Context: an optimization exercise on an open-source flow, tuned for small area, a short achievable clock period and few clock cycles. The choices shown serve that exercise and are no tape-out recipe. Only simulation tests tie the RTL to the original design; equivalence was not proved. Some runs may be left out. An edit can pass the tests and still lose a function that they never use. No activity file was given, so power comes from the tool's default toggle rates.

$ cat design/flow/flow/run.sh
#!/bin/bash
# The standard layout, with two changes: synthesis maps the logic with ABC's
# area-oriented &nf mapper (flow/abc.script) instead of ORFS's script, and the
# port buffers are plain buf_1 cells. Everything else, the registers included,
# is the standard synthesis and flow.
set -euo pipefail
work=$PWD
cat > $work/flow_synth.tcl <<EOT
proc abc {args} {
  set i [lsearch -exact \$args -script]
  if {\$i >= 0} { set args [lreplace \$args \$i [expr {\$i + 1}] -script $work/flow/abc.script] }
  yosys abc {*}\$args
}
source $work/synth_recipe.tcl
EOT
bash standard.sh SYNTH_SCRIPT=$work/flow_synth.tcl \
  "BUFFER_PORTS_ARGS=-buffer_cell sky130_fd_sc_hd__buf_1" finish > $work/flow.log 2>&1
$ cat design/flow/flow/abc.script
&get -n
&dch
&nf -R 1000
&put
$ cat design/flow/standard.sh
#!/bin/bash
# synth_recipe.tcl (not shown) runs the flow's synth.tcl, then flattens the netlist and writes it again
# the make line also repeats each setting of config.mk as NAME=value (left out here)
make -C /OpenROAD-flow-scripts/flow DESIGN_CONFIG=/design/flow/config.mk WORK_HOME=/design/flow/orfs CLKGATE_MAP_FILE= SYNTH_SCRIPT=/design/flow/synth_recipe.tcl "${@:-finish}"
$ cat design/flow/config.mk
export PLATFORM = sky130hd
export DESIGN_NAME = lab2
export DESIGN_NICKNAME = lab2
export VERILOG_FILES = /design/flow/design.v
export SDC_FILE = /design/flow/constraint.sdc
export NUM_CORES = 4
export LEC_CHECK = 0
export CAP_MARGIN = 20
export CORE_AREA = 2 2 60 60
export DIE_AREA = 0 0 62 62
export SETUP_SLACK_MARGIN = 1.5
export SLEW_MARGIN = 20
$ cat design/flow/constraint.sdc
create_clock -name core_clock -period 5.0 [get_ports {clk_i}]
set_input_delay 1.0000 -clock core_clock [delete_from_list [all_inputs] [get_ports {clk_i}]]
set_output_delay 1.0000 -clock core_clock [all_outputs]
set_load 0.01 [all_outputs]
$ cat design/flow/design.v
`timescale 1ns / 1ps
module mul;
endmodule
`timescale 1ns / 1ps
module cuberoot(input [7:0] a_i, input [7:0] b_i, output [2:0] y);
wire n1;
wire n2;
wire n3;
wire n4;
wire n5;
wire n6;
wire n7;
wire n8;
wire n9;
wire n10;
wire n11;
wire n12;
wire n13;
wire n14;
wire n15;
wire n16;
wire n17;
wire n18;
wire n19;
wire n20;
wire n21;
wire n22;
wire n23;
wire n24;
wire n25;
wire n26;
wire n27;
wire n28;
wire n29;
wire n30;
wire n31;
wire n32;
wire n33;
wire n34;
wire n35;
wire n36;
wire n37;
wire n38;
wire n39;
wire n40;
wire n41;
wire n42;
wire n43;
wire n44;
wire n45;
wire n46;
wire n47;
wire n48;
wire n49;
wire n50;
wire n51;
wire n52;
wire n53;
wire n54;
wire n55;
wire n56;
wire n57;
wire n58;
wire n59;
wire n60;
wire n61;
wire n62;
wire n63;
wire n64;
wire n65;
wire n66;
wire n67;
wire n68;
wire n69;
wire n70;
wire n71;
wire n72;
wire n73;
wire n74;
wire n75;
wire n76;
wire n77;
wire n78;
wire n79;
wire n80;
wire n81;
wire n82;
wire n83;
wire n84;
wire n85;
assign n1 = ~b_i[6] & ~b_i[7];
assign n2 = ~a_i[3] & n1;
assign n3 = a_i[4] & ~n2;
assign n4 = a_i[3] & ~n1;
assign n5 = ~b_i[4] & ~b_i[5];
assign n6 = ~b_i[6] & n5;
assign n7 = b_i[6] & ~b_i[7];
assign n8 = ~n6 & ~n7;
assign n9 = a_i[2] & n8;
assign n10 = ~a_i[2] & ~n8;
assign n11 = ~n9 & ~n10;
assign n12 = ~b_i[2] & ~b_i[3];
assign n13 = ~b_i[4] & n12;
assign n14 = ~b_i[5] & b_i[6];
assign n15 = b_i[7] & ~n14;
assign n16 = n13 & ~n15;
assign n17 = ~b_i[5] & ~b_i[7];
assign n18 = ~b_i[6] & b_i[7];
assign n19 = ~n17 & ~n18;
assign n20 = ~n6 & ~n19;
assign n21 = ~n16 & ~n20;
assign n22 = ~a_i[1] & ~n21;
assign n23 = n11 & ~n22;
assign n24 = a_i[1] & n21;
assign n25 = n13 & ~n17;
assign n26 = ~b_i[4] & ~n6;
assign n27 = ~b_i[0] & ~b_i[1];
assign n28 = ~b_i[2] & n27;
assign n29 = ~b_i[3] & n28;
assign n30 = ~n26 & ~n29;
assign n31 = ~n25 & ~n30;
assign n32 = b_i[3] & ~n28;
assign n33 = b_i[5] & ~b_i[6];
assign n34 = ~n14 & ~n33;
assign n35 = ~n13 & n34;
assign n36 = ~n32 & n35;
assign n37 = ~n31 & ~n36;
assign n38 = ~n15 & ~n37;
assign n39 = b_i[6] & ~n29;
assign n40 = ~b_i[4] & ~n32;
assign n41 = ~n39 & n40;
assign n42 = b_i[5] & ~n41;
assign n43 = b_i[7] & ~n5;
assign n44 = ~n42 & n43;
assign n45 = ~n38 & ~n44;
assign n46 = a_i[0] & n45;
assign n47 = ~n24 & ~n46;
assign n48 = n23 & ~n47;
assign n49 = ~n9 & ~n48;
assign n50 = ~n4 & n49;
assign n51 = n3 & ~n50;
assign n52 = ~n11 & ~n24;
assign n53 = ~n48 & ~n52;
assign n54 = ~a_i[0] & ~n45;
assign n55 = ~n23 & n54;
assign n56 = n53 & ~n55;
assign n57 = ~n51 & ~n56;
assign n58 = ~a_i[4] & ~n4;
assign n59 = ~n3 & n49;
assign n60 = ~n58 & ~n59;
assign n61 = a_i[5] & a_i[6];
assign n62 = n60 & n61;
assign n63 = ~n57 & n62;
assign n64 = ~a_i[7] & ~n63;
assign n65 = ~a_i[5] & ~n60;
assign n66 = a_i[6] & a_i[7];
assign n67 = ~n65 & n66;
assign n68 = ~n64 & ~n67;
assign n69 = a_i[5] & n51;
assign n70 = ~a_i[6] & ~a_i[7];
assign y[2] = ~(~n69 & n70);
assign n71 = ~n11 & ~n22;
assign n72 = ~n54 & n71;
assign n73 = ~n53 & ~n72;
assign n74 = n60 & ~n73;
assign n75 = ~a_i[4] & ~a_i[5];
assign n76 = n2 & n75;
assign n77 = n49 & n76;
assign n78 = ~n74 & ~n77;
assign n79 = ~n11 & n22;
assign n80 = n54 & n79;
assign n81 = ~n78 & ~n80;
assign n82 = ~a_i[5] & ~n51;
assign n83 = ~n81 & n82;
assign n84 = ~y[2] & ~n83;
assign y[0] = ~(~n68 & ~n84);
assign n85 = ~y[2] & ~n77;
assign y[1] = ~(~n67 & ~n85);
endmodule
`timescale 1ns / 1ps
module root;
endmodule
`timescale 1ns / 1ps
module lab2(
    input clk_i,
    input rst_i,
    input [7:0] a_i,
    input [7:0] b_i,
    input start_i,
    output wire busy_o,
    output wire [3:0] y_bo
);
wire [2:0] y_next;
reg  [2:0] y;
cuberoot cuberoot_inst (.a_i(a_i), .b_i(b_i), .y(y_next));
assign busy_o = 1'b0;
assign y_bo = {1'b0, y};
always @(posedge clk_i)
    if (start_i && !rst_i)
        y <= y_next;
endmodule
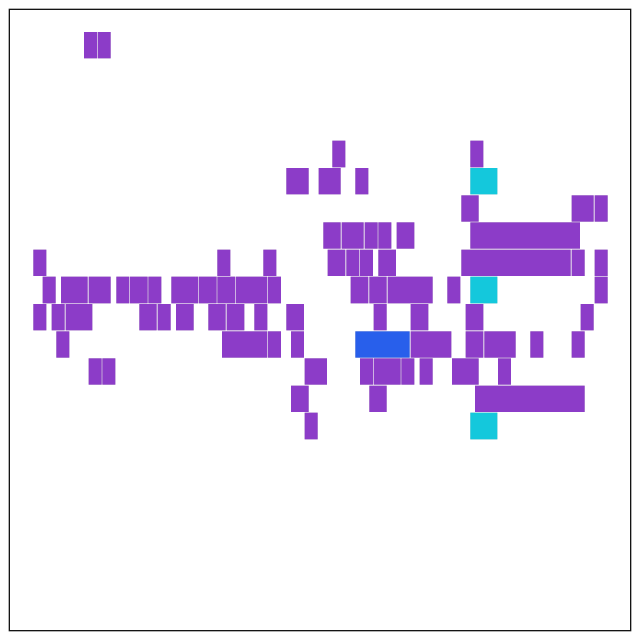
Figure 1: run 1, cell sizes after repair.
Drawn at 10 px/um.
Key: _3 and _4 cells = cyan [cells 3, most used clkbuf_4]; _2 cells = blue [cells 1, most used nor4b_2]; _0 and _1 cells = purple [cells 78, most used buf_1]
area delta synth->final: 39.13%
setup ws final: 1.880 ns
Signal buffers: 21
final instance area: 560.5 um^2

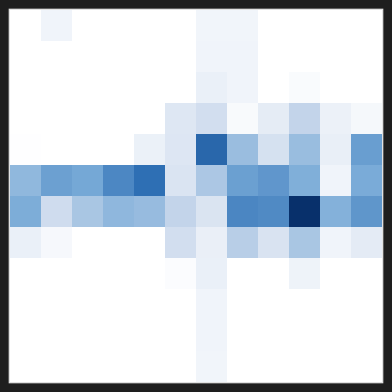
Figure 2: run 1, routed metal per tile.
Drawn at 6 px/um. The die is cut into 12 by 12 equal tiles; white is low, dark blue is high, scaled to the fullest tile. Values are wire area over tile area, all layers added.
The densest ninth of the die: right middle. The mean over all tiles is 0.048. 58% of the tiles are nearly empty. The emptiest ninth of the die: bottom left. The fullest tile reaches 0.40. 8.3% of the tiles are over half the peak.
post-DR wirelength/cell: 8.727 um
DR vias: 516
GRT Total Usage: 5.930%

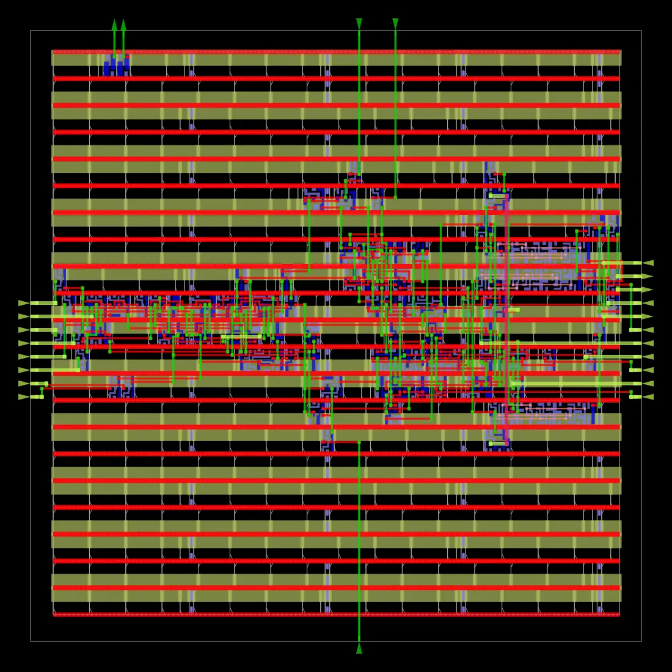
Figure 3: run 1, wires after detailed routing.
DR top layer: met4
metal2 WL: 453 um
met3 WL: 80 um
Final Routed Wirelength: 1.117 mm

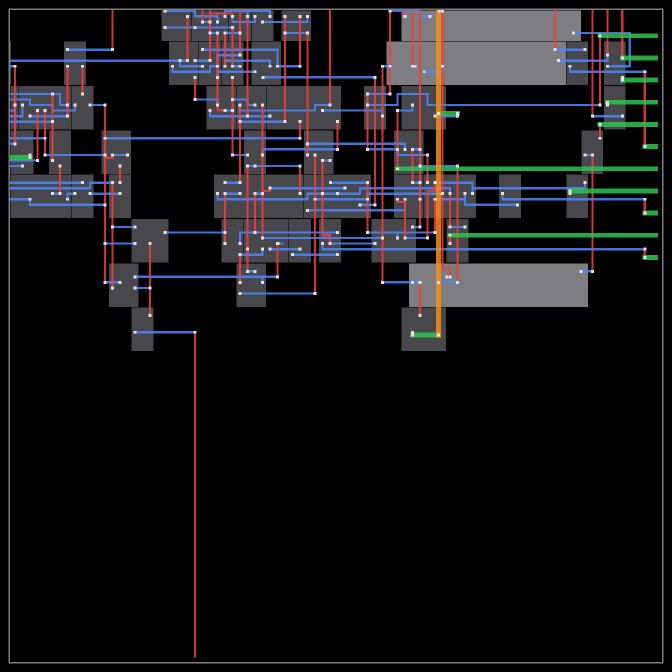
Figure 4: run 1, layout detail.
Region (22, 0) to (62, 40) um. Cells in grey, sequential cells in the stronger grey; small squares are vias.
Key: metal 1 = blue; metal 4 = orange; metal 3 = green; metal 2 = red
Most frequent: buf_1 (10), a21oi_1 (7), nor2_1 (7). Sequential cells in the window: 3. Netlist names of flops here include y (3). 50 logic cells have their middle in the window.

==> impl_metrics.json, run 1 <==
{
  "cts.repair.resized": 0,
  "grt_pass1_vias": 442,
  "postPlaceCellArea_um2": 528.0,
  "arrival_ns": 3.10,
  "synth_flop_cell": "edfxtp_1",
  "firstDrtPassIters": 4,
  "critPathCapture": "y[0]",
  "required_ns": 4.98,
  "synth_cell_types": 25,
  "vias_per_cell": 4.031,
  "synth_area_leader_cell": "edfxtp_1",
  "grt_pass1_wl_mm": 1.697,
  "p_leak_nw": 0.1789,
  "synthArstFlopShare_pct": 0,
  "layout_commonest_cell": "buf_1",
  "final_cell_count_no_fill": 128,
  "fmax_ghz": 0.3205,
  "ant_nets": 0,
  "reg_top3": "y: 3 flops",
  "syn_area_um2": 402.9,
  "slew_viol_final": 0,
  "worst_setup_path_start_kind": "input pin",
  "place_inst": 124,
  "clk_path_buf_depth": 2,
  "synthCells": 58,
  "run_status": "no timing/DRC/antenna violations",
  "dp_hpwl_um": 921.4,
  "critical_path.startpoint": "b_i[2]",
  "cts_inserted_buffers": 3,
  "power_mw": 0.1136,
  "post-place-ws_ns": 1.558,
  "yosys_warnings": 1,
  "cpMostUsedCell": "o21ai_0",
  "dr.first_iter.drc_count": 35,
  "die_w_um": 62,
  "syn_area_per_cell_um2": 6.946,
  "layout.nets": 104,
  "finalHoldViolations": 0,
  "die-area_um2": 3844,
  "finalSetupTns_ns": 0,
  "ys_ff_latch": 3,
  "drive_gt1_share_pct": 4.878,
  "hold_slack_ns": 1.094,
  "cts.hold.buffers_added": 0,
  "whs_path_depth": 2,
  "ys_top_cells_by_count": "nor2_1, o21ai_0, a21oi_1",
  "vdd_drop_max_v": 0.00003482,
  "fp.dieH_um": 62,
  "fin_util_pct": 17.07,
  "final_cell_mix": "buf_1, nor2_1, o21ai_0",
  "cts_tree": "built",
  "p_per_area_nw_per_um2": 202.7,
  "gp_congestion": 0.8011,
  "maxCapViolCount": 0,
  "worstPathCellList": "buf_1 > or4_1 > o21ai_0 > o21ai_0 > a21oi_1 > nor2_1 > a21oi_1 > nor2_1 > nor2_1 > a21oi_1 > o2111a_1 > o21ai_0 > o21ai_0",
  "antenna_found_initial": 0,
  "cts_root_buffer": "clkbuf_4",
  "core_area_um2": 3284,
  "top_register": "y",
  "post-cts-setup-buffer-count": 0,
  "rsz0062_at_grt": "false",
  "io_pins": 24,
  "antennaDiodeCount": 0
}
Testbench counts for the RTL of run 1, summed over its fixed seeds: cycles 3,200.
==> run 1: worst max-delay path: cells and delay by family <==
family / cells / cell delay [ns]
compound gates: 8 / 1.17
simple gates: 4 / 0.84
buf+inv: 1 / 0.09
==> run 1: per-layer routing <==
metal | vias to the layer above | track usage, % | wire length (um)
met5 | - | 0 | 0
met4 | 0 | 3.647 | 25
met3 | 3 | 0.6211 | 80
met2 | 24 | 8.333 | 453
met1 | 224 | 8.550 | 559
li1 | 265 | - | -
==> run 1: report_power, final <==
part	switching (mW)	internal (mW)
Clock	0.0134	0.0300
Sequential	0.000460	0.0303
Combinational	0.0240	0.0155
==> run 1: logic make-up after synthesis <==
group	synth area share, %
fa+ha+maj	6.210
simple gates	28.57
buf+inv	6.520
flops	22.36
compound gates	35.41
other cells	0.9308
==> run 1: cell type report <==
cell class	instances	area [um^2]
fill	387	2724
multi-input combinational	51	296.5
sequential	3	90.09
timing repair buffer	21	78.83
tap	46	57.56
clock buffer	4	26.28
inverter	3	11.26
--- run 2 (diff from run 1) ---
--- a/design/flow/config.mk
+++ b/design/flow/config.mk
@@ -10,3 +10,2 @@
 export DIE_AREA = 0 0 62 62
-export SETUP_SLACK_MARGIN = 1.5
 export SLEW_MARGIN = 20
==> impl_metrics.json, run 2 <==
{
  "clk_path_buf_depth": 2,
  "antennaDiodeCount": 0,
  "final_cell_mix": "buf_1, nor2_1, o21ai_0",
  "p_clk_mw": 0.0433,
  "cts_root_buffer": "clkbuf_4",
  "grt_usage_pct": 5.930,
  "antenna_found_initial": 0,
  "power_mw": 0.1132,
  "synth_top_family_by_area": "compound AO/OA/AOI/OAI gates",
  "synth_area_leader_cell": "edfxtp_1",
  "hold_slack_ns": 1.094,
  "power_switching_mw": 0.03752,
  "synthCells": 58,
  "rsz0062_at_grt": "false",
  "seq_cell_power_mw": 0.0308,
  "grt_max_degree": 8,
  "design_area_um2": 554.3,
  "crit_buf_inv": 1,
  "ys_ff_latch": 3,
  "die_w_um": 62,
  "slew_viol_final": 0,
  "crit_path_end_kind": "flip-flop",
  "dr.first_iter.drc_count": 37,
  "cts.hold.buffers_added": 0,
  "muxShareOfSynthArea_pct": 0,
  "synth_flop_cell": "edfxtp_1",
  "cpPeakStageDelay_ns": 0.54,
  "worst_setup_path_start_kind": "input pin",
  "ys_top_cells_by_count": "nor2_1, o21ai_0, a21oi_1",
  "combPwrFrac_pct": 34.5,
  "regArea_um2": 90.09,
  "io_pins": 24,
  "post-place-ws_ns": 1.558,
  "vdd_drop_max_v": 0.00003480,
  "postPlaceCellArea_um2": 528.0,
  "cpMostUsedCell": "a21oi_1",
  "clkPwrFrac_pct": 38.3,
  "place_inst": 124,
  "critPathTopFamily": "simple AND/OR/NAND/NOR gates",
  "p_per_area_nw_per_um2": 204.2,
  "grt_pass1_vias": 442,
  "grt_pass1_wl_mm": 1.697,
  "arrival_ns": 3.33,
  "synth-simple-area-share_pct": 28.57,
  "syn_area_per_cell_um2": 6.946,
  "synth_xor_area_share_pct": 0,
  "drive_gt1_share_pct": 3.659,
  "layout.nets": 104,
  "cts_inserted_buffers": 3,
  "synthArstFlopShare_pct": 0,
  "internal_power_mw": 0.07565,
  "top_register": "y",
  "synth-compound-area-share_pct": 35.40,
  "cts_tree": "built",
  "clk_pin_slew_ns": 0.04,
  "maxCapViolCount": 0,
  "yosys-top-cells-area": "edfxtp_1, o21ai_0, a21oi_1",
  "dp_hpwl_um": 921.4,
  "wl_mm": 1.116,
  "finalHoldViolations": 0,
  "layout_commonest_cell": "buf_1",
  "fmax_ghz": 0.3069,
  "syn_area_um2": 402.9,
  "multi_input_area_um2": 290.3,
  "reg_top3": "y: 3 flops",
  "n_fill_cell": 389,
  "ant_nets": 0,
  "fp.dieH_um": 62,
  "gp_congestion": 0.8011,
  "core_area_um2": 3284,
  "htree_levels": 1,
  "run_status": "no timing/DRC/antenna violations",
  "setup_ws_ns": 1.742,
  "finalSetupTns_ns": 0,
  "p_comb_mw": 0.0391,
  "synthAdderAreaFrac_pct": 6.211,
  "largest_register_ff_count": 3,
  "vias": 515,
  "switching_share_pct": 33.16,
  "seqPwrFrac_pct": 27.2,
  "final_cell_count_no_fill": 128,
  "yosys_warnings": 1,
  "wire_per_inst_um": 8.719,
  "vias_per_cell": 4.023,
  "worstPathCellList": "buf_1 > or4_1 > o21ai_0 > o21ai_0 > a21oi_1 > nor2_1 > a21oi_1 > nor2_1 > nor2_1 > nor4b_1 > a21oi_1 > a21oi_1 > nor3_1 > o21ai_0",
  "p_leak_nw": 0.1776,
  "die-area_um2": 3844,
  "cts.repair.resized": 0,
  "power_leader": "the clock network",
  "required_ns": 5.08,
  "area_growth_pct": 37.58,
  "firstDrtPassIters": 4,
  "synth_cell_types": 25,
  "post-cts-setup-buffer-count": 0,
  "final.min_clock_period_ns": 3.258
}
-- run 2: cell counts after synthesis --
No cell type changed its count.
-- run 2: path summary, 6_finish.rpt --
check	slack (ns)	cells after the start	end	from
hold / removal	1.09	2	y[1]	rst_i
setup / recovery	1.74	14	y[0]	b_i[2]
-- run 2: per-layer routing --
layer | vias up | routed length (um) | track usage, %
met5 | - | 0 | 0
met3 | 3 | 91 | 0.6211
met4 | 0 | 25 | 3.647
met2 | 27 | 453 | 8.333
met1 | 222 | 545 | 8.550
li1 | 263 | - | -
-- run 2: cell families (layout without fill, tap and decap cells) --
group,after synthesis,count (layout)
buf+inv,5,28
compound gates,24,24
other cells,1,2
fa+ha+maj,2,2
simple gates,23,23
flops,3,3
-- run 2: layout make-up --
| cell class | instances | area share, % |
|---|---|---|
| multi-input cells | 51 | 52.37 |
| well taps | 46 | 10.38 |
| repair buffers | 21 | 14.22 |
| flip-flops and latches | 3 | 16.25 |
| inverters | 3 | 2.032 |
| clock buffers | 4 | 4.740 |
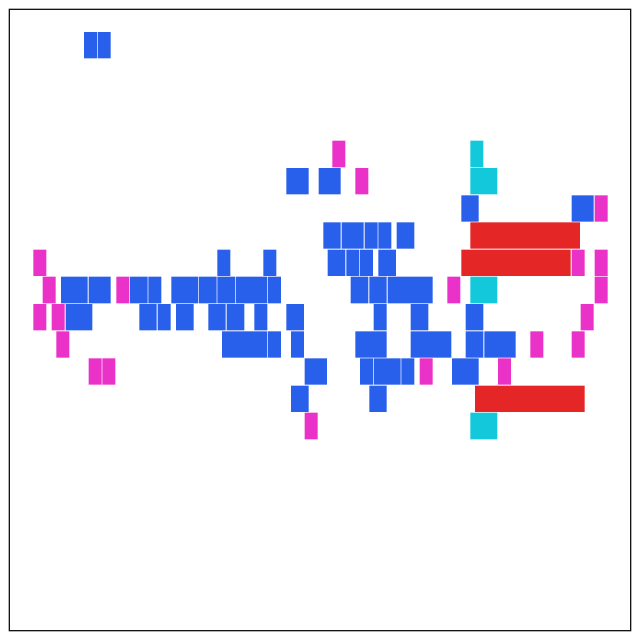
Figure 5: run 2, placement by cell class.
Drawn at 10 px/um.
Key: other buffers and delay cells = magenta [cells 21]; combinational and other logic = blue [cells 54]; clock drivers and dummy loads = cyan [cells 4]; flops = red [cells 3]
fin util: 16.88%
# rows: 21

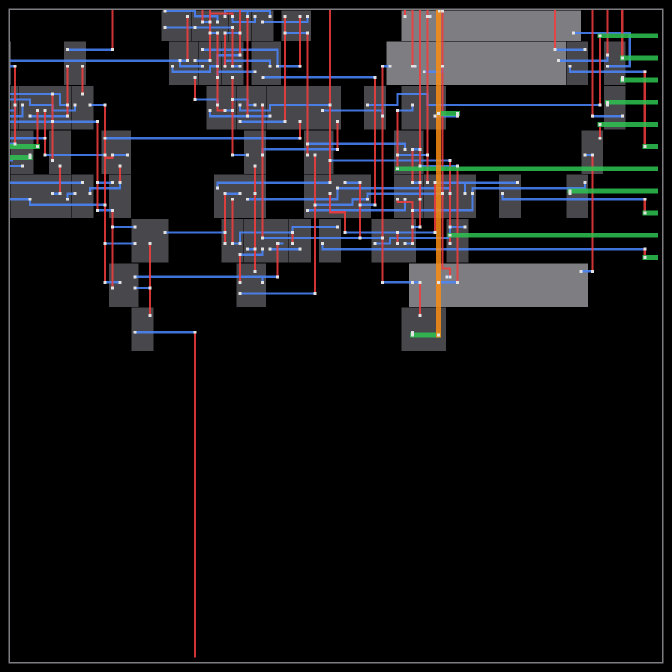
Figure 6: run 2, layout detail.
Region (22, 0) to (62, 40) um. Cells in grey, sequential cells in the stronger grey; small squares are vias.

--- run 3 (diff from run 2) ---
--- a/design/flow/config.mk
+++ b/design/flow/config.mk
@@ -10,2 +10,3 @@
 export DIE_AREA = 0 0 62 62
+export SETUP_SLACK_MARGIN = 3.0
 export SLEW_MARGIN = 20
==> impl_metrics.json, run 3 <==
{
  "use_met3_pct": 1.656,
  "power_leader": "combinational cells",
  "final_cell_count_no_fill": 130,
  "crit_buf_inv": 3,
  "die-area_um2": 3844,
  "die_w_um": 62,
  "setup_ws_ns": 2.071,
  "combPwrFrac_pct": 39.1,
  "cts.hold.buffers_added": 0,
  "clk_pin_slew_ns": 0.04,
  "design_area_um2": 609.3,
  "hold_start": "rst_i",
  "cts_root_buffer": "clkbuf_4",
  "vias_per_cell": 4.054,
  "ant_nets": 0,
  "layout_commonest_cell": "buf_1",
  "syn_area_per_cell_um2": 6.946,
  "cts.repair.resized": 3,
  "grt_pass1_vias": 411,
  "power_mw": 0.1212,
  "largest_register_ff_count": 3,
  "synthCells": 58,
  "area_growth_pct": 51.24,
  "synth_cell_types": 25,
  "layout.nets": 106,
  "grt.busiest_layer": "met2",
  "io_pins": 24,
  "p_clk_mw": 0.0432,
  "worst_setup_path_start_kind": "input pin",
  "cpPeakStageDelay_ns": 0.53,
  "p_per_area_nw_per_um2": 198.9,
  "top_register": "y",
  "firstDrtPassIters": 4,
  "post-place-ws_ns": 1.798,
  "dr.first_iter.drc_count": 16,
  "grt_util_met1_pct": 7.673,
  "run_status": "no timing/DRC/antenna violations",
  "seqPwrFrac_pct": 25.3,
  "place_inst": 124,
  "whs_endpoint": "y[2]",
  "core_area_um2": 3284,
  "maxCapViolCount": 0,
  "cts_tree": "built",
  "required_ns": 4.98,
  "antennaDiodeCount": 0,
  "final.min_clock_period_ns": 2.929,
  "topRoutingLayerUsed": "met3",
  "rsz0062_at_grt": "true",
  "routed-wl-met3_um": 107,
  "internal_power_mw": 0.08059,
  "slew_viol_final": 0,
  "synth_area_leader_cell": "edfxtp_1",
  "clkPwrFrac_pct": 35.7,
  "critPathTopFamily": "compound AO/OA/AOI/OAI gates",
  "post-cts-setup-buffer-count": 2,
  "worstPathCellList": "buf_6 > or4_4 > o21ai_1 > o21ai_1 > a21oi_1 > nor2_1 > buf_4 > buf_4 > nor2_1 > a21oi_1 > o2111a_1 > o21ai_1 > o21ai_1",
  "power_switching_mw": 0.04061,
  "cpMostUsedCell": "o21ai_1",
  "crit_path_end_kind": "flip-flop",
  "clk_path_buf_depth": 2,
  "final_cell_mix": "buf_1, nor2_1, a21oi_1, o21ai_1, o21ai_0",
  "p_comb_mw": 0.0474,
  "switching_share_pct": 33.51,
  "cts_inserted_buffers": 3,
  "fmax_ghz": 0.3415,
  "yosys_warnings": 1,
  "seq_cell_power_mw": 0.0306,
  "reg_top3": "y: 3 flops",
  "gp_congestion": 0.7942,
  "dp_hpwl_um": 922.5,
  "fp.dieH_um": 62,
  "grt_pass1_wl_mm": 1.697,
  "ys_top_cells_by_count": "nor2_1, o21ai_0, a21oi_1",
  "synth_flop_cell": "edfxtp_1",
  "antenna_found_initial": 0,
  "vdd_drop_max_v": 0.00003685,
  "wl_mm": 1.127,
  "hold_slack_ns": 1.096
}
## run 3: worst max-delay path by stage
stage | startpoint | to | slack [ns] | cells after the start
6_report | b_i[2] | y[0] | 2.07 | 13
3_3_place_gp | b_i[2] | y[0] | 1.78 | 14
2_1_floorplan | b_i[2] | y[0] | 2.06 | 12
3_5_place_dp | b_i[2] | y[0] | 1.80 | 14
5_1_grt | b_i[2] | y[0] | 1.90 | 14
4_1_cts | b_i[2] | y[0] | 2.07 | 14
## run 3: layout make-up
type                       count  area [um^2]
multi-input combinational     51        321.6
timing repair buffer          23        102.6
fill                         376         2675
sequential                     3        90.09
inverter                       3        11.26
tap                           46        57.56
clock buffer                   4        26.28
## run 3: cell families (layout without fill, tap and decap cells)
| family | count (synthesis) | in the layout | share of synthesized area [%] |
|---|---|---|---|
| AOI/OAI and AO/OA | 24 | 24 | 35.41 |
| other | 1 | 2 | 0.9308 |
| and+or+nand+nor | 23 | 23 | 28.57 |
| buffers and inverters | 5 | 30 | 6.520 |
| DFF | 3 | 3 | 22.36 |
| adders and majority gates | 2 | 2 | 6.210 |
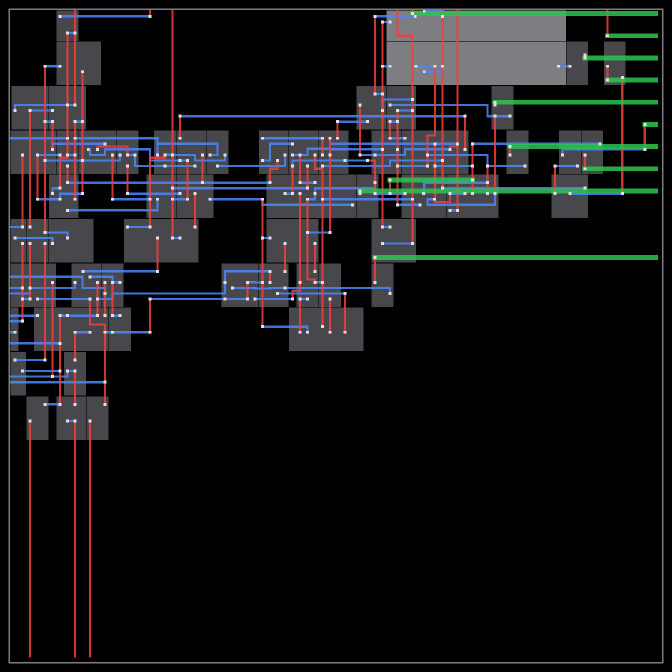
Figure 7: run 3, layout detail.
Region (22, 0) to (62, 40) um. Cells in grey, sequential cells in the stronger grey; small squares are vias.
Key: metal 3 = green; metal 1 = blue; metal 2 = red
Sequential cells in the window: 2. Netlist names of flops here include y (2). Most frequent: buf_1 (11), nor2_1 (7), a21oi_1 (4). 56 logic cells have their middle in the window.

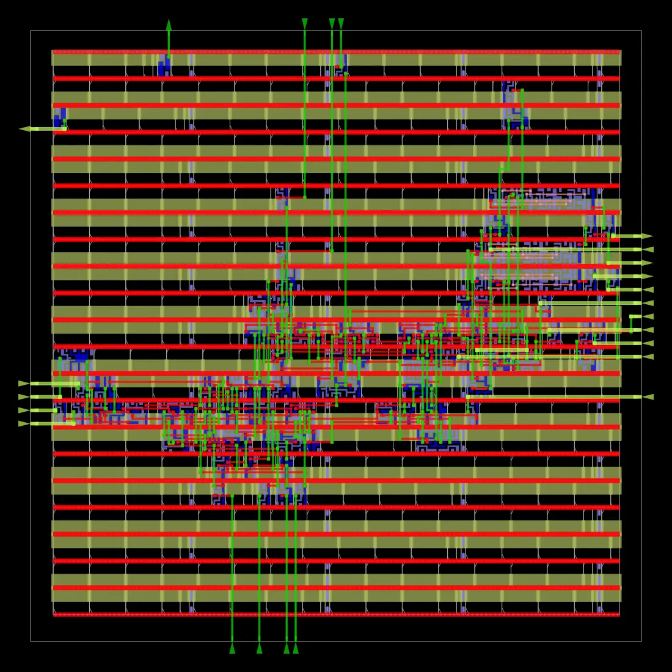
Figure 8: run 3, wires after detailed routing.
M1 WL: 479 um
GRT Total Usage: 6.181%
metal2 WL: 540 um
DR vias: 527

--- run 4 (diff from run 3) ---
==> design/flow/flow/abc.script (replaced) <==
&get -n
&dch
&nf -R 1000
&put
topo
upsize
dnsize
--- a/design/flow/config.mk
+++ b/design/flow/config.mk
@@ -10,3 +10,3 @@
 export DIE_AREA = 0 0 62 62
-export SETUP_SLACK_MARGIN = 3.0
+export SETUP_SLACK_MARGIN = 1.5
 export SLEW_MARGIN = 20
==> impl_metrics.json, run 4 <==
{
  "run_status": "no timing/DRC/antenna violations",
  "cts_root_buffer": "clkbuf_4",
  "htree_levels": 1,
  "p_per_area_nw_per_um2": 200.6,
  "yosys-top-cells-area": "edfxtp_1, a21oi_1, nor2_1",
  "nClkBuffers": 4,
  "seq_cell_count": 3,
  "wl_mm": 1.048,
  "syn_area_um2": 420.4,
  "p_comb_mw": 0.0418,
  "maxCapViolCount": 0,
  "crit_path_end_kind": "flip-flop",
  "grt_pass1_vias": 426,
  "worst_setup_path_start_kind": "input pin",
  "multi_input_area_um2": 307.8,
  "buffers": 21,
  "ys_ff_latch": 3,
  "cpPeakStageDelay_ns": 0.54,
  "critPathTopFamily": "compound AO/OA/AOI/OAI gates",
  "finalSetupTns_ns": 0,
  "crit_buf_inv": 1,
  "power_switching_mw": 0.03754,
  "whs_path_depth": 2,
  "final.min_clock_period_ns": 2.930,
  "largestClassByArea": "multi-input combinational cells",
  "rsz0062_at_grt": "false",
  "hold_slack_ns": 1.094,
  "vdd_drop_max_v": 0.00004199,
  "largest_register_ff_count": 3,
  "inverters": 3,
  "multi_input_area_share_pct": 53.83,
  "clk_pin_slew_ns": 0.04,
  "setup_ws_ns": 2.070,
  "drive_gt1_share_pct": 9.756,
  "area_growth_pct": 36.01,
  "post-place-ws_ns": 1.812,
  "worstSetupPathDepth": 13,
  "internal_power_mw": 0.07717,
  "p_leak_nw": 0.1895,
  "post-cts-setup-buffer-count": 0,
  "n_fill_cell": 383,
  "synthArstFlopShare_pct": 0,
  "ant_nets": 0,
  "buf_share_pct": 13.79,
  "layout_commonest_cell": "buf_1",
  "power_leader": "the clock network",
  "nWellTaps": 46,
  "finalHoldViolations": 0,
  "regArea_um2": 90.09,
  "clk_path_buf_depth": 2,
  "cts.repair.resized": 0,
  "synthCells": 58,
  "cpMostUsedCell": "o21ai_1",
  "slew_viol_final": 0,
  "cts.hold.buffers_added": 0,
  "die-area_um2": 3844,
  "clock_area_share_pct": 4.595,
  "power_mw": 0.1147,
  "synth_area_leader_cell": "edfxtp_1",
  "worstPathCellList": "buf_1 > or4_1 > o21ai_0 > o21ai_1 > a21oi_1 > nor2_1 > a21oi_2 > nor2_1 > nor2_4 > a21oi_1 > o2111a_1 > o21ai_1 > o21ai_1",
  "dr.first_iter.drc_count": 24,
  "yosys_warnings": 1,
  "combPwrFrac_pct": 36.4,
  "arrival_ns": 2.91,
  "final_cell_mix": "buf_1, nor2_1, a21oi_1",
  "io_pins": 24,
  "syn_area_per_cell_um2": 7.248,
  "synth_cell_types": 30,
  "core.rowCount": 21,
  "firstDrtPassIters": 4,
  "antennaDiodeCount": 0,
  "p_clk_mw": 0.0423,
  "vias_per_cell": 3.859,
  "layout.nets": 104,
  "clkPwrFrac_pct": 36.8
}
run 4: per-stage QoR:
stage | instances | util (%) | cell area [um^2]
global route | 128 | 17.41 | 571.8
CTS | 128 | 17.41 | 571.8
global placement | 124 | 16.61 | 545.5
detailed placement | 124 | 16.61 | 545.5
floorplan | 59 | - | 424.2
finish | 128 | 17.41 | 571.8
run 4: path summary, 6_finish.rpt:
path / start / slack [ns] / to
worst min-delay path: rst_i / 1.09 / y[1]
worst max-delay path: b_i[2] / 2.07 / y[0]
run 4: cells by family (layout without fill, tap and decap cells):
family | Yosys count | after routing | share of synthesized area (%)
AO/OA/AOI/OAI | 24 | 24 | 34.82
buffers and inverters | 5 | 28 | 6.246
AND/OR/NAND/NOR | 23 | 23 | 30.66
adder cells (fa/ha/maj) | 2 | 2 | 5.951
flip-flops | 3 | 3 | 21.43
other | 1 | 2 | 0.8920
run 4: layer usage:
metal,GRT usage (%),vias up,part of all wire (%)
met3,1.656,2,8.4
met1,7.054,207,45
met2,9.375,22,46
met4,2.736,0,0.48
li1,-,263,-
met5,0,-,0
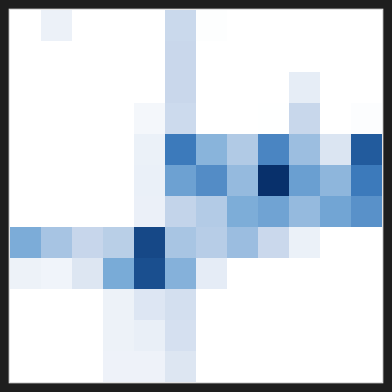
Figure 9: run 4, routed metal per tile.
Drawn at 6 px/um. The die is cut into 12 by 12 equal tiles; white is low, dark blue is high, scaled to the fullest tile. Values are wire area over tile area, all layers added.
DR vias: 494
GRT Total Usage: 5.800%

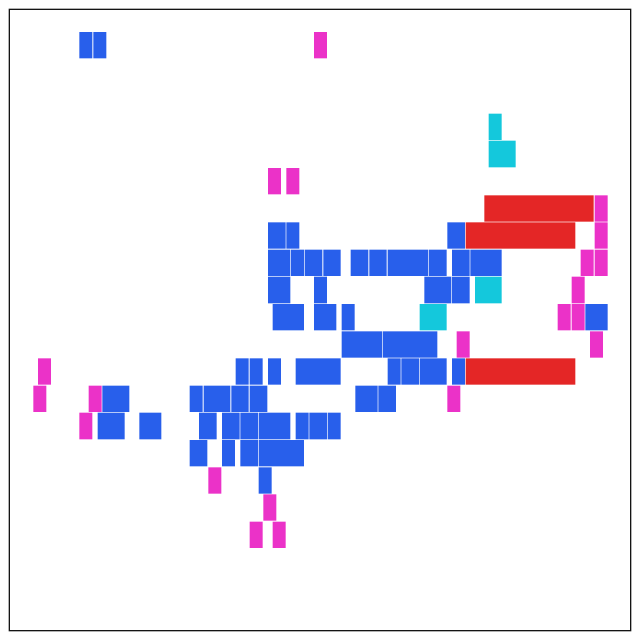
Figure 10: run 4, placement by cell class.
Drawn at 10 px/um.
fin util: 17.41%
Seq area share: 15.75%
Std-Cell Core Area: 3284 um^2
final instance area: 571.8 um^2

--- run 5 (diff from run 4) ---
==> design/flow/flow/abc.script (replaced) <==
dch
map
topo
upsize
dnsize
==> impl_metrics.json, run 5 <==
{
  "run_status": "stopped before the end",
  "yosys_warnings": 1,
  "firstError": "ERROR: ABC script did not complete successfully",
  "lastStage": "1_2_yosys"
}
--- run 6 (diff from run 5) ---
==> design/flow/flow/abc.script (replaced) <==
&get -n
&dch
&nf -R 40
&put
==> impl_metrics.json, run 6 <==
{
  "run_status": "no timing/DRC/antenna violations",
  "remaining_drc_errors": 0,
  "synthCells": 55,
  "maxCapViolCount": 0,
  "ant_nets": 0,
  "grt_pass1_wl_mm": 1.794,
  "topRoutingLayerUsed": "met3",
  "yosys-top-cells-area": "edfxtp_1, a21oi_1, o21ai_0",
  "crit_fanout": 6,
  "rsz0062_at_grt": "false",
  "final_cell_count_no_fill": 125,
  "fin_crit_sh_pct": 62.24,
  "syn_area_per_cell_um2": 7.575,
  "synth_area_leader_cell": "edfxtp_1",
  "synth_flop_cell": "edfxtp_1",
  "reg_top3": "y: 3 flops",
  "cts_inserted_buffers": 3,
  "power_mw": 0.1155,
  "place_inst": 121,
  "met1_length_um": 549,
  "drive_gt1_share_pct": 3.797,
  "hold_slack_ns": 1.080,
  "core_area_um2": 3284,
  "syn_area_um2": 416.7,
  "postPlaceCellArea_um2": 541.8,
  "portBuffers": 21,
  "cts_root_buffer": "clkbuf_4",
  "ys_ff_latch": 3,
  "synth_top_area_share_pct": 21.62,
  "worstSetupPathType": "in -> reg",
  "crit_path_end_kind": "flip-flop",
  "die_w_um": 62,
  "post-place-ws_ns": 1.675,
  "worstPathCellList": "buf_1 > clkinv_1 > ha_1 > o31ai_1 > o221ai_1 > a22oi_1 > a22oi_1 > nor2_1 > or2_0 > a21oi_1 > o2111a_1 > o21ai_0 > o21ai_0",
  "grt_pass1_vias": 467,
  "core.rowCount": 21,
  "cts_sinks": 3,
  "grt.busiest_layer": "met2",
  "arrival_ns": 3.09,
  "die-area_um2": 3844,
  "critPathTopFamily": "compound AO/OA/AOI/OAI gates",
  "worst_path_max_delay_cell": "ha_1",
  "slew_viol_final": 0,
  "vdd_drop_max_v": 0.00003979,
  "p_per_area_nw_per_um2": 203.3,
  "cpPeakStageDelay_ns": 0.30,
  "grt_util_met1_pct": 8.045,
  "htree_levels": 1,
  "antennaDiodeCount": 0,
  "final_cell_mix": "buf_1, nor2_1, a21oi_1, o21ai_0, nor3_1",
  "crit_buf_inv": 2,
  "clk_path_buf_depth": 2,
  "firstDrtPassIters": 4,
  "ys_top_cells_by_count": "a21oi_1, nor2_1, o21ai_0",
  "routed-wl-met3_um": 113,
  "fmax_ghz": 0.3213,
  "synthArstFlopShare_pct": 0,
  "layout.nets": 101,
  "cts_tree": "built",
  "grt_use_met2_pct": 8.929,
  "yosys_warnings": 1,
  "post-cts-setup-buffer-count": 0,
  "cts.repair.resized": 0,
  "antenna_found_initial": 0,
  "dr.first_iter.drc_count": 32,
  "setup_viol": 0,
  "synth_cell_types": 25,
  "finalHoldViolations": 0,
  "wl_met2_um": 446,
  "io_pins": 24,
  "dp_hpwl_um": 902.1,
  "layout_commonest_cell": "buf_1",
  "hold_class": "in -> reg",
  "final.min_clock_period_ns": 3.112,
  "start_util_pct": 12.69,
  "synth_edf_count": 3,
  "fin_util_pct": 17.30,
  "gr-total-overflow": 0,
  "required_ns": 4.98,
  "seq_area_frac_synth_pct": 21.62,
  "worst_setup_path_start_kind": "input pin",
  "use_met3_pct": 1.656,
  "gp_congestion": 0.7844,
  "grt_max_degree": 8,
  "cts.hold.buffers_added": 0,
  "largest_register_ff_count": 3,
  "finalSetupTns_ns": 0,
  "clk_pin_slew_ns": 0.04,
  "fp.dieH_um": 62,
  "top_register": "y",
  "p_leak_nw": 0.1742,
  "vias_per_cell": 3.904
}
run 6: cell type report:
type | instances | area, um^2
fillers | 381 | 2716
multi-input cells | 48 | 304.0
flip-flops and latches | 3 | 90.09
repair buffers | 21 | 78.83
well taps | 46 | 57.56
clock buffers | 4 | 26.28
inverters | 3 | 11.26
run 6: power breakdown:
group | leakage, nW | switching (mW) | internal [mW] | total (mW)
clock network | 0.0150 | 0.0132 | 0.0300 | 0.0431
logic | 0.131 | 0.0248 | 0.0168 | 0.0417
registers | 0.0287 | 0.000410 | 0.0303 | 0.0307
total | 0.174 | 0.0384 | 0.0771 | 0.115
run 6: cell families after synthesis:
group / count (synthesis) / synth area share [%]
AOI/OAI and AO/OA: 26 / 42.64
and+or+nand+nor: 18 / 22.52
buffers and inverters: 5 / 6.305
DFF: 3 / 21.62
adders and majority gates: 2 / 6.005
other: 1 / 0.9000
run 6: path summary, 6_finish.rpt:
check	start	to	slack [ns]	depth (start not counted)
max	b_i[5]	y[0]	1.89	13
min	rst_i	y[2]	1.08	2
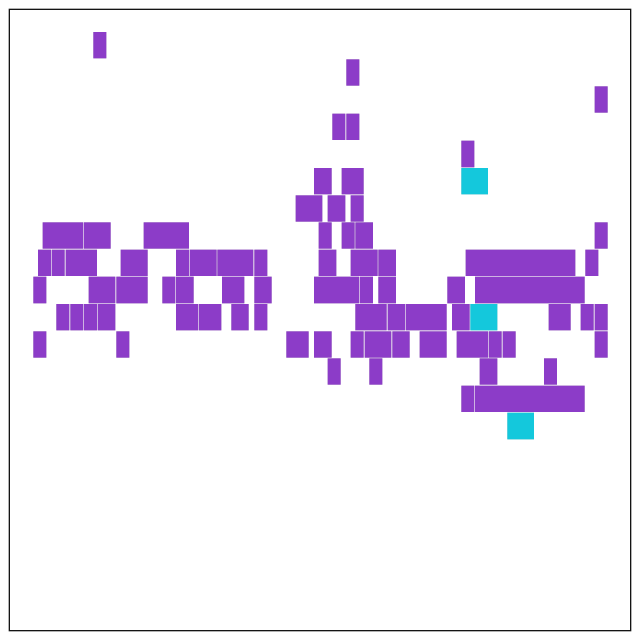
Figure 11: run 6, cell sizes after repair.
Drawn at 10 px/um.
setup ws final: 1.888 ns
area delta synth->final: 36.34%
final instance area: 568.0 um^2

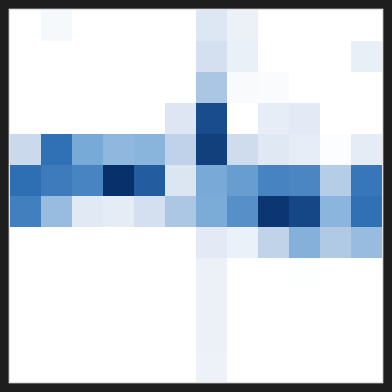
Figure 12: run 6, routed metal per tile.
Drawn at 6 px/um. The die is cut into 12 by 12 equal tiles; white is low, dark blue is high, scaled to the fullest tile. Values are wire area over tile area, all layers added.
The mean over all tiles is 0.048. 12% of the tiles are over half the peak. The densest ninth of the die: right middle.
DR vias: 488
GRT Total Usage: 6.266%
post-DR wirelength/cell: 8.880 um
Final Routed Wirelength: 1.110 mm

--- run 7 (diff from run 6) ---
==> design/flow/flow/abc.script (replaced) <==
&get -n
&dch
&nf -R 1000
&put
topo
upsize
dnsize
upsize
dnsize
==> impl_metrics.json, run 7 <==
{
  "run_status": "no timing/DRC/antenna violations",
  "clkPwrFrac_pct": 36.8,
  "synthMostInstantiatedCell": "nor2_1",
  "fin_util_pct": 17.41,
  "htree_levels": 1,
  "place_inst": 124,
  "synth_edf_count": 3,
  "synth_flop_cell": "edfxtp_1",
  "crit_fanout": 3,
  "cts.repair.resized": 0,
  "remaining_drc_errors": 0,
  "fp.dieH_um": 62,
  "worstSetupPathType": "in -> reg",
  "maxCapViolCount": 0,
  "firstDrtPassIters": 4,
  "wl_met2_um": 480,
  "dp_hpwl_um": 917.1,
  "ys_ff_latch": 3,
  "cts_root_buffer": "clkbuf_4",
  "ant_nets": 0,
  "clk_path_buf_depth": 2,
  "post-place-ws_ns": 1.812,
  "final.min_clock_period_ns": 2.930,
  "synth_cell_types": 30,
  "dr.first_iter.drc_count": 24,
  "seq_cell_power_mw": 0.0307,
  "portBuffers": 21,
  "arrival_ns": 2.91,
  "routed-wl-met3_um": 88,
  "n_fill_cell": 383,
  "slew_viol_final": 0,
  "seq_area_frac_synth_pct": 21.43,
  "synth_top_area_share_pct": 21.43,
  "drive_gt1_share_pct": 9.756,
  "grt_max_degree": 8,
  "switching_share_pct": 32.73,
  "power_leader": "the clock network",
  "postPlaceCellArea_um2": 545.5,
  "crit_path_end_kind": "flip-flop",
  "yosys-top-cells-area": "edfxtp_1, a21oi_1, nor2_1",
  "critPathTopFamily": "compound AO/OA/AOI/OAI gates",
  "p_per_area_nw_per_um2": 200.6,
  "setup_ws_ns": 2.070,
  "reg_top3": "y: 3 flops",
  "crit_buf_inv": 1,
  "area_growth_pct": 36.01,
  "wl_mm": 1.048,
  "fmax_ghz": 0.3413,
  "antennaDiodeCount": 0,
  "seqPwrFrac_pct": 26.8,
  "worst_path_max_delay_cell": "or4_1",
  "synth_area_leader_cell": "edfxtp_1",
  "worst_setup_path_start_kind": "input pin",
  "synthCells": 58,
  "vdd_drop_max_v": 0.00004199,
  "finalHoldViolations": 0,
  "cts.hold.buffers_added": 0,
  "syn_area_um2": 420.4,
  "layout.nets": 104,
  "ys_top_cells_by_count": "nor2_1, a21oi_1, o21ai_0",
  "hold_class": "in -> reg",
  "start_util_pct": 12.80,
  "power_switching_mw": 0.03754,
  "power_mw": 0.1147,
  "cts_tree": "built",
  "cts_inserted_buffers": 3,
  "regArea_um2": 90.09,
  "p_comb_mw": 0.0418,
  "p_clk_mw": 0.0423,
  "gr-total-overflow": 0,
  "worstPathCellList": "buf_1 > or4_1 > o21ai_0 > o21ai_1 > a21oi_1 > nor2_1 > a21oi_2 > nor2_1 > nor2_4 > a21oi_1 > o2111a_1 > o21ai_1 > o21ai_1",
  "internal_power_mw": 0.07717,
  "hold_slack_ns": 1.094,
  "final_cell_count_no_fill": 128,
  "wire_per_inst_um": 8.188,
  "core_area_um2": 3284,
  "largest_register_ff_count": 3,
  "design_area_um2": 571.8,
  "grt_usage_pct": 5.800,
  "core.rowCount": 21,
  "cpMostUsedCell": "o21ai_1",
  "topRoutingLayerUsed": "met4",
  "synthArstFlopShare_pct": 0,
  "clk_pin_slew_ns": 0.04,
  "finalSetupTns_ns": 0,
  "gp_congestion": 0.7196,
  "io_pins": 24,
  "die-area_um2": 3844,
  "multi_input_area_um2": 307.8,
  "final_cell_mix": "buf_1, nor2_1, a21oi_1",
  "rsz0062_at_grt": "false",
  "layout_commonest_cell": "buf_1",
  "cts_sinks": 3,
  "post-cts-setup-buffer-count": 0,
  "fin_crit_sh_pct": 58.60,
  "setup_viol": 0,
  "grt_pass1_vias": 426,
  "p_leak_nw": 0.1895,
  "grt_pass1_wl_mm": 1.676,
  "vias_per_cell": 3.859,
  "die_w_um": 62,
  "top_register": "y",
  "cpPeakStageDelay_ns": 0.54,
  "required_ns": 4.98,
  "syn_area_per_cell_um2": 7.248,
  "antenna_found_initial": 0,
  "yosys_warnings": 1,
  "combPwrFrac_pct": 36.4
}
==> run 7: cell types whose count changed in the layout (fill, tap and decap cells not counted), moves of 2 or more <==
| cell | change |
|---|---|
| nor3_1 | -2 |
| nor2_1 | +2 |
| o31ai_1 | -2 |
| o21ai_1 | +4 |
| nand2_1 | +2 |
| clkinv_1 | -2 |
| a22oi_1 | -2 |
==> run 7: final timing paths <==
path   end  cells after the start  slack [ns]   start
max   y[0]                     13        2.07  b_i[2]
min   y[1]                      2        1.09   rst_i
==> run 7: logic make-up (layout without fill, tap and decap cells) <==
kind of cell    after synthesis  after routing  share of synthesized area (%)
buf+inv                       5             28                          6.246
simple gates                 23             23                          30.66
flops                         3              3                          21.43
other cells                   1              2                         0.8920
compound gates               24             24                          34.82
fa+ha+maj                     2              2                          5.951
==> run 7: layer usage <==
layer	vias to the layer above	GRT usage (%)
li1	263	-
met1	207	7.054
met2	22	9.375
met3	2	1.656
met4	0	2.736
met5	-	0
==> run 7: final cells by class <==
| class | count | share of cell area [%] |
|---|---|---|
| clock buffer | 4 | 4.595 |
| inverter | 3 | 1.969 |
| multi-input combinational | 51 | 53.83 |
| sequential | 3 | 15.75 |
| tap | 46 | 10.07 |
| timing repair buffer | 21 | 13.79 |
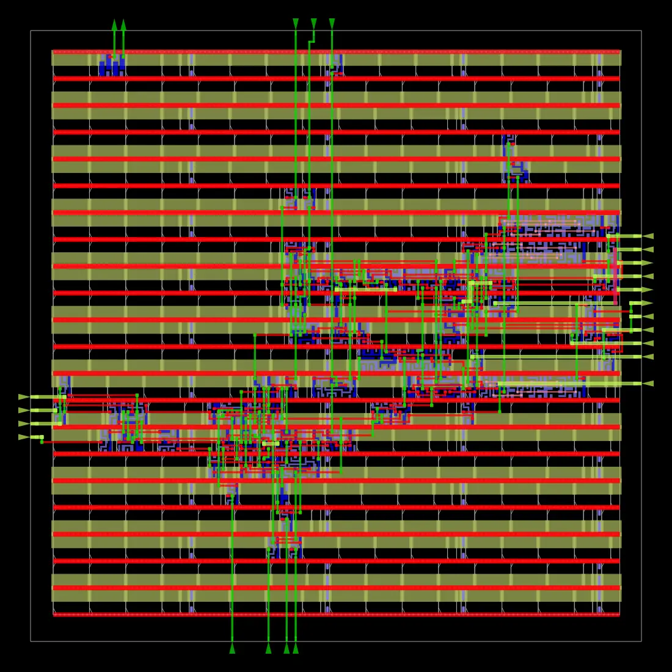
Figure 13: run 7, wires after detailed routing.
DR vias: 494
M1 WL: 474 um

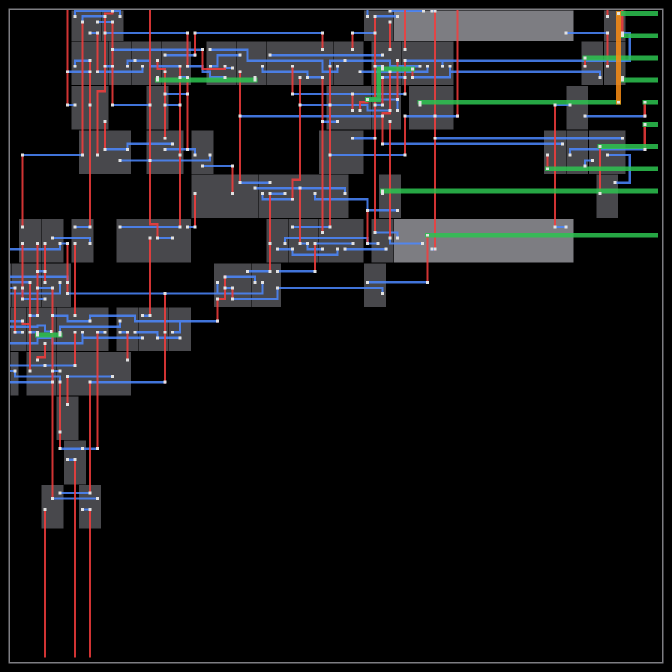
Figure 14: run 7, layout detail.
Region (22, 0) to (62, 40) um. Cells in grey, sequential cells in the stronger grey; small squares are vias.
Key: metal 3 = green; metal 1 = blue; metal 4 = orange; metal 2 = red
Most frequent: buf_1 (12), a21oi_1 (7), nor2_1 (7). Sequential cells in the window: 2. 60 logic cells have their middle in the window. Netlist names of flops here include y (2).

--- run 8 (diff from run 7) ---
==> design/flow/flow/abc.script (replaced) <==
&get -n
&dch
&nf -R 1000
&put
topo
buffer -c
upsize
dnsize
==> impl_metrics.json, run 8 <==
{
  "run_status": "no timing/DRC/antenna violations",
  "final.min_clock_period_ns": 2.992,
  "power_leader": "the clock network",
  "synth_flop_cell": "edfxtp_1",
  "grt_max_degree": 8,
  "portBuffers": 21,
  "synth_cell_types": 28,
  "grt_pass1_vias": 430,
  "synth_top_area_share_pct": 21.69,
  "core.rowCount": 21,
  "layout.nets": 104,
  "synthArstFlopShare_pct": 0,
  "antenna_found_initial": 0,
  "p_leak_nw": 0.1928,
  "post-cts-setup-buffer-count": 0,
  "io_pins": 24,
  "cts_root_buffer": "clkbuf_4",
  "largest_register_ff_count": 3,
  "hold_slack_ns": 1.081,
  "die-area_um2": 3844,
  "fmax_ghz": 0.3343,
  "grt.busiest_layer": "met2",
  "critPathCapture": "y[0]",
  "maxCapViolCount": 0,
  "drive_gt1_share_pct": 8.537,
  "cts.repair.resized": 0,
  "synthCells": 58,
  "grt_use_met2_pct": 9.077,
  "seqPwrFrac_pct": 26.8,
  "finalSetupTns_ns": 0,
  "regArea_um2": 90.09,
  "setup_viol": 0,
  "internal_power_mw": 0.07666,
  "cts_inserted_buffers": 3,
  "cts.hold.buffers_added": 0,
  "use_met3_pct": 1.035,
  "synthMostInstantiatedCell": "nor2_1",
  "topRoutingLayerUsed": "met4",
  "core_area_um2": 3284,
  "worstSetupPathType": "in -> reg",
  "final_cell_mix": "buf_1, nor2_1, a21oi_1",
  "ant_nets": 0,
  "ys_ff_latch": 3,
  "power_mw": 0.1146,
  "yosys-top-cells-area": "edfxtp_1, a21oi_1, o21ai_0",
  "crit_path_end_kind": "flip-flop",
  "grt_pass1_wl_mm": 1.690,
  "wl_met2_um": 468,
  "clkPwrFrac_pct": 37.9,
  "synth_area_leader_cell": "edfxtp_1",
  "required_ns": 4.98,
  "seq_cell_power_mw": 0.0307,
  "dp_hpwl_um": 905.1,
  "clk_path_buf_depth": 2,
  "arrival_ns": 2.97,
  "power_switching_mw": 0.03791,
  "grt_util_met1_pct": 7.417,
  "worst_setup_path_start_kind": "input pin",
  "hold_start": "rst_i",
  "hold_class": "in -> reg",
  "top_register": "y",
  "ys_top_cells_by_count": "nor2_1, a21oi_1, o21ai_0",
  "crit_fanout": 3,
  "final_cell_count_no_fill": 128,
  "routed-wl-met3_um": 94,
  "met1_length_um": 470,
  "place_inst": 124,
  "syn_area_per_cell_um2": 7.162,
  "n_fill_cell": 388,
  "gr-total-overflow": 0,
  "fp.dieH_um": 62,
  "htree_levels": 1,
  "layout_commonest_cell": "buf_1",
  "p_comb_mw": 0.0405,
  "gp_congestion": 0.7912,
  "start_util_pct": 12.65,
  "design_area_um2": 566.8,
  "syn_area_um2": 415.4,
  "dr.first_iter.drc_count": 9,
  "rsz0062_at_grt": "false",
  "switching_share_pct": 33.09,
  "vias_per_cell": 3.883,
  "finalHoldViolations": 0,
  "synth_edf_count": 3,
  "cts_tree": "built",
  "antennaDiodeCount": 0,
  "critical_path.startpoint": "b_i[2]",
  "area_growth_pct": 36.45,
  "p_clk_mw": 0.0435,
  "whs_endpoint": "y[1]",
  "vdd_drop_max_v": 0.00004458,
  "whs_path_depth": 2,
  "combPwrFrac_pct": 35.3,
  "postPlaceCellArea_um2": 540.5,
  "yosys_warnings": 1,
  "slew_viol_final": 0,
  "firstDrtPassIters": 4,
  "p_per_area_nw_per_um2": 202.1,
  "die_w_um": 62,
  "multi_input_area_um2": 302.8,
  "clk_pin_slew_ns": 0.04,
  "fin_crit_sh_pct": 59.83,
  "cts_sinks": 3,
  "remaining_drc_errors": 0,
  "seq_area_frac_synth_pct": 21.69,
  "reg_top3": "y: 3 flops"
}
-- run 8: critical path, stage by stage --
cell,delay (ns)
buf_1,0.09
or4_1,0.54
o21ai_0,0.09
o21ai_1,0.08
a21oi_1,0.16
nor2_1,0.10
a21oi_2,0.15
nor2_1,0.07
nor2_2,0.11
a21oi_1,0.11
o2111a_1,0.26
o21ai_0,0.14
o21ai_1,0.08
-- run 8: per-stage QoR --
stage	util, %	setup WS, ns
6_report	17.26	2.008
5_1_grt	17.26	1.835
4_1_cts	17.26	2.018
3_5_place_dp	16.46	1.780
3_3_place_gp	16.46	1.790
2_1_floorplan	-	2.032
-- run 8: cell families (layout without fill, tap and decap cells) --
kind of cell             after synthesis  in the layout  share of synthesized area (%)
flip-flops                             3              3                          21.69
AO/OA/AOI/OAI                         24             24                          35.24
buffers and inverters                  5             28                          6.324
adder cells (fa/ha/maj)                2              2                          6.023
other                                  1              2                         0.9027
AND/OR/NAND/NOR                       23             23                          29.82
-- run 8: final cells by class --
class | count | area share, %
flip-flops and latches | 3 | 15.89
well taps | 46 | 10.15
multi-input cells | 51 | 53.42
inverters | 3 | 1.987
repair buffers | 21 | 13.91
clock buffers | 4 | 4.636
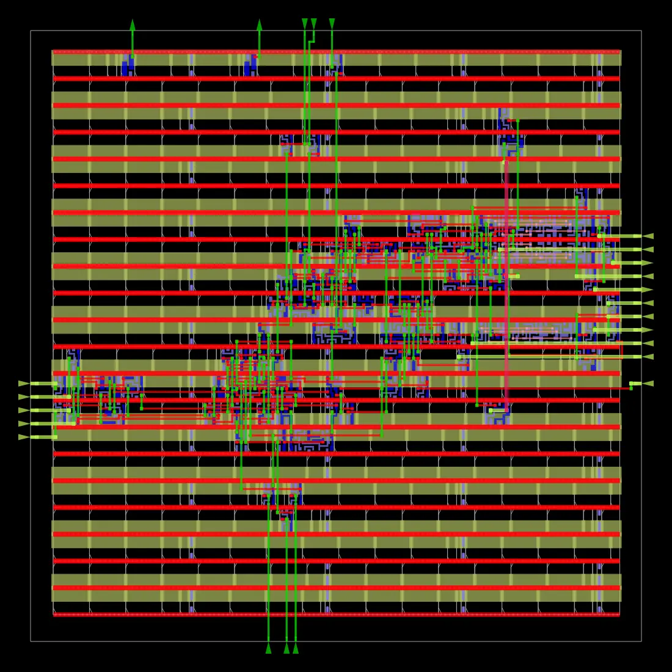
Figure 15: run 8, wires after detailed routing.
GRT Total Usage: 5.840%
DR vias: 497

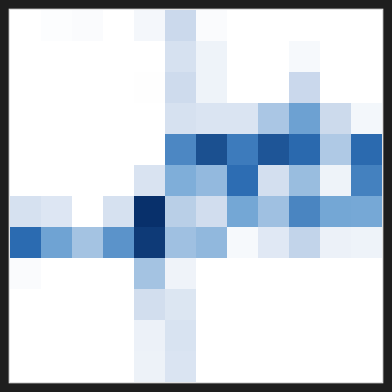
Figure 16: run 8, routed metal per tile.
Drawn at 6 px/um. The die is cut into 12 by 12 equal tiles; white is low, dark blue is high, scaled to the fullest tile. Values are wire area over tile area, all layers added.
Final Routed Wirelength: 1.059 mm
post-DR wirelength/cell: 8.273 um

--- run 9 (diff from run 8) ---
==> design/flow/flow/abc.script (replaced) <==
&get -n
&dch
&nf -R 1000
&put
--- a/design/flow/config.mk
+++ b/design/flow/config.mk
@@ -10,3 +10,3 @@
 export DIE_AREA = 0 0 62 62
-export SETUP_SLACK_MARGIN = 1.5
+export SETUP_SLACK_MARGIN = 1.0
 export SLEW_MARGIN = 20
==> impl_metrics.json, run 9 <==
{
  "regArea_um2": 90.09,
  "whs_path_depth": 2,
  "crit_path_end_kind": "flip-flop",
  "portBuffers": 21,
  "final_cell_count_no_fill": 128,
  "synthAdderAreaFrac_pct": 6.211,
  "top_register": "y",
  "finalHoldViolations": 0,
  "remaining_drc_errors": 0,
  "grt_pass1_wl_mm": 1.697,
  "p_per_area_nw_per_um2": 204.2,
  "place_inst": 124,
  "synth_cell_types": 25,
  "reg_top3": "y: 3 flops",
  "layout.nets": 104,
  "synthArstFlopShare_pct": 0,
  "run_status": "no timing/DRC/antenna violations",
  "worst_setup_path_start_kind": "input pin",
  "ys_ff_latch": 3,
  "synth_flop_cell": "edfxtp_1",
  "area_growth_pct": 37.58,
  "postPlaceCellArea_um2": 528.0,
  "synth-simple-area-share_pct": 28.57,
  "antennaDiodeCount": 0,
  "largest_register_ff_count": 3,
  "design_area_um2": 554.3,
  "fin_util_pct": 16.88,
  "start_util_pct": 12.27,
  "firstDrtPassIters": 4,
  "cts.repair.resized": 0,
  "crit_fanout": 3,
  "setup_ws_ns": 1.742,
  "synth_edf_count": 3,
  "grt_util_met1_pct": 8.550,
  "required_ns": 5.08,
  "dr.first_iter.drc_count": 37,
  "final_cell_mix": "buf_1, nor2_1, o21ai_0",
  "finalSetupTns_ns": 0,
  "synth_area_leader_cell": "edfxtp_1",
  "post-place-ws_ns": 1.558,
  "topRoutingLayerUsed": "met4",
  "cts_tree": "built",
  "hold_class": "in -> reg",
  "clk_path_buf_depth": 2,
  "seq_area_frac_synth_pct": 22.36,
  "dp_hpwl_um": 921.4,
  "muxShareOfSynthArea_pct": 0,
  "power_mw": 0.1132,
  "gp_congestion": 0.8011,
  "final.min_clock_period_ns": 3.258,
  "multi_input_area_um2": 290.3,
  "fp.dieH_um": 62,
  "synth_top_area_share_pct": 22.36,
  "grt_max_degree": 8,
  "layout_commonest_cell": "buf_1",
  "slew_viol_final": 0,
  "arrival_ns": 3.33,
  "core_area_um2": 3284,
  "yosys_warnings": 1,
  "rsz0062_at_grt": "false",
  "htree_levels": 1,
  "vdd_drop_max_v": 0.00003480,
  "cts.hold.buffers_added": 0,
  "syn_area_per_cell_um2": 6.946,
  "gr-total-overflow": 0,
  "yosys-top-cells-area": "edfxtp_1, o21ai_0, a21oi_1",
  "synth-compound-area-share_pct": 35.40,
  "core.rowCount": 21,
  "grt_pass1_vias": 442,
  "die-area_um2": 3844,
  "grt_use_met2_pct": 8.333,
  "antenna_found_initial": 0,
  "worstSetupPathType": "in -> reg",
  "synth_xor_area_share_pct": 0,
  "ys_top_cells_by_count": "nor2_1, o21ai_0, a21oi_1",
  "grt.busiest_layer": "met1",
  "synth_top_family_by_area": "compound AO/OA/AOI/OAI gates",
  "post-cts-setup-buffer-count": 0,
  "cts_sinks": 3,
  "syn_area_um2": 402.9,
  "maxCapViolCount": 0,
  "hold_slack_ns": 1.094,
  "ant_nets": 0,
  "drive_gt1_share_pct": 3.659,
  "fin_crit_sh_pct": 65.17,
  "cts_root_buffer": "clkbuf_4",
  "io_pins": 24,
  "wl_met2_um": 453,
  "vias_per_cell": 4.023,
  "p_leak_nw": 0.1776,
  "fmax_ghz": 0.3069,
  "n_fill_cell": 389,
  "setup_viol": 0,
  "use_met3_pct": 0.6211,
  "synthCells": 58,
  "cts_inserted_buffers": 3,
  "clk_pin_slew_ns": 0.04,
  "die_w_um": 62
}
[run 9: cell types whose count changed in the layout (fill, tap and decap cells not counted), sizes merged]
cell    change
clkinv      +3
inv         -3
[run 9: critical path, cell delays in order]
cell and delay (ns):
buf_1 0.09, or4_1 0.54, o21ai_0 0.09, o21ai_0 0.12, a21oi_1 0.16, nor2_1 0.08
a21oi_1 0.19, nor2_1 0.07, nor2_1 0.14, nor4b_1 0.42, a21oi_1 0.09, a21oi_1 0.14
nor3_1 0.06, o21ai_0 0.16
[run 9: layout make-up]
cell class	instances	area share [%]
inverters	3	2.032
repair buffers	21	14.22
multi-input cells	51	52.37
well taps	46	10.38
clock buffers	4	4.740
flip-flops and latches	3	16.25
[run 9: logic make-up after synthesis]
group | Yosys count
fa+ha+maj | 2
buf+inv | 5
flops | 3
simple gates | 23
compound gates | 24
other cells | 1
[run 9: final timing paths]
kind | from | to | slack [ns]
max | b_i[2] | y[0] | 1.74
min | rst_i | y[1] | 1.09
[run 9: report_power, final]
group	switching (mW)	internal [mW]	leakage [nW]	total (mW)
clock	0.0134	0.0300	0.0150	0.0433
sequential	0.000460	0.0303	0.0287	0.0308
combinational	0.0237	0.0154	0.134	0.0391
total	0.0375	0.0757	0.178	0.113
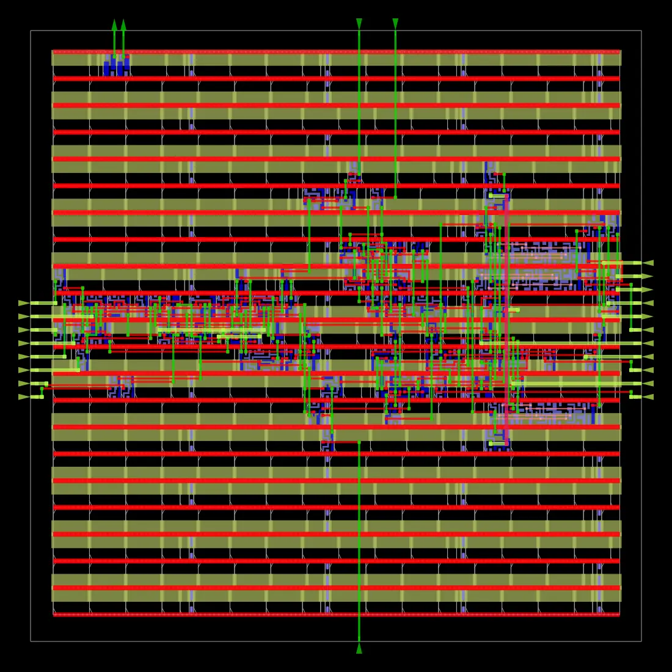
Figure 17: run 9, wires after detailed routing.
DR vias: 515
M1 WL: 545 um
Final Routed Wirelength: 1.116 mm
met3 WL: 91 um

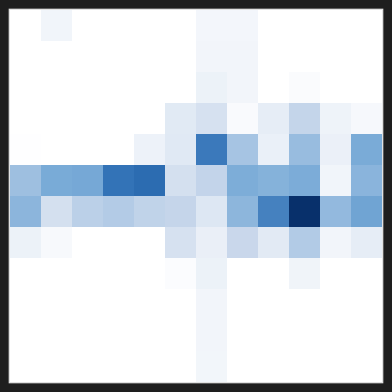
Figure 18: run 9, routed metal per tile.
Drawn at 6 px/um. The die is cut into 12 by 12 equal tiles; white is low, dark blue is high, scaled to the fullest tile. Values are wire area over tile area, all layers added.
The emptiest ninth of the die: bottom left. The densest ninth of the die: right middle. 4.9% of the tiles are over half the peak.
GRT Total Usage: 5.930%
post-DR wirelength/cell: 8.719 um

--- run 10 (diff from run 9) ---
==> design/flow/flow/abc.script (replaced) <==
strash
dch
map
topo
upsize
dnsize
--- a/design/flow/config.mk
+++ b/design/flow/config.mk
@@ -10,3 +10,3 @@
 export DIE_AREA = 0 0 62 62
-export SETUP_SLACK_MARGIN = 1.0
+export SETUP_SLACK_MARGIN = 1.5
 export SLEW_MARGIN = 20
==> impl_metrics.json, run 10 <==
{
  "run_status": "no timing/DRC/antenna violations",
  "ys_ff_latch": 3,
  "largestClassByArea": "multi-input combinational cells",
  "remaining_drc_errors": 0,
  "synth_edf_count": 3,
  "vdd_drop_max_v": 0.00003753,
  "cts_root_buffer": "clkbuf_4",
  "multi_input_area_um2": 399.1,
  "antennaDiodeCount": 0,
  "htree_levels": 1,
  "wire_per_inst_um": 8.136,
  "reg_top3": "y: 3 flops",
  "yosys-top-cells-area": "edfxtp_1, clkinv_1, nand2_1",
  "multi_input_area_share_pct": 55.96,
  "crit_fanout": 5,
  "met1_length_um": 553,
  "synth_top_area_share_pct": 16.04,
  "hold_slack_ns": 1.082,
  "synthCells": 84,
  "combPwrFrac_pct": 44.6,
  "seq_area_frac_synth_pct": 16.04,
  "fin_util_pct": 21.71,
  "post-place-ws_ns": 2.107,
  "core_area_um2": 3284,
  "n_fill_cell": 385,
  "cts_tree": "built",
  "fin_crit_sh_pct": 53.39,
  "finalSetupTns_ns": 0,
  "grt_pass1_vias": 501,
  "wl_met2_um": 666,
  "synth_area_leader_cell": "edfxtp_1",
  "setup_ws_ns": 2.331,
  "arrival_ns": 2.65,
  "internal_power_mw": 0.08287,
  "hold_class": "in -> reg",
  "power_switching_mw": 0.04684,
  "cts_inserted_buffers": 3,
  "synth_xor_area_share_pct": 0,
  "synth_top_family_by_area": "compound AO/OA/AOI/OAI gates",
  "nWellTaps": 46,
  "buffers": 21,
  "grt_max_degree": 7,
  "setup_viol": 0,
  "slew_viol_final": 0,
  "cpPeakStageDelay_ns": 0.25,
  "final_cell_count_no_fill": 154,
  "topRoutingLayerUsed": "met3",
  "seq_cell_count": 3,
  "regArea_um2": 90.09,
  "finalHoldViolations": 0,
  "ys_top_cells_by_count": "clkinv_1, nand2_1, nor2_1",
  "final.min_clock_period_ns": 2.669,
  "syn_area_um2": 561.8,
  "dr.first_iter.drc_count": 4,
  "worst_path_max_delay_cell": "a31o_2",
  "final_cell_mix": "buf_1, clkinv_1, nand2_1",
  "buf_share_pct": 11.05,
  "grt_pass1_wl_mm": 1.952,
  "postPlaceCellArea_um2": 686.9,
  "gr-total-overflow": 0,
  "antenna_found_initial": 0,
  "cts.hold.buffers_added": 0,
  "nClkBuffers": 4,
  "syn_area_per_cell_um2": 6.688,
  "fmax_ghz": 0.3746,
  "firstDrtPassIters": 4,
  "required_ns": 4.98,
  "synth-simple-area-share_pct": 30.73,
  "die-area_um2": 3844,
  "portBuffers": 21,
  "worstSetupPathType": "in -> reg",
  "sh_seq_area_pct": 12.63,
  "synthArstFlopShare_pct": 0,
  "layout.nets": 130,
  "design_area_um2": 713.2,
  "wl_mm": 1.253,
  "synth_cell_types": 32,
  "clock_area_share_pct": 3.684,
  "power_mw": 0.1297,
  "multi_input_gates": 64,
  "gp_congestion": 0.7746,
  "place_inst": 150,
  "post-cts-setup-buffer-count": 0,
  "switching_share_pct": 36.11,
  "maxCapViolCount": 0,
  "drive_gt1_share_pct": 14.81,
  "clkPwrFrac_pct": 31.7,
  "io_pins": 24,
  "top_register": "y",
  "crit_path_end_kind": "flip-flop",
  "layout_commonest_cell": "buf_1",
  "synthAdderAreaFrac_pct": 4.454,
  "rsz0062_at_grt": "false",
  "synth-compound-area-share_pct": 34.52
}
## run 10: cell count changes in the layout (fill, tap and decap cells not counted), sizes merged, moves of 3 or more
cell,previous run,this run
nand3,1,6
clkinv,3,14
o21ai,9,1
nand2,3,14
a31oi,0,3
## run 10: power by group through the flow
stage	Sequential [mW]	Combinational [mW]	Clock, mW
finish	0.0307	0.0579	0.0412
global route	0.0308	0.0652	0.0463
CTS	0.0307	0.0585	0.0431
detailed placement	0.0310	0.0583	0
global placement	0.0310	0.0580	0
floorplan	0.0322	0.0422	0
## run 10: critical path, delay by kind of cell
family | cells | cell delay, ns
AOI/OAI and AO/OA | 4 | 0.84
and+or+nand+nor | 3 | 0.37
buffers and inverters | 2 | 0.21
adders and majority gates | 1 | 0.21
## run 10: final timing paths
path / startpoint / end / slack [ns] / cells after the start
worst min-delay path: rst_i / y[1] / 1.08 / 2
worst max-delay path: b_i[5] / y[1] / 2.33 / 10
## run 10: metal layers
metal / up-vias / GRT usage (%)
li1: 342 / -
met1: 276 / 8.696
met2: 9 / 11.61
met3: 0 / 1.035
met4: 0 / 1.824
met5: - / 0
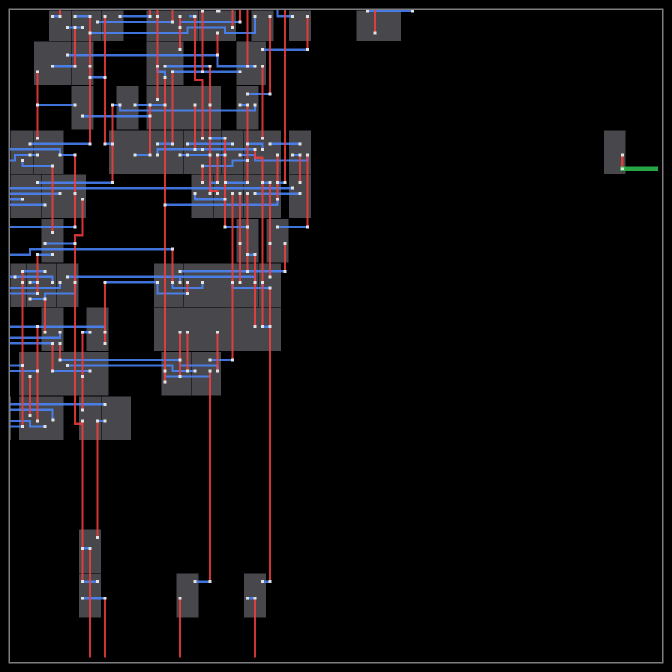
Figure 19: run 10, layout detail.
Region (22, 0) to (62, 40) um. Cells in grey, sequential cells in the stronger grey; small squares are vias.

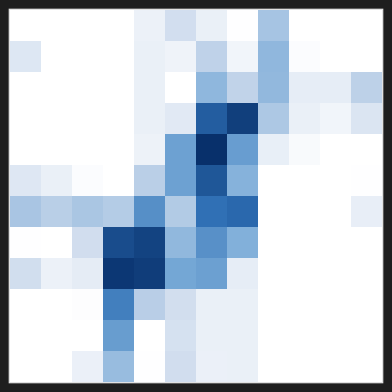
Figure 20: run 10, routed metal per tile.
Drawn at 6 px/um. The die is cut into 12 by 12 equal tiles; white is low, dark blue is high, scaled to the fullest tile. Values are wire area over tile area, all layers added.
The mean over all tiles is 0.050. The emptiest ninth of the die: bottom right. 49% of the tiles are nearly empty. 13% of the tiles are over half the peak. The fullest tile reaches 0.29. The densest ninth of the die: middle.
GRT Total Usage: 6.740%
DR vias: 627

--- run 11 (diff from run 10) ---
==> design/flow/flow/abc.script (replaced) <==
strash
dch
map -D 1300
topo
upsize -D 1300
dnsize -D 1300
==> impl_metrics.json, run 11 <==
{
  "critPathTopFamily": "compound AO/OA/AOI/OAI gates",
  "io_pins": 24,
  "worst_setup_path_start_kind": "input pin",
  "nWellTaps": 46,
  "core.rowCount": 21,
  "hold_slack_ns": 1.084,
  "gp_congestion": 0.7368,
  "finalSetupTns_ns": 0,
  "synthMostInstantiatedCell": "clkinv_1",
  "seq_cell_count": 3,
  "dp_hpwl_um": 973.8,
  "synthAdderAreaFrac_pct": 5.063,
  "setup_viol": 0,
  "antenna_found_initial": 0,
  "worstSetupPathType": "in -> reg",
  "run_status": "no timing/DRC/antenna violations",
  "clock_area_share_pct": 4.070,
  "vdd_drop_max_v": 0.00003693,
  "finalHoldViolations": 0,
  "inverters": 17,
  "critical_path.startpoint": "b_i[5]",
  "multi_input_gates": 53,
  "n_fill_cell": 380,
  "grt_max_degree": 7,
  "firstDrtPassIters": 6,
  "synth_flop_cell": "edfxtp_1",
  "gr-total-overflow": 0,
  "portBuffers": 21,
  "multi_input_area_share_pct": 50.97,
  "final_cell_mix": "buf_1, clkinv_1, nor2_1",
  "nClkBuffers": 4,
  "regArea_um2": 90.09,
  "ys_ff_latch": 3,
  "cpPeakStageDelay_ns": 0.29,
  "power_mw": 0.1215,
  "p_per_area_nw_per_um2": 188.2,
  "cts.hold.buffers_added": 0,
  "area_growth_pct": 30.63,
  "synthArstFlopShare_pct": 0,
  "antennaDiodeCount": 0,
  "clk_path_buf_depth": 2,
  "ant_nets": 0,
  "synth_xor_area_share_pct": 0,
  "remaining_drc_errors": 0,
  "hold_class": "in -> reg",
  "crit_fanout": 5,
  "fmax_ghz": 0.3530,
  "rsz0062_at_grt": "false",
  "dr.first_iter.drc_count": 8,
  "p_leak_nw": 0.2099,
  "largest_register_ff_count": 3,
  "design_area_um2": 645.6,
  "worstSetupPathDepth": 12,
  "cts_inserted_buffers": 3,
  "die-area_um2": 3844,
  "final_cell_count_no_fill": 144,
  "vias_per_cell": 3.806,
  "reg_top3": "y: 3 flops",
  "yosys_warnings": 1,
  "place_inst": 140,
  "cts_sinks": 3,
  "seq_area_frac_synth_pct": 18.23,
  "synth-compound-area-share_pct": 34.18,
  "fp.dieH_um": 62,
  "slew_viol_final": 0,
  "post-cts-setup-buffer-count": 0,
  "cts_root_buffer": "clkbuf_4",
  "largestClassByArea": "multi-input combinational cells",
  "synthCells": 74,
  "ys_top_cells_by_count": "clkinv_1, nor2_1, nand2_1",
  "final.min_clock_period_ns": 2.833,
  "cts.repair.resized": 0,
  "syn_area_per_cell_um2": 6.679,
  "layout.nets": 120,
  "synth_top_area_share_pct": 18.23,
  "layout_commonest_cell": "buf_1",
  "start_util_pct": 15.05,
  "required_ns": 4.97,
  "crit_buf_inv": 4,
  "buf_share_pct": 12.21,
  "worstPathCellList": "buf_1 > clkinv_1 > ha_1 > clkinv_1 > nor3_1 > o21ai_2 > a31oi_2 > o21ai_2 > a21oi_2 > inv_1 > o211ai_2 > o21ai_1",
  "htree_levels": 1,
  "crit_path_end_kind": "flip-flop",
  "top_register": "y",
  "grt_usage_pct": 6.186,
  "drive_gt1_share_pct": 14.29,
  "die_w_um": 62,
  "arrival_ns": 2.81,
  "syn_area_um2": 494.2,
  "critPathCapture": "y[1]",
  "postPlaceCellArea_um2": 619.3,
  "clk_pin_slew_ns": 0.04,
  "yosys-top-cells-area": "edfxtp_1, clkinv_1, nor2_1",
  "setup_ws_ns": 2.167,
  "fin_crit_sh_pct": 56.66,
  "synth_area_leader_cell": "edfxtp_1",
  "maxCapViolCount": 0,
  "synth_cell_types": 28,
  "buffers": 21,
  "synth_top_family_by_area": "compound AO/OA/AOI/OAI gates",
  "worst_path_max_delay_cell": "ha_1",
  "post-place-ws_ns": 1.928,
  "muxShareOfSynthArea_pct": 0,
  "core_area_um2": 3284,
  "grt_pass1_vias": 469,
  "synth-simple-area-share_pct": 25.82,
  "cts_tree": "built",
  "multi_input_area_um2": 329.1,
  "grt_pass1_wl_mm": 1.697,
  "synth_edf_count": 3
}
-- run 11: metal layers --
metal / share of wire [%] / track usage [%] / vias up
li1: - / - / 299
met1: 42 / 6.203 / 238
met2: 56 / 11.61 / 11
met3: 2.6 / 1.242 / 0
met4: 0 / 3.647 / 0
met5: 0 / 0 / -
-- run 11: how the worst min path moves through the flow --
stage	end	startpoint	slack, ns	cells after the start
floorplan	y[0]	rst_i	1.22	1
detailed placement	y[0]	rst_i	1.32	2
global route	y[2]	rst_i	1.09	2
global placement	y[0]	rst_i	1.32	2
CTS	y[2]	rst_i	1.08	2
finish	y[2]	rst_i	1.08	2
-- run 11: cells by family after synthesis --
kind of cell / count (synthesis)
other cells: 1
compound gates: 23
simple gates: 26
flops: 3
buf+inv: 19
fa+ha+maj: 2
-- run 11: power by group --
group	leakage, nW	total, mW	internal (mW)	switching [mW]
clock	0.0150	0.0415	0.0298	0.0116
sequential	0.0288	0.0307	0.0303	0.000344
combinational	0.166	0.0494	0.0190	0.0303
total	0.210	0.121	0.0792	0.0423
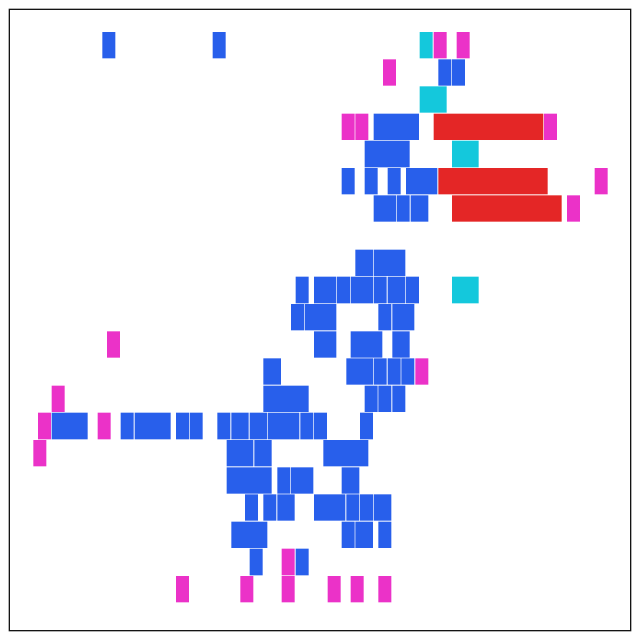
Figure 21: run 11, placement by cell class.
Drawn at 10 px/um.
Key: other buffers and delay cells = magenta [cells 21]; clock drivers and dummy loads = cyan [cells 4]; combinational and other logic = blue [cells 70]; flops = red [cells 3]
fin util: 19.66%
Seq area share: 13.95%

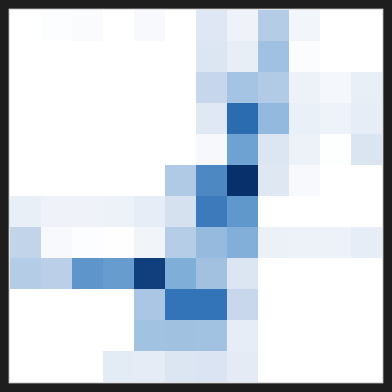
Figure 22: run 11, routed metal per tile.
Drawn at 6 px/um. The die is cut into 12 by 12 equal tiles; white is low, dark blue is high, scaled to the fullest tile. Values are wire area over tile area, all layers added.
7.6% of the tiles are over half the peak. The mean over all tiles is 0.044. The fullest tile reaches 0.34. The emptiest ninth of the die: bottom right. 51% of the tiles are nearly empty.
DR vias: 548
Final Routed Wirelength: 1.103 mm
post-DR wirelength/cell: 7.660 um

--- run 12 (diff from run 11) ---
==> design/flow/flow/abc.script (replaced) <==
&get -n
&dch
&nf -R 1000
&put
topo
upsize
dnsize
--- a/design/flow/config.mk
+++ b/design/flow/config.mk
@@ -9,2 +9,3 @@
 export CORE_AREA = 2 2 60 60
+export CTS_BUF_LIST = sky130_fd_sc_hd__clkbuf_2
 export DIE_AREA = 0 0 62 62
==> impl_metrics.json, run 12 <==
{
  "clk_pin_slew_ns": 0.04,
  "synth_top_family_by_area": "compound AO/OA/AOI/OAI gates",
  "dp_hpwl_um": 917.1,
  "power_leader": "combinational cells",
  "worstSetupPathType": "in -> reg",
  "fmax_ghz": 0.3385,
  "synthArstFlopShare_pct": 0,
  "seqPwrFrac_pct": 28.9,
  "n_fill_cell": 384,
  "core_area_um2": 3284,
  "portBuffers": 21,
  "regArea_um2": 90.09,
  "finalSetupTns_ns": 0,
  "syn_area_per_cell_um2": 7.248,
  "critical_path.startpoint": "b_i[2]",
  "synth_edf_count": 3,
  "p_comb_mw": 0.0418,
  "largest_register_ff_count": 3,
  "die_w_um": 62,
  "hold_class": "in -> reg",
  "grt_pass1_vias": 426,
  "synth_top_area_share_pct": 21.43,
  "cts.repair.resized": 0,
  "synthCells": 58,
  "p_leak_nw": 0.1911,
  "synth_area_leader_cell": "edfxtp_1",
  "cts.hold.buffers_added": 0,
  "fin_util_pct": 17.22,
  "worst_path_max_delay_cell": "or4_1",
  "arrival_ns": 2.91,
  "cts_inserted_buffers": 3,
  "combPwrFrac_pct": 39.3,
  "io_pins": 24,
  "maxCapViolCount": 0,
  "firstDrtPassIters": 4,
  "fp.dieH_um": 62,
  "remaining_drc_errors": 0,
  "required_ns": 4.96,
  "post-place-ws_ns": 1.812,
  "synthMostInstantiatedCell": "nor2_1",
  "multi_input_area_um2": 307.8,
  "synth_xor_area_share_pct": 0,
  "fin_crit_sh_pct": 59.09,
  "cts_tree": "built",
  "cpMostUsedCell": "o21ai_1",
  "wire_per_inst_um": 8.258,
  "final_cell_mix": "buf_1, nor2_1, a21oi_1",
  "setup_ws_ns": 2.045,
  "finalHoldViolations": 0,
  "run_status": "no timing/DRC/antenna violations",
  "antennaDiodeCount": 0,
  "reg_top3": "y: 3 flops",
  "whs_endpoint": "y[1]",
  "yosys-top-cells-area": "edfxtp_1, a21oi_1, nor2_1",
  "slew_viol_final": 0,
  "ys_top_cells_by_count": "nor2_1, a21oi_1, o21ai_0",
  "power_switching_mw": 0.03782,
  "vdd_drop_max_v": 0.00003327,
  "seq_area_frac_synth_pct": 21.43,
  "synthAdderAreaFrac_pct": 5.952,
  "antenna_found_initial": 0,
  "p_clk_mw": 0.0337,
  "power_mw": 0.1062,
  "synth_flop_cell": "edfxtp_1",
  "vias_per_cell": 3.898,
  "setup_viol": 0,
  "dr.first_iter.drc_count": 25,
  "grt_max_degree": 8,
  "layout_commonest_cell": "buf_1",
  "yosys_warnings": 1,
  "critPathCapture": "y[0]",
  "layout.nets": 104,
  "synth-compound-area-share_pct": 34.82,
  "crit_fanout": 3,
  "final.min_clock_period_ns": 2.955,
  "internal_power_mw": 0.06833,
  "cpPeakStageDelay_ns": 0.54,
  "start_util_pct": 12.80,
  "synth_cell_types": 30,
  "clkPwrFrac_pct": 31.8,
  "drive_gt1_share_pct": 10.98,
  "p_per_area_nw_per_um2": 187.7,
  "whs_path_depth": 2,
  "area_growth_pct": 34.52,
  "post-cts-setup-buffer-count": 0,
  "worstPathCellList": "buf_1 > or4_1 > o21ai_0 > o21ai_1 > a21oi_1 > nor2_1 > a21oi_2 > nor2_1 > nor2_4 > a21oi_1 > o2111a_1 > o21ai_1 > o21ai_1",
  "muxShareOfSynthArea_pct": 0,
  "gr-total-overflow": 0,
  "hold_start": "rst_i",
  "syn_area_um2": 420.4,
  "switching_share_pct": 35.63,
  "cts_sinks": 3,
  "ys_ff_latch": 3,
  "gp_congestion": 0.7196,
  "worst_setup_path_start_kind": "input pin",
  "clk_path_buf_depth": 2,
  "htree_levels": 1,
  "cts_root_buffer": "clkbuf_2",
  "synth-simple-area-share_pct": 30.65,
  "top_register": "y",
  "rsz0062_at_grt": "false",
  "core.rowCount": 21,
  "seq_cell_power_mw": 0.0307,
  "crit_path_end_kind": "flip-flop",
  "grt_pass1_wl_mm": 1.683,
  "die-area_um2": 3844,
  "ant_nets": 0
}
==> run 12: cell types whose count changed after synthesis, moves of 3 or more <==
cell and change:
nand2_1 -4, nor3_2 -3, clkinv_1 -14, a21oi_1 +3, o21ai_0 +4
==> run 12: final cells by class <==
type,count,share of cell area (%)
Clock buffer,4,3.540
Multi-Input combinational cell,51,54.42
Timing Repair Buffer,21,13.94
Sequential cell,3,15.93
Inverter,3,1.991
Tap cell,46,10.18
==> run 12: critical path, delay by kind of cell <==
family / cells / cell delay [ns]
AOI/OAI and AO/OA: 8 / 1.00
and+or+nand+nor: 4 / 0.80
buffers and inverters: 1 / 0.09
==> run 12: per-stage QoR <==
stage | std cells | hold slack (ns) | area (um^2)
floorplan | 59 | 1.211 | 424.2
global placement | 124 | 1.320 | 545.5
detailed placement | 124 | 1.329 | 545.5
CTS | 128 | 1.106 | 565.5
global route | 128 | 1.134 | 565.5
finish | 128 | 1.121 | 565.5
==> run 12: per-layer routing <==
metal	global-route usage, %	vias to the layer above	part of all wire [%]
met5	0	-	0
met4	3.647	0	0.47
met3	1.656	2	9.0
met2	9.375	22	46
met1	7.054	211	44
li1	-	264	-
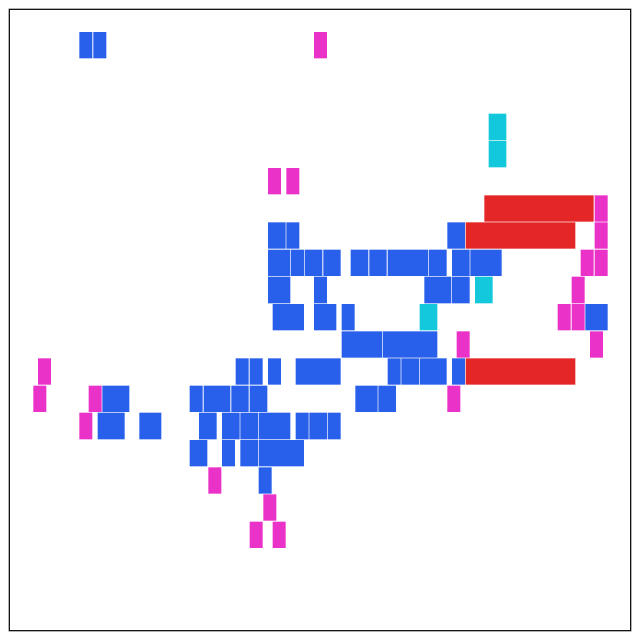
Figure 23: run 12, placement by cell class.
Drawn at 10 px/um.
Seq area share: 15.93%
final instance area: 565.5 um^2

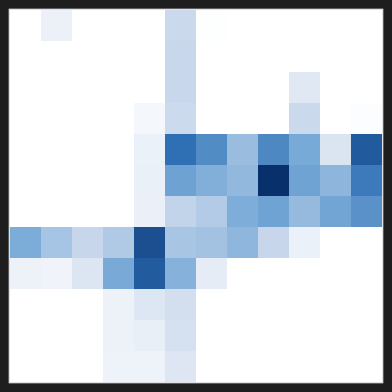
Figure 24: run 12, routed metal per tile.
Drawn at 6 px/um. The die is cut into 12 by 12 equal tiles; white is low, dark blue is high, scaled to the fullest tile. Values are wire area over tile area, all layers added.
The densest ninth of the die: right middle. The fullest tile reaches 0.33. The emptiest ninth of the die: bottom right.
DR vias: 499
Final Routed Wirelength: 1.057 mm
GRT Total Usage: 5.927%

--- run 13 (diff from run 12) ---
--- a/design/flow/config.mk
+++ b/design/flow/config.mk
@@ -9,3 +9,4 @@
 export CORE_AREA = 2 2 60 60
-export CTS_BUF_LIST = sky130_fd_sc_hd__clkbuf_2
+export CTS_CLUSTER_DIAMETER = 200
+export CTS_CLUSTER_SIZE = 30
 export DIE_AREA = 0 0 62 62
==> impl_metrics.json, run 13 <==
{
  "run_status": "no timing/DRC/antenna violations",
  "vias_per_cell": 3.859,
  "setup_viol": 0,
  "grt_max_degree": 8,
  "die_w_um": 62,
  "ys_ff_latch": 3,
  "clk_path_buf_depth": 2,
  "core.rowCount": 21,
  "maxCapViolCount": 0,
  "ys_top_cells_by_count": "nor2_1, a21oi_1, o21ai_0",
  "final_cell_mix": "buf_1, nor2_1, a21oi_1",
  "critical_path.startpoint": "b_i[2]",
  "power_switching_mw": 0.03754,
  "crit_path_end_kind": "flip-flop",
  "grt_pass1_wl_mm": 1.676,
  "reg_top3": "y: 3 flops",
  "worstSetupPathType": "in -> reg",
  "vdd_drop_max_v": 0.00004199,
  "clkPwrFrac_pct": 36.8,
  "power_mw": 0.1147,
  "critPathTopFamily": "compound AO/OA/AOI/OAI gates",
  "core_area_um2": 3284,
  "muxShareOfSynthArea_pct": 0,
  "internal_power_mw": 0.07717,
  "worstSetupPathDepth": 13,
  "p_comb_mw": 0.0418,
  "yosys-top-cells-area": "edfxtp_1, a21oi_1, nor2_1",
  "seqPwrFrac_pct": 26.8,
  "fp.dieH_um": 62,
  "synth-compound-area-share_pct": 34.82,
  "synth_area_leader_cell": "edfxtp_1",
  "slew_viol_final": 0,
  "finalHoldViolations": 0,
  "final.min_clock_period_ns": 2.930,
  "cts_root_buffer": "clkbuf_4",
  "crit_buf_inv": 1,
  "cts.repair.resized": 0,
  "postPlaceCellArea_um2": 545.5,
  "synthAdderAreaFrac_pct": 5.952,
  "power_leader": "the clock network",
  "synth_edf_count": 3,
  "ant_nets": 0,
  "drive_gt1_share_pct": 9.756,
  "grt_usage_pct": 5.800,
  "syn_area_per_cell_um2": 7.248,
  "vias": 494,
  "gp_congestion": 0.7196,
  "arrival_ns": 2.91,
  "worstPathCellList": "buf_1 > or4_1 > o21ai_0 > o21ai_1 > a21oi_1 > nor2_1 > a21oi_2 > nor2_1 > nor2_4 > a21oi_1 > o2111a_1 > o21ai_1 > o21ai_1",
  "yosys_warnings": 1,
  "fmax_ghz": 0.3413,
  "cpMostUsedCell": "o21ai_1",
  "synth_flop_cell": "edfxtp_1",
  "die-area_um2": 3844,
  "clk_pin_slew_ns": 0.04,
  "grt_pass1_vias": 426,
  "htree_levels": 1,
  "p_leak_nw": 0.1895,
  "synth_top_family_by_area": "compound AO/OA/AOI/OAI gates",
  "fin_crit_sh_pct": 58.60,
  "synth_top_area_share_pct": 21.43,
  "crit_fanout": 3,
  "combPwrFrac_pct": 36.4,
  "design_area_um2": 571.8,
  "gr-total-overflow": 0,
  "wl_mm": 1.048,
  "switching_share_pct": 32.73,
  "hold_class": "in -> reg",
  "dp_hpwl_um": 917.1,
  "io_pins": 24,
  "rsz0062_at_grt": "false",
  "synth-simple-area-share_pct": 30.65,
  "synthCells": 58,
  "cts_tree": "built",
  "syn_area_um2": 420.4,
  "dr.first_iter.drc_count": 24,
  "seq_cell_power_mw": 0.0307,
  "required_ns": 4.98,
  "firstDrtPassIters": 4,
  "start_util_pct": 12.80,
  "antennaDiodeCount": 0,
  "remaining_drc_errors": 0,
  "synth_xor_area_share_pct": 0,
  "synth_cell_types": 30,
  "antenna_found_initial": 0,
  "cts.hold.buffers_added": 0,
  "top_register": "y",
  "post-cts-setup-buffer-count": 0,
  "p_clk_mw": 0.0423,
  "synthMostInstantiatedCell": "nor2_1",
  "cts_sinks": 3,
  "synthArstFlopShare_pct": 0,
  "cpPeakStageDelay_ns": 0.54,
  "largest_register_ff_count": 3,
  "wire_per_inst_um": 8.188,
  "post-place-ws_ns": 1.812,
  "cts_inserted_buffers": 3,
  "portBuffers": 21,
  "worst_setup_path_start_kind": "input pin",
  "p_per_area_nw_per_um2": 200.6,
  "layout.nets": 104,
  "layout_commonest_cell": "buf_1",
  "seq_area_frac_synth_pct": 21.43,
  "finalSetupTns_ns": 0,
  "worst_path_max_delay_cell": "or4_1",
  "fin_util_pct": 17.41,
  "critPathCapture": "y[0]"
}
[run 13: per-layer routing]
layer | global-route usage, % | vias to the layer above | part of all wire (%)
li1 | - | 263 | -
met5 | 0 | - | 0
met4 | 2.736 | 0 | 0.48
met1 | 7.054 | 207 | 45
met3 | 1.656 | 2 | 8.4
met2 | 9.375 | 22 | 46
[run 13: layout make-up]
| class | instances | area (um^2) |
|---|---|---|
| timing repair buffer | 21 | 78.83 |
| inverter | 3 | 11.26 |
| clock buffer | 4 | 26.28 |
| sequential | 3 | 90.09 |
| multi-input combinational | 51 | 307.8 |
| tap | 46 | 57.56 |
| fill | 383 | 2713 |
[run 13: how the worst min path moves through the flow]
stage	startpoint	end	slack (ns)	depth (start not counted)
floorplan	a_i[7]	y[0]	1.21	2
global placement	rst_i	y[1]	1.32	2
detailed placement	rst_i	y[1]	1.33	2
CTS	rst_i	y[1]	1.09	2
global route	rst_i	y[2]	1.12	2
finish	rst_i	y[1]	1.09	2
[run 13: metrics by stage]
stage / cells / hold slack, ns
after floorplan: 59 / 1.211
after global placement: 124 / 1.320
after detailed placement: 124 / 1.329
after CTS: 128 / 1.086
after global routing: 128 / 1.122
final: 128 / 1.094
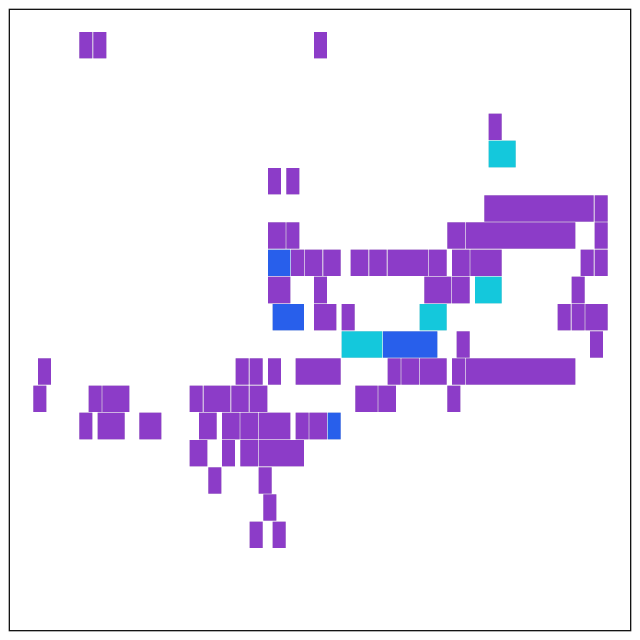
Figure 25: run 13, cell sizes after repair.
Drawn at 10 px/um.
Key: _0 and _1 cells = purple [cells 74, most used buf_1]; _3 and _4 cells = cyan [cells 4, most used clkbuf_4]; _2 cells = blue [cells 4]
setup ws final: 2.070 ns
area delta synth->final: 36.01%

--- run 14 (diff from run 13) ---
--- a/design/flow/config.mk
+++ b/design/flow/config.mk
@@ -9,6 +9,4 @@
 export CORE_AREA = 2 2 60 60
-export CTS_CLUSTER_DIAMETER = 200
-export CTS_CLUSTER_SIZE = 30
 export DIE_AREA = 0 0 62 62
-export SETUP_SLACK_MARGIN = 1.5
+export SETUP_SLACK_MARGIN = 0.5
 export SLEW_MARGIN = 20
==> impl_metrics.json, run 14 <==
{
  "run_status": "no timing/DRC/antenna violations",
  "seq_area_frac_synth_pct": 21.43,
  "power_switching_mw": 0.03754,
  "n_fill_cell": 383,
  "synth_top_area_share_pct": 21.43,
  "gp_congestion": 0.7196,
  "yosys_warnings": 1,
  "gr-total-overflow": 0,
  "synth_edf_count": 3,
  "antenna_found_initial": 0,
  "switching_share_pct": 32.73,
  "grt_usage_pct": 5.800,
  "fin_crit_sh_pct": 58.60,
  "hold_class": "in -> reg",
  "reg_top3": "y: 3 flops",
  "cts_root_buffer": "clkbuf_4",
  "combPwrFrac_pct": 36.4,
  "syn_area_per_cell_um2": 7.248,
  "hold_slack_ns": 1.094,
  "dr.first_iter.drc_count": 24,
  "post-cts-setup-buffer-count": 0,
  "clk_pin_slew_ns": 0.04,
  "synthMostInstantiatedCell": "nor2_1",
  "setup_viol": 0,
  "critPathTopFamily": "compound AO/OA/AOI/OAI gates",
  "required_ns": 4.98,
  "fin_util_pct": 17.41,
  "vdd_drop_max_v": 0.00004199,
  "cts.repair.resized": 0,
  "synth_top_family_by_area": "compound AO/OA/AOI/OAI gates",
  "syn_area_um2": 420.4,
  "synthCells": 58,
  "internal_power_mw": 0.07717,
  "fmax_ghz": 0.3413,
  "htree_levels": 1,
  "layout.nets": 104,
  "final.min_clock_period_ns": 2.930,
  "post-place-ws_ns": 1.812,
  "cpMostUsedCell": "o21ai_1",
  "seqPwrFrac_pct": 26.8,
  "synth_flop_cell": "edfxtp_1",
  "cts_tree": "built",
  "worstPathCellList": "buf_1 > or4_1 > o21ai_0 > o21ai_1 > a21oi_1 > nor2_1 > a21oi_2 > nor2_1 > nor2_4 > a21oi_1 > o2111a_1 > o21ai_1 > o21ai_1",
  "core_area_um2": 3284,
  "antennaDiodeCount": 0,
  "final_cell_count_no_fill": 128,
  "setup_ws_ns": 2.070,
  "clk_path_buf_depth": 2,
  "cts.hold.buffers_added": 0,
  "synth-compound-area-share_pct": 34.82,
  "power_mw": 0.1147,
  "crit_fanout": 3,
  "ys_top_cells_by_count": "nor2_1, a21oi_1, o21ai_0",
  "synth-simple-area-share_pct": 30.65,
  "cts_sinks": 3,
  "worst_setup_path_start_kind": "input pin",
  "io_pins": 24,
  "firstDrtPassIters": 4,
  "finalSetupTns_ns": 0,
  "area_growth_pct": 36.01,
  "cts_inserted_buffers": 3,
  "wl_mm": 1.048,
  "ys_ff_latch": 3,
  "fp.dieH_um": 62,
  "grt_pass1_wl_mm": 1.676,
  "remaining_drc_errors": 0,
  "arrival_ns": 2.91,
  "yosys-top-cells-area": "edfxtp_1, a21oi_1, nor2_1",
  "ant_nets": 0,
  "crit_buf_inv": 1,
  "cpPeakStageDelay_ns": 0.54,
  "layout_commonest_cell": "buf_1",
  "die-area_um2": 3844,
  "grt_pass1_vias": 426,
  "top_register": "y",
  "grt_max_degree": 8,
  "p_leak_nw": 0.1895,
  "p_per_area_nw_per_um2": 200.6,
  "largest_register_ff_count": 3,
  "clkPwrFrac_pct": 36.8,
  "vias_per_cell": 3.859,
  "synth_xor_area_share_pct": 0,
  "synth_cell_types": 30,
  "crit_path_end_kind": "flip-flop",
  "synthAdderAreaFrac_pct": 5.952,
  "slew_viol_final": 0,
  "synthArstFlopShare_pct": 0,
  "vias": 494,
  "rsz0062_at_grt": "false",
  "worstSetupPathType": "in -> reg",
  "drive_gt1_share_pct": 9.756,
  "synth_area_leader_cell": "edfxtp_1",
  "postPlaceCellArea_um2": 545.5,
  "core.rowCount": 21,
  "maxCapViolCount": 0,
  "wire_per_inst_um": 8.188,
  "finalHoldViolations": 0,
  "muxShareOfSynthArea_pct": 0,
  "final_cell_mix": "buf_1, nor2_1, a21oi_1",
  "dp_hpwl_um": 917.1,
  "start_util_pct": 12.80,
  "die_w_um": 62,
  "place_inst": 124,
  "worst_path_max_delay_cell": "or4_1",
  "design_area_um2": 571.8,
  "portBuffers": 21
}
-- run 14: cell counts after synthesis --
No cell type changed its count.
-- run 14: power groups by stage --
| stage | Clock [mW] | Combinational (mW) | Sequential, mW |
|---|---|---|---|
| finish | 0.0423 | 0.0418 | 0.0307 |
| CTS | 0.0442 | 0.0422 | 0.0307 |
| detailed placement | 0 | 0.0419 | 0.0311 |
| global route | 0.0470 | 0.0484 | 0.0311 |
| floorplan | 0 | 0.0280 | 0.0322 |
| global placement | 0 | 0.0419 | 0.0310 |
-- run 14: layer usage --
layer  routed length, um  track usage (%)  up-vias
met2                 480            9.375       22
li1                    -                -      263
met4                   5            2.736        0
met3                  88            1.656        2
met1                 474            7.054      207
met5                   0                0        -
-- run 14: worst paths after layout --
check	start	cells past startpoint	slack, ns	to
worst min-delay path	rst_i	2	1.09	y[1]
worst max-delay path	b_i[2]	13	2.07	y[0]
-- run 14: final cells by class --
cell class | instances | area, um^2 | share of cell area [%]
multi-input cells | 51 | 307.8 | 53.83
flip-flops and latches | 3 | 90.09 | 15.75
repair buffers | 21 | 78.83 | 13.79
well taps | 46 | 57.56 | 10.07
clock buffers | 4 | 26.28 | 4.595
inverters | 3 | 11.26 | 1.969
--- run 15 (diff from run 14) ---
--- a/design/flow/flow/run.sh
+++ b/design/flow/flow/run.sh
@@ -16,2 +16,3 @@
 bash standard.sh SYNTH_SCRIPT=$work/flow_synth.tcl \
-  "BUFFER_PORTS_ARGS=-buffer_cell sky130_fd_sc_hd__buf_1" finish > $work/flow.log 2>&1
+  "BUFFER_PORTS_ARGS=-buffer_cell sky130_fd_sc_hd__buf_1" \
+  "CTS_ARGS=-repair_clock_nets -dont_use_dummy_load -buf_list sky130_fd_sc_hd__clkbuf_2" finish > $work/flow.log 2>&1
--- a/design/flow/config.mk
+++ b/design/flow/config.mk
@@ -10,3 +10,3 @@
 export DIE_AREA = 0 0 62 62
-export SETUP_SLACK_MARGIN = 0.5
+export SETUP_SLACK_MARGIN = 1.5
 export SLEW_MARGIN = 20
==> impl_metrics.json, run 15 <==
{
  "dr.first_iter.drc_count": 31,
  "synth_edf_count": 3,
  "synth_area_leader_cell": "edfxtp_1",
  "p_leak_nw": 0.1870,
  "portBuffers": 21,
  "synthArstFlopShare_pct": 0,
  "final.min_clock_period_ns": 2.957,
  "rsz0062_at_grt": "false",
  "ant_nets": 0,
  "crit_path_end_kind": "flip-flop",
  "critPathCapture": "y[0]",
  "area_growth_pct": 33.33,
  "grt_max_degree": 8,
  "gp_congestion": 0.7196,
  "grt_pass1_vias": 422,
  "power_leader": "combinational cells",
  "met1_length_um": 468,
  "slew_viol_final": 0,
  "worstPathCellList": "buf_1 > or4_1 > o21ai_0 > o21ai_1 > a21oi_1 > nor2_1 > a21oi_2 > nor2_1 > nor2_4 > a21oi_1 > o2111a_1 > o21ai_1 > o21ai_1",
  "worst_setup_path_start_kind": "input pin",
  "setup_ws_ns": 2.043,
  "run_status": "no timing/DRC/antenna violations",
  "fp.dieH_um": 62,
  "internal_power_mw": 0.06327,
  "io_pins": 24,
  "hold_start": "rst_i",
  "cpPeakStageDelay_ns": 0.54,
  "cts.hold.buffers_added": 0,
  "clk_path_buf_depth": 2,
  "yosys_warnings": 1,
  "routed-wl-met3_um": 95,
  "arrival_ns": 2.91,
  "ys_top_cells_by_count": "nor2_1, a21oi_1, o21ai_0",
  "crit_buf_inv": 1,
  "finalHoldViolations": 0,
  "clk_pin_slew_ns": 0.04,
  "core_area_um2": 3284,
  "switching_share_pct": 36.18,
  "clkPwrFrac_pct": 26.9,
  "hold_class": "in -> reg",
  "wl_met2_um": 483,
  "topRoutingLayerUsed": "met4",
  "seq_area_frac_synth_pct": 21.43,
  "required_ns": 4.95,
  "post-place-ws_ns": 1.812,
  "fin_crit_sh_pct": 59.14,
  "power_switching_mw": 0.03587,
  "critPathTopFamily": "compound AO/OA/AOI/OAI gates",
  "synthMostInstantiatedCell": "nor2_1",
  "post-cts-setup-buffer-count": 0,
  "vias_per_cell": 3.913,
  "die-area_um2": 3844,
  "syn_area_per_cell_um2": 7.248,
  "top_register": "y",
  "layout_commonest_cell": "buf_1",
  "synth_flop_cell": "edfxtp_1",
  "maxCapViolCount": 0,
  "crit_fanout": 3,
  "cts_sinks": 3,
  "worst_path_max_delay_cell": "or4_1",
  "dp_hpwl_um": 917.1,
  "finalSetupTns_ns": 0,
  "syn_area_um2": 420.4,
  "cts_root_buffer": "clkbuf_2",
  "synth_cell_types": 30,
  "die_w_um": 62,
  "final_cell_mix": "buf_1, nor2_1, a21oi_1",
  "seqPwrFrac_pct": 31.0,
  "combPwrFrac_pct": 42.1,
  "vdd_drop_max_v": 0.00003293,
  "whs_endpoint": "y[1]",
  "htree_levels": 1,
  "drive_gt1_share_pct": 9.877,
  "p_comb_mw": 0.0418,
  "cts.repair.resized": 0,
  "p_per_area_nw_per_um2": 176.9
}
==> run 15: cell counts after synthesis <==
Identical to the previous run, type by type.
==> run 15: area by class of cell <==
type / instances / area [um^2]
Fill cell: 384 / 2724
Clock buffer: 3 / 15.01
Inverter: 3 / 11.26
Multi-Input combinational cell: 51 / 307.8
Tap cell: 46 / 57.56
Sequential cell: 3 / 90.09
Timing Repair Buffer: 21 / 78.83
==> run 15: routing by layer <==
metal	track usage, %	up-vias
met1	7.054	210
met2	9.226	22
met3	1.656	2
li1	-	263
met5	0	-
met4	2.736	0
==> run 15: metrics by stage <==
stage	instance area, um^2	std cells	hold WS (ns)	power, mW
4_1_cts	560.5	127	1.110	0.1014
3_3_place_gp	545.5	124	1.320	0.07295
6_report	560.5	127	1.123	0.09914
5_1_grt	560.5	127	1.149	0.1099
2_1_floorplan	424.2	59	1.211	0.06019
3_5_place_dp	545.5	124	1.329	0.07297
==> run 15: cells by family after synthesis <==
group / after synthesis / share of synthesized area, %
AND/OR/NAND/NOR: 23 / 30.66
adder cells (fa/ha/maj): 2 / 5.951
flip-flops: 3 / 21.43
other: 1 / 0.8920
buffers and inverters: 5 / 6.246
AO/OA/AOI/OAI: 24 / 34.82
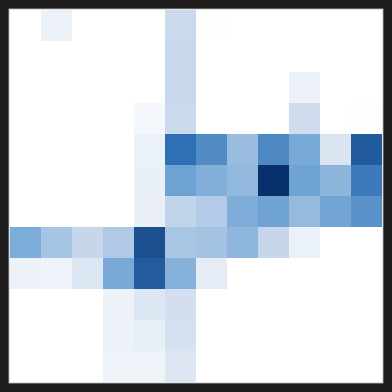
Figure 26: run 15, routed metal per tile.
Drawn at 6 px/um. The die is cut into 12 by 12 equal tiles; white is low, dark blue is high, scaled to the fullest tile. Values are wire area over tile area, all layers added.
The fullest tile reaches 0.33. The densest ninth of the die: right middle. The emptiest ninth of the die: bottom right. 9.7% of the tiles are over half the peak.
post-DR wirelength/cell: 8.291 um
GRT Total Usage: 5.758%
Final Routed Wirelength: 1.053 mm
DR vias: 497

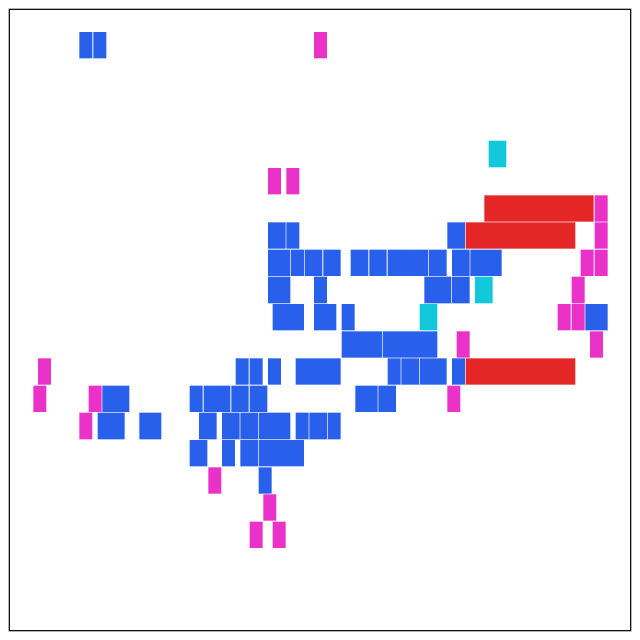
Figure 27: run 15, placement by cell class.
Drawn at 10 px/um.
Key: clock drivers = cyan [cells 3]; combinational and other logic = blue [cells 54]; other buffers and delay cells = magenta [cells 21]; flops = red [cells 3]
Seq area share: 16.07%
fin util: 17.07%
final instance area: 560.5 um^2

--- run 16 (diff from run 15) ---
--- a/design/flow/flow/run.sh
+++ b/design/flow/flow/run.sh
@@ -17,2 +17,2 @@
   "BUFFER_PORTS_ARGS=-buffer_cell sky130_fd_sc_hd__buf_1" \
-  "CTS_ARGS=-repair_clock_nets -dont_use_dummy_load -buf_list sky130_fd_sc_hd__clkbuf_2" finish > $work/flow.log 2>&1
+  "CTS_ARGS=-repair_clock_nets -dont_use_dummy_load -sink_clustering_enable -sink_clustering_size 4 -sink_clustering_max_diameter 100 -buf_list sky130_fd_sc_hd__clkbuf_2" finish > $work/flow.log 2>&1
==> impl_metrics.json, run 16 <==
{
  "syn_area_um2": 420.4,
  "synth_cell_types": 30,
  "grt_max_degree": 8,
  "vias_per_cell": 3.913,
  "layout.nets": 104,
  "ant_nets": 0,
  "clk_path_buf_depth": 2,
  "cts.hold.buffers_added": 0,
  "cts_root_buffer": "clkbuf_2",
  "synth_edf_count": 3,
  "hold_class": "in -> reg",
  "ys_ff_latch": 3,
  "p_per_area_nw_per_um2": 176.9,
  "finalSetupTns_ns": 0,
  "vdd_drop_max_v": 0.00003293,
  "wire_per_inst_um": 8.291,
  "clk_pin_slew_ns": 0.04,
  "postPlaceCellArea_um2": 545.5,
  "run_status": "no timing/DRC/antenna violations",
  "antenna_found_initial": 0,
  "fin_crit_sh_pct": 59.14,
  "setup_viol": 0,
  "yosys-top-cells-area": "edfxtp_1, a21oi_1, nor2_1",
  "drive_gt1_share_pct": 9.877,
  "slew_viol_final": 0,
  "power_switching_mw": 0.03587,
  "power_mw": 0.09914,
  "p_comb_mw": 0.0418,
  "switching_share_pct": 36.18,
  "firstDrtPassIters": 4,
  "cts_inserted_buffers": 3,
  "cpMostUsedCell": "o21ai_1",
  "crit_fanout": 3,
  "yosys_warnings": 1,
  "synth_top_area_share_pct": 21.43,
  "internal_power_mw": 0.06327,
  "cts.repair.resized": 0,
  "grt_pass1_vias": 422,
  "gp_congestion": 0.7196,
  "grt_pass1_wl_mm": 1.662,
  "worstSetupPathType": "in -> reg",
  "design_area_um2": 560.5,
  "largest_register_ff_count": 3,
  "fin_util_pct": 17.07,
  "power_leader": "combinational cells",
  "finalHoldViolations": 0,
  "grt_usage_pct": 5.758,
  "start_util_pct": 12.80,
  "rsz0062_at_grt": "false",
  "hold_slack_ns": 1.123,
  "reg_top3": "y: 3 flops",
  "wl_mm": 1.053,
  "dr.first_iter.drc_count": 31,
  "core.rowCount": 21,
  "die_w_um": 62,
  "synthCells": 58,
  "seqPwrFrac_pct": 31.0,
  "crit_path_end_kind": "flip-flop",
  "synthArstFlopShare_pct": 0,
  "final_cell_count_no_fill": 127,
  "fp.dieH_um": 62,
  "worst_setup_path_start_kind": "input pin",
  "clkPwrFrac_pct": 26.9,
  "antennaDiodeCount": 0,
  "vias": 497,
  "post-place-ws_ns": 1.812,
  "synth_flop_cell": "edfxtp_1",
  "seq_cell_power_mw": 0.0307,
  "required_ns": 4.95,
  "remaining_drc_errors": 0,
  "worst_path_max_delay_cell": "or4_1",
  "top_register": "y",
  "dp_hpwl_um": 917.1,
  "p_leak_nw": 0.1870,
  "layout_commonest_cell": "buf_1",
  "gr-total-overflow": 0,
  "synth_area_leader_cell": "edfxtp_1",
  "combPwrFrac_pct": 42.1,
  "maxCapViolCount": 0,
  "die-area_um2": 3844,
  "n_fill_cell": 384,
  "ys_top_cells_by_count": "nor2_1, a21oi_1, o21ai_0",
  "core_area_um2": 3284,
  "syn_area_per_cell_um2": 7.248,
  "final_cell_mix": "buf_1, nor2_1, a21oi_1",
  "cts_tree": "built",
  "seq_area_frac_synth_pct": 21.43,
  "io_pins": 24,
  "htree_levels": 1,
  "arrival_ns": 2.91,
  "post-cts-setup-buffer-count": 0,
  "portBuffers": 21,
  "place_inst": 124,
  "cpPeakStageDelay_ns": 0.54,
  "p_clk_mw": 0.0267,
  "synthMostInstantiatedCell": "nor2_1",
  "worstPathCellList": "buf_1 > or4_1 > o21ai_0 > o21ai_1 > a21oi_1 > nor2_1 > a21oi_2 > nor2_1 > nor2_4 > a21oi_1 > o2111a_1 > o21ai_1 > o21ai_1",
  "cts_sinks": 3,
  "fmax_ghz": 0.3382,
  "final.min_clock_period_ns": 2.957
}
==> run 16: final timing paths <==
| path | from | to | slack, ns | cells after the start |
|---|---|---|---|---|
| hold / removal | rst_i | y[1] | 1.12 | 2 |
| setup / recovery | b_i[2] | y[0] | 2.04 | 13 |
==> run 16: logic make-up after synthesis <==
| kind of cell | after synthesis | synth area share [%] |
|---|---|---|
| AO/OA/AOI/OAI | 24 | 34.82 |
| adder cells (fa/ha/maj) | 2 | 5.951 |
| AND/OR/NAND/NOR | 23 | 30.66 |
| buffers and inverters | 5 | 6.246 |
| flip-flops | 3 | 21.43 |
| other | 1 | 0.8920 |
==> run 16: area by class of cell <==
cell class	instances	area [um^2]	area share, %
multi-input combinational	51	307.8	54.91
inverter	3	11.26	2.009
tap	46	57.56	10.27
sequential	3	90.09	16.07
clock buffer	3	15.01	2.679
timing repair buffer	21	78.83	14.06
==> run 16: critical path: cells and delay by family <==
kind | cells | cell delay [ns]
simple gates | 4 | 0.80
buf+inv | 1 | 0.09
compound gates | 8 | 1.00
==> run 16: metal layers <==
metal  wire, um  vias up  track usage [%]
li1           -      263                -
met3         95        2            1.656
met2        483       22            9.226
met4          5        0            2.736
met1        468      210            7.054
met5          0        -                0
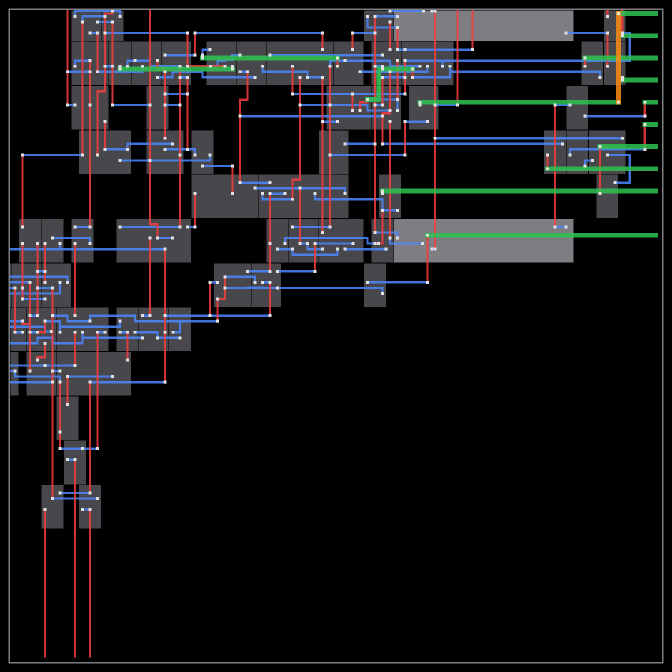
Figure 28: run 16, layout detail.
Region (22, 0) to (62, 40) um. Cells in grey, sequential cells in the stronger grey; small squares are vias.
Key: metal 3 = green; metal 4 = orange; metal 1 = blue; metal 2 = red
60 logic cells have their middle in the window. Most frequent: buf_1 (12), a21oi_1 (7), nor2_1 (7). Netlist names of flops here include y (2). Sequential cells in the window: 2.

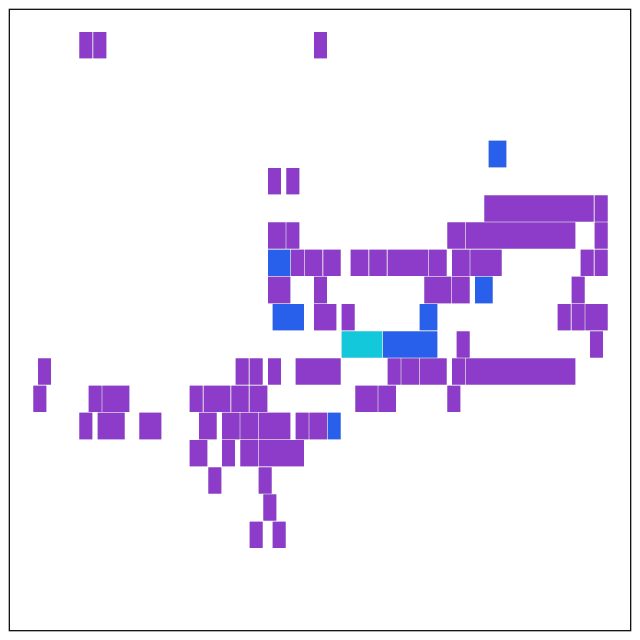
Figure 29: run 16, cell sizes after repair.
Drawn at 10 px/um.
Key: _0 and _1 cells = purple [cells 73, most used buf_1]; _3 and _4 cells = cyan [cells 1, most used nor2_4]; _2 cells = blue [cells 7, most used clkbuf_2]
setup ws final: 2.043 ns
area delta synth->final: 33.33%

--- run 17 (diff from run 16) ---
==> design/flow/flow/run.sh (replaced) <==
#!/bin/bash
# The standard layout, with three changes: synthesis maps the logic with
# flow/abc.script instead of ORFS's ABC script, the port buffers are plain
# buf_1 cells, and clock tree synthesis uses clkbuf_2 cells without a dummy
# load. Everything else, the registers included, is the standard synthesis
# and flow.
set -euo pipefail
work=$PWD
cat > $work/flow_synth.tcl <<EOT
proc abc {args} {
  set i [lsearch -exact \$args -script]
  if {\$i >= 0} { set args [lreplace \$args \$i [expr {\$i + 1}] -script $work/flow/abc.script] }
  yosys abc {*}\$args
}
source $work/synth_recipe.tcl
EOT
bash standard.sh SYNTH_SCRIPT=$work/flow_synth.tcl \
  "BUFFER_PORTS_ARGS=-buffer_cell sky130_fd_sc_hd__buf_1" \
  "CTS_ARGS=-repair_clock_nets -dont_use_dummy_load -buf_list sky130_fd_sc_hd__clkbuf_2" finish > $work/flow.log 2>&1
==> impl_metrics.json, run 17 <==
{
  "synth_flop_cell": "edfxtp_1",
  "run_status": "no timing/DRC/antenna violations",
  "cts_inserted_buffers": 3,
  "nClkBuffers": 3,
  "grt_usage_pct": 5.758,
  "wl_mm": 1.053,
  "synthAdderAreaFrac_pct": 5.952,
  "clk_pin_slew_ns": 0.04,
  "finalHoldViolations": 0,
  "fmax_ghz": 0.3382,
  "start_util_pct": 12.80,
  "switching_share_pct": 36.18,
  "grt_util_met1_pct": 7.054,
  "core.rowCount": 21,
  "power_switching_mw": 0.03587,
  "synth_top_family_by_area": "compound AO/OA/AOI/OAI gates",
  "buffers": 21,
  "hold_class": "in -> reg",
  "wire_per_inst_um": 8.291,
  "final.min_clock_period_ns": 2.957,
  "seqPwrFrac_pct": 31.0,
  "die-area_um2": 3844,
  "gp_congestion": 0.7196,
  "combPwrFrac_pct": 42.1,
  "routed-wl-met3_um": 95,
  "hold_slack_ns": 1.123,
  "crit_fanout": 3,
  "nWellTaps": 46,
  "multi_input_area_share_pct": 54.91,
  "synth_edf_count": 3,
  "syn_area_um2": 420.4,
  "antenna_found_initial": 0,
  "post-cts-setup-buffer-count": 0,
  "worstSetupPathType": "in -> reg",
  "synth_top_area_share_pct": 21.43,
  "dp_hpwl_um": 917.1,
  "fin_crit_sh_pct": 59.14,
  "io_pins": 24,
  "antennaDiodeCount": 0,
  "ys_top_cells_by_count": "nor2_1, a21oi_1, o21ai_0",
  "regArea_um2": 90.09,
  "muxShareOfSynthArea_pct": 0,
  "largest_register_ff_count": 3,
  "arrival_ns": 2.91,
  "dr.first_iter.drc_count": 31,
  "firstDrtPassIters": 4,
  "sh_seq_area_pct": 16.07,
  "use_met3_pct": 1.656,
  "rsz0062_at_grt": "false",
  "cpPeakStageDelay_ns": 0.54,
  "maxCapViolCount": 0,
  "worstSetupPathDepth": 13,
  "crit_path_end_kind": "flip-flop",
  "synth_cell_types": 30,
  "clock_area_share_pct": 2.679,
  "synthArstFlopShare_pct": 0,
  "internal_power_mw": 0.06327,
  "setup_viol": 0,
  "cts.hold.buffers_added": 0,
  "n_fill_cell": 384,
  "crit_buf_inv": 1,
  "seq_area_frac_synth_pct": 21.43,
  "synth-compound-area-share_pct": 34.82,
  "syn_area_per_cell_um2": 7.248,
  "synth_xor_area_share_pct": 0,
  "die_w_um": 62
}
## run 17: cell counts after synthesis
No cell type changed its count.
## run 17: path summary, 6_finish.rpt
kind	startpoint	end	slack, ns
worst min-delay path	rst_i	y[1]	1.12
worst max-delay path	b_i[2]	y[0]	2.04
## run 17: through the flow
step / setup slack (ns) / power [mW] / util (%) / cell area, um^2
6_report: 2.043 / 0.09914 / 17.07 / 560.5
3_5_place_dp: 1.812 / 0.07297 / 16.61 / 545.5
3_3_place_gp: 1.806 / 0.07295 / 16.61 / 545.5
2_1_floorplan: 2.062 / 0.06019 / - / 424.2
5_1_grt: 1.773 / 0.1099 / 17.07 / 560.5
4_1_cts: 2.028 / 0.1014 / 17.07 / 560.5
## run 17: power by group through the flow
stage	clock network (mW)	registers [mW]	logic (mW)
6_report	0.0267	0.0307	0.0418
4_1_cts	0.0285	0.0307	0.0422
3_5_place_dp	0	0.0311	0.0419
5_1_grt	0.0305	0.0310	0.0484
2_1_floorplan	0	0.0322	0.0280
3_3_place_gp	0	0.0310	0.0419
## run 17: kinds of logic after synthesis
logic type | Yosys count
other cells | 1
flops | 3
buf+inv | 5
simple gates | 23
compound gates | 24
fa+ha+maj | 2
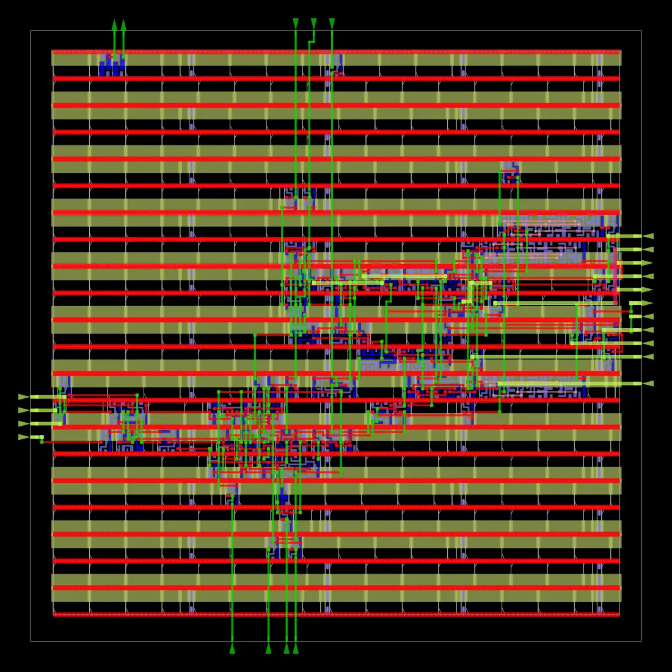
Figure 30: run 17, wires after detailed routing.
metal2 WL: 483 um
M1 WL: 468 um


==> notes/layouts.md <==
Pictures saved along the way, in no particular order.

Layout detail.
Region (22, 0) to (62, 40) um. Cells in grey, sequential cells in the stronger grey; small squares are vias.
picture 1
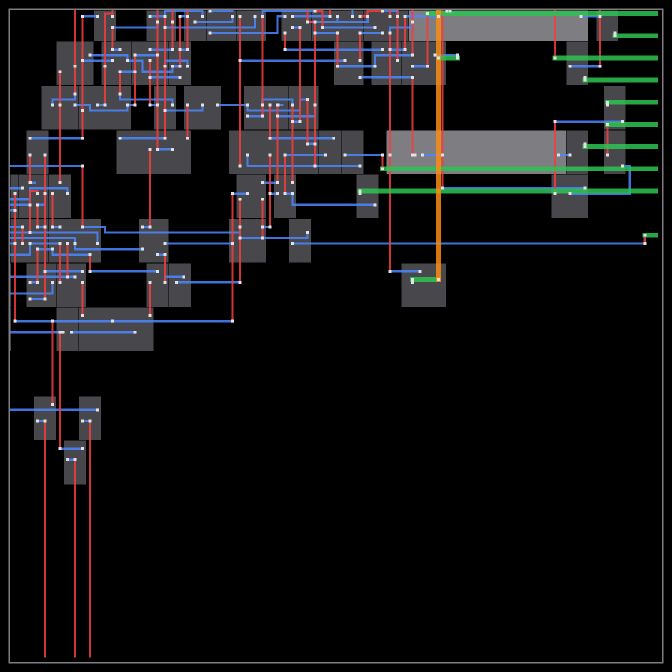
picture 2
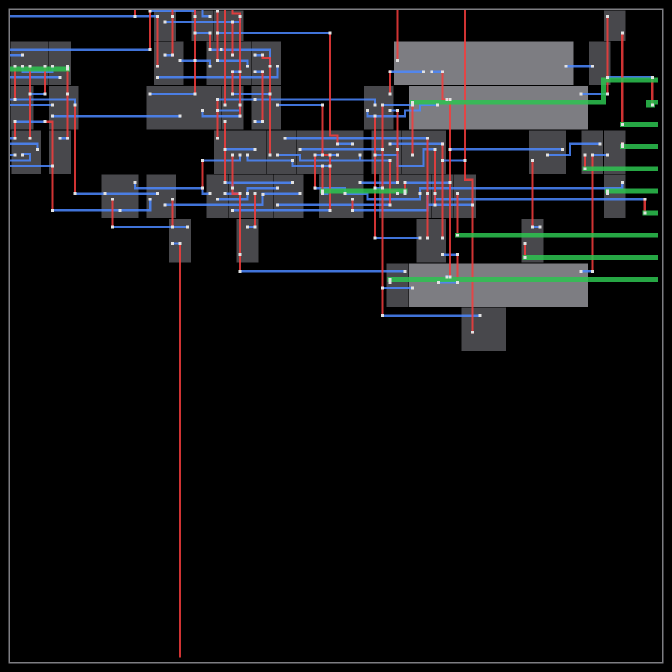
picture 3
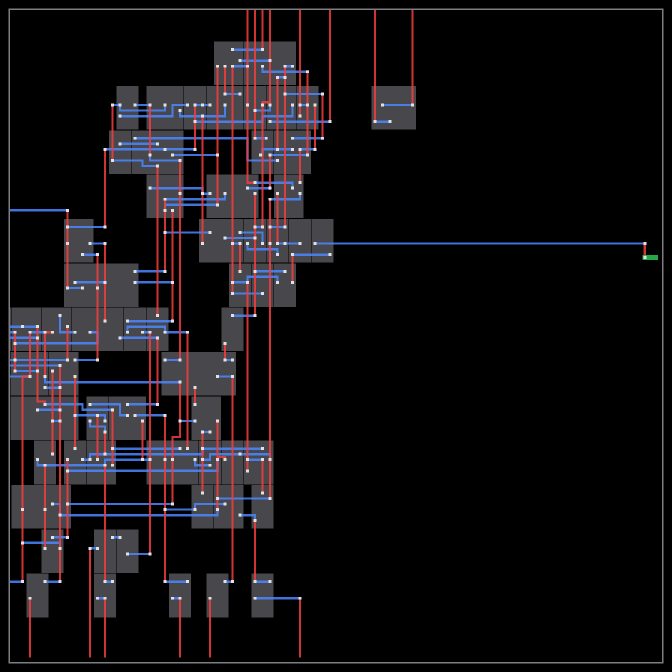
Picture 3 is run 11.
Picture 1 is run 8.
Picture 2 is run 6.

Key to picture 2:
Key: metal 3 = green; metal 1 = blue; metal 2 = red
Netlist names of flops here include y (3). 45 logic cells have their middle in the window. Most frequent: buf_1 (10), a21oi_1 (5), o21ai_0 (5). Sequential cells in the window: 3.


==> layout pictures side by side <==
Wires after detailed routing.
image #1
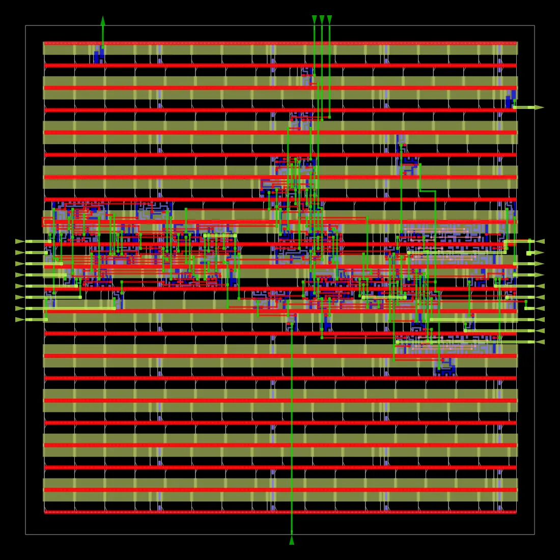
image #2
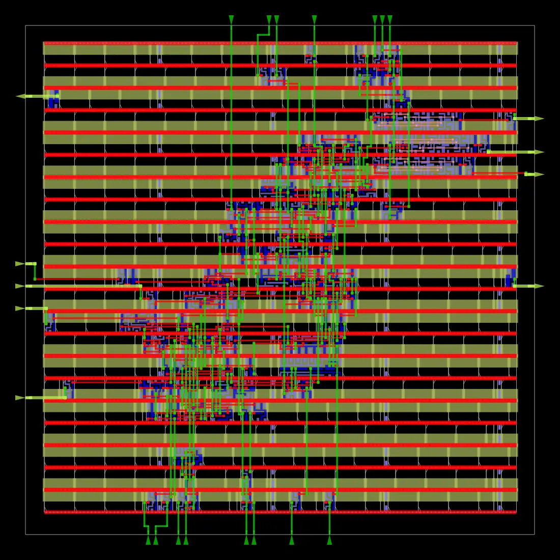
image #3
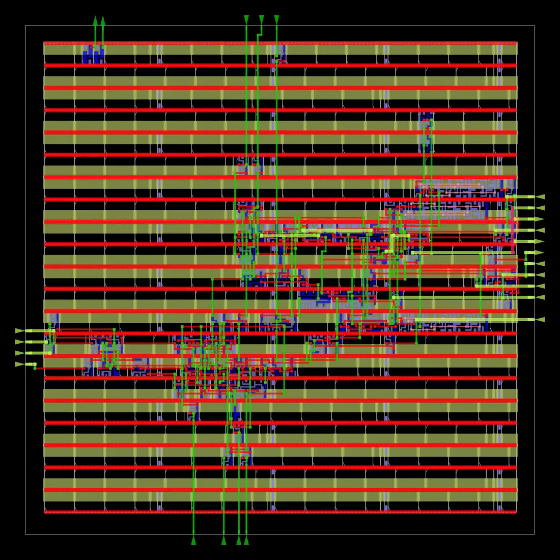
image #4
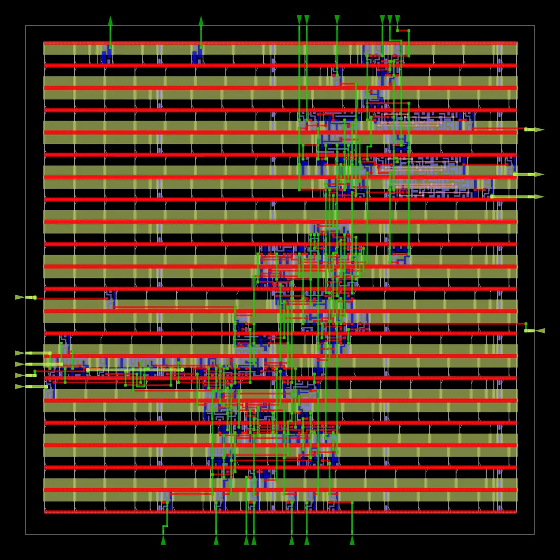
image #1 -> run 6
image #2 -> run 10
image #3 -> run 12
image #4 -> run 11

## what the ideal ports hide
How much do the figures lean on ideal ports? The routed layouts below were timed once more, with nothing changed but the port constraints. Step 1 (the two cells are an assumption about what drives the block):
set clk [get_ports {clk_i}]
set_driving_cell -lib_cell sky130_fd_sc_hd__clkbuf_16 $clk
set_driving_cell -lib_cell sky130_fd_sc_hd__buf_2 [delete_from_list [all_inputs] $clk]
Step 2, shift: input delay + t, output delay - t, t = (earliest + latest rising clock arrival at the registers) / 2. This alone moves slack from input paths to output paths. Slacks: ideal / step 1 / step 2; pairs: ideal / step 1.
| run | shift t [ns] | slack for setup (ns) | worst hold slack (ns) | worst slew at a driven data input, ns |
|---|---|---|---|---|
| run 1 | 0.253 | 1.880 / 1.876 / 1.623 | 1.094 / 1.099 / 1.351 | 0.04 |
| run 2 | 0.253 | 1.742 / 1.738 / 1.485 | 1.094 / 1.099 / 1.352 | 0.04 |
| run 3 | 0.249 | 2.071 / 2.055 / 1.806 | 1.096 / 1.103 / 1.352 | 0.04 |
| run 4 | 0.246 | 2.070 / 2.066 / 1.819 | 1.094 / 1.101 / 1.348 | 0.03 |
| run 6 | 0.248 | 1.888 / 1.877 / 1.628 | 1.080 / 1.088 / 1.336 | 0.03 |
| run 7 | 0.246 | 2.070 / 2.066 / 1.819 | 1.094 / 1.101 / 1.348 | 0.03 |
| run 8 | 0.252 | 2.008 / 2.002 / 1.751 | 1.081 / 1.088 / 1.340 | 0.04 |
| run 9 | 0.253 | 1.742 / 1.738 / 1.485 | 1.094 / 1.099 / 1.352 | 0.04 |
| run 10 | 0.241 | 2.331 / 2.321 / 2.080 | 1.082 / 1.088 / 1.329 | 0.03 |
| run 11 | 0.243 | 2.167 / 2.161 / 1.918 | 1.084 / 1.092 / 1.335 | 0.03 |
| run 12 | 0.217 | 2.045 / 2.041 / 1.824 | 1.121 / 1.128 / 1.345 | 0.03 |
| run 13 | 0.246 | 2.070 / 2.066 / 1.819 | 1.094 / 1.101 / 1.348 | 0.03 |
| run 14 | 0.246 | 2.070 / 2.066 / 1.819 | 1.094 / 1.101 / 1.348 | 0.03 |
| run 15 | 0.210 | 2.043 / 2.039 / 1.829 | 1.123 / 1.131 / 1.340 | 0.03 |
| run 16 | 0.210 | 2.043 / 2.039 / 1.829 | 1.123 / 1.131 / 1.340 | 0.03 |
| run 17 | 0.210 | 2.043 / 2.039 / 1.829 | 1.123 / 1.131 / 1.340 | 0.03 |
After both steps setup and hold are still met in every run listed. The setup slack of run 3, which loses most, moves by -0.016 ns with the drivers and by -0.265 ns with both steps.
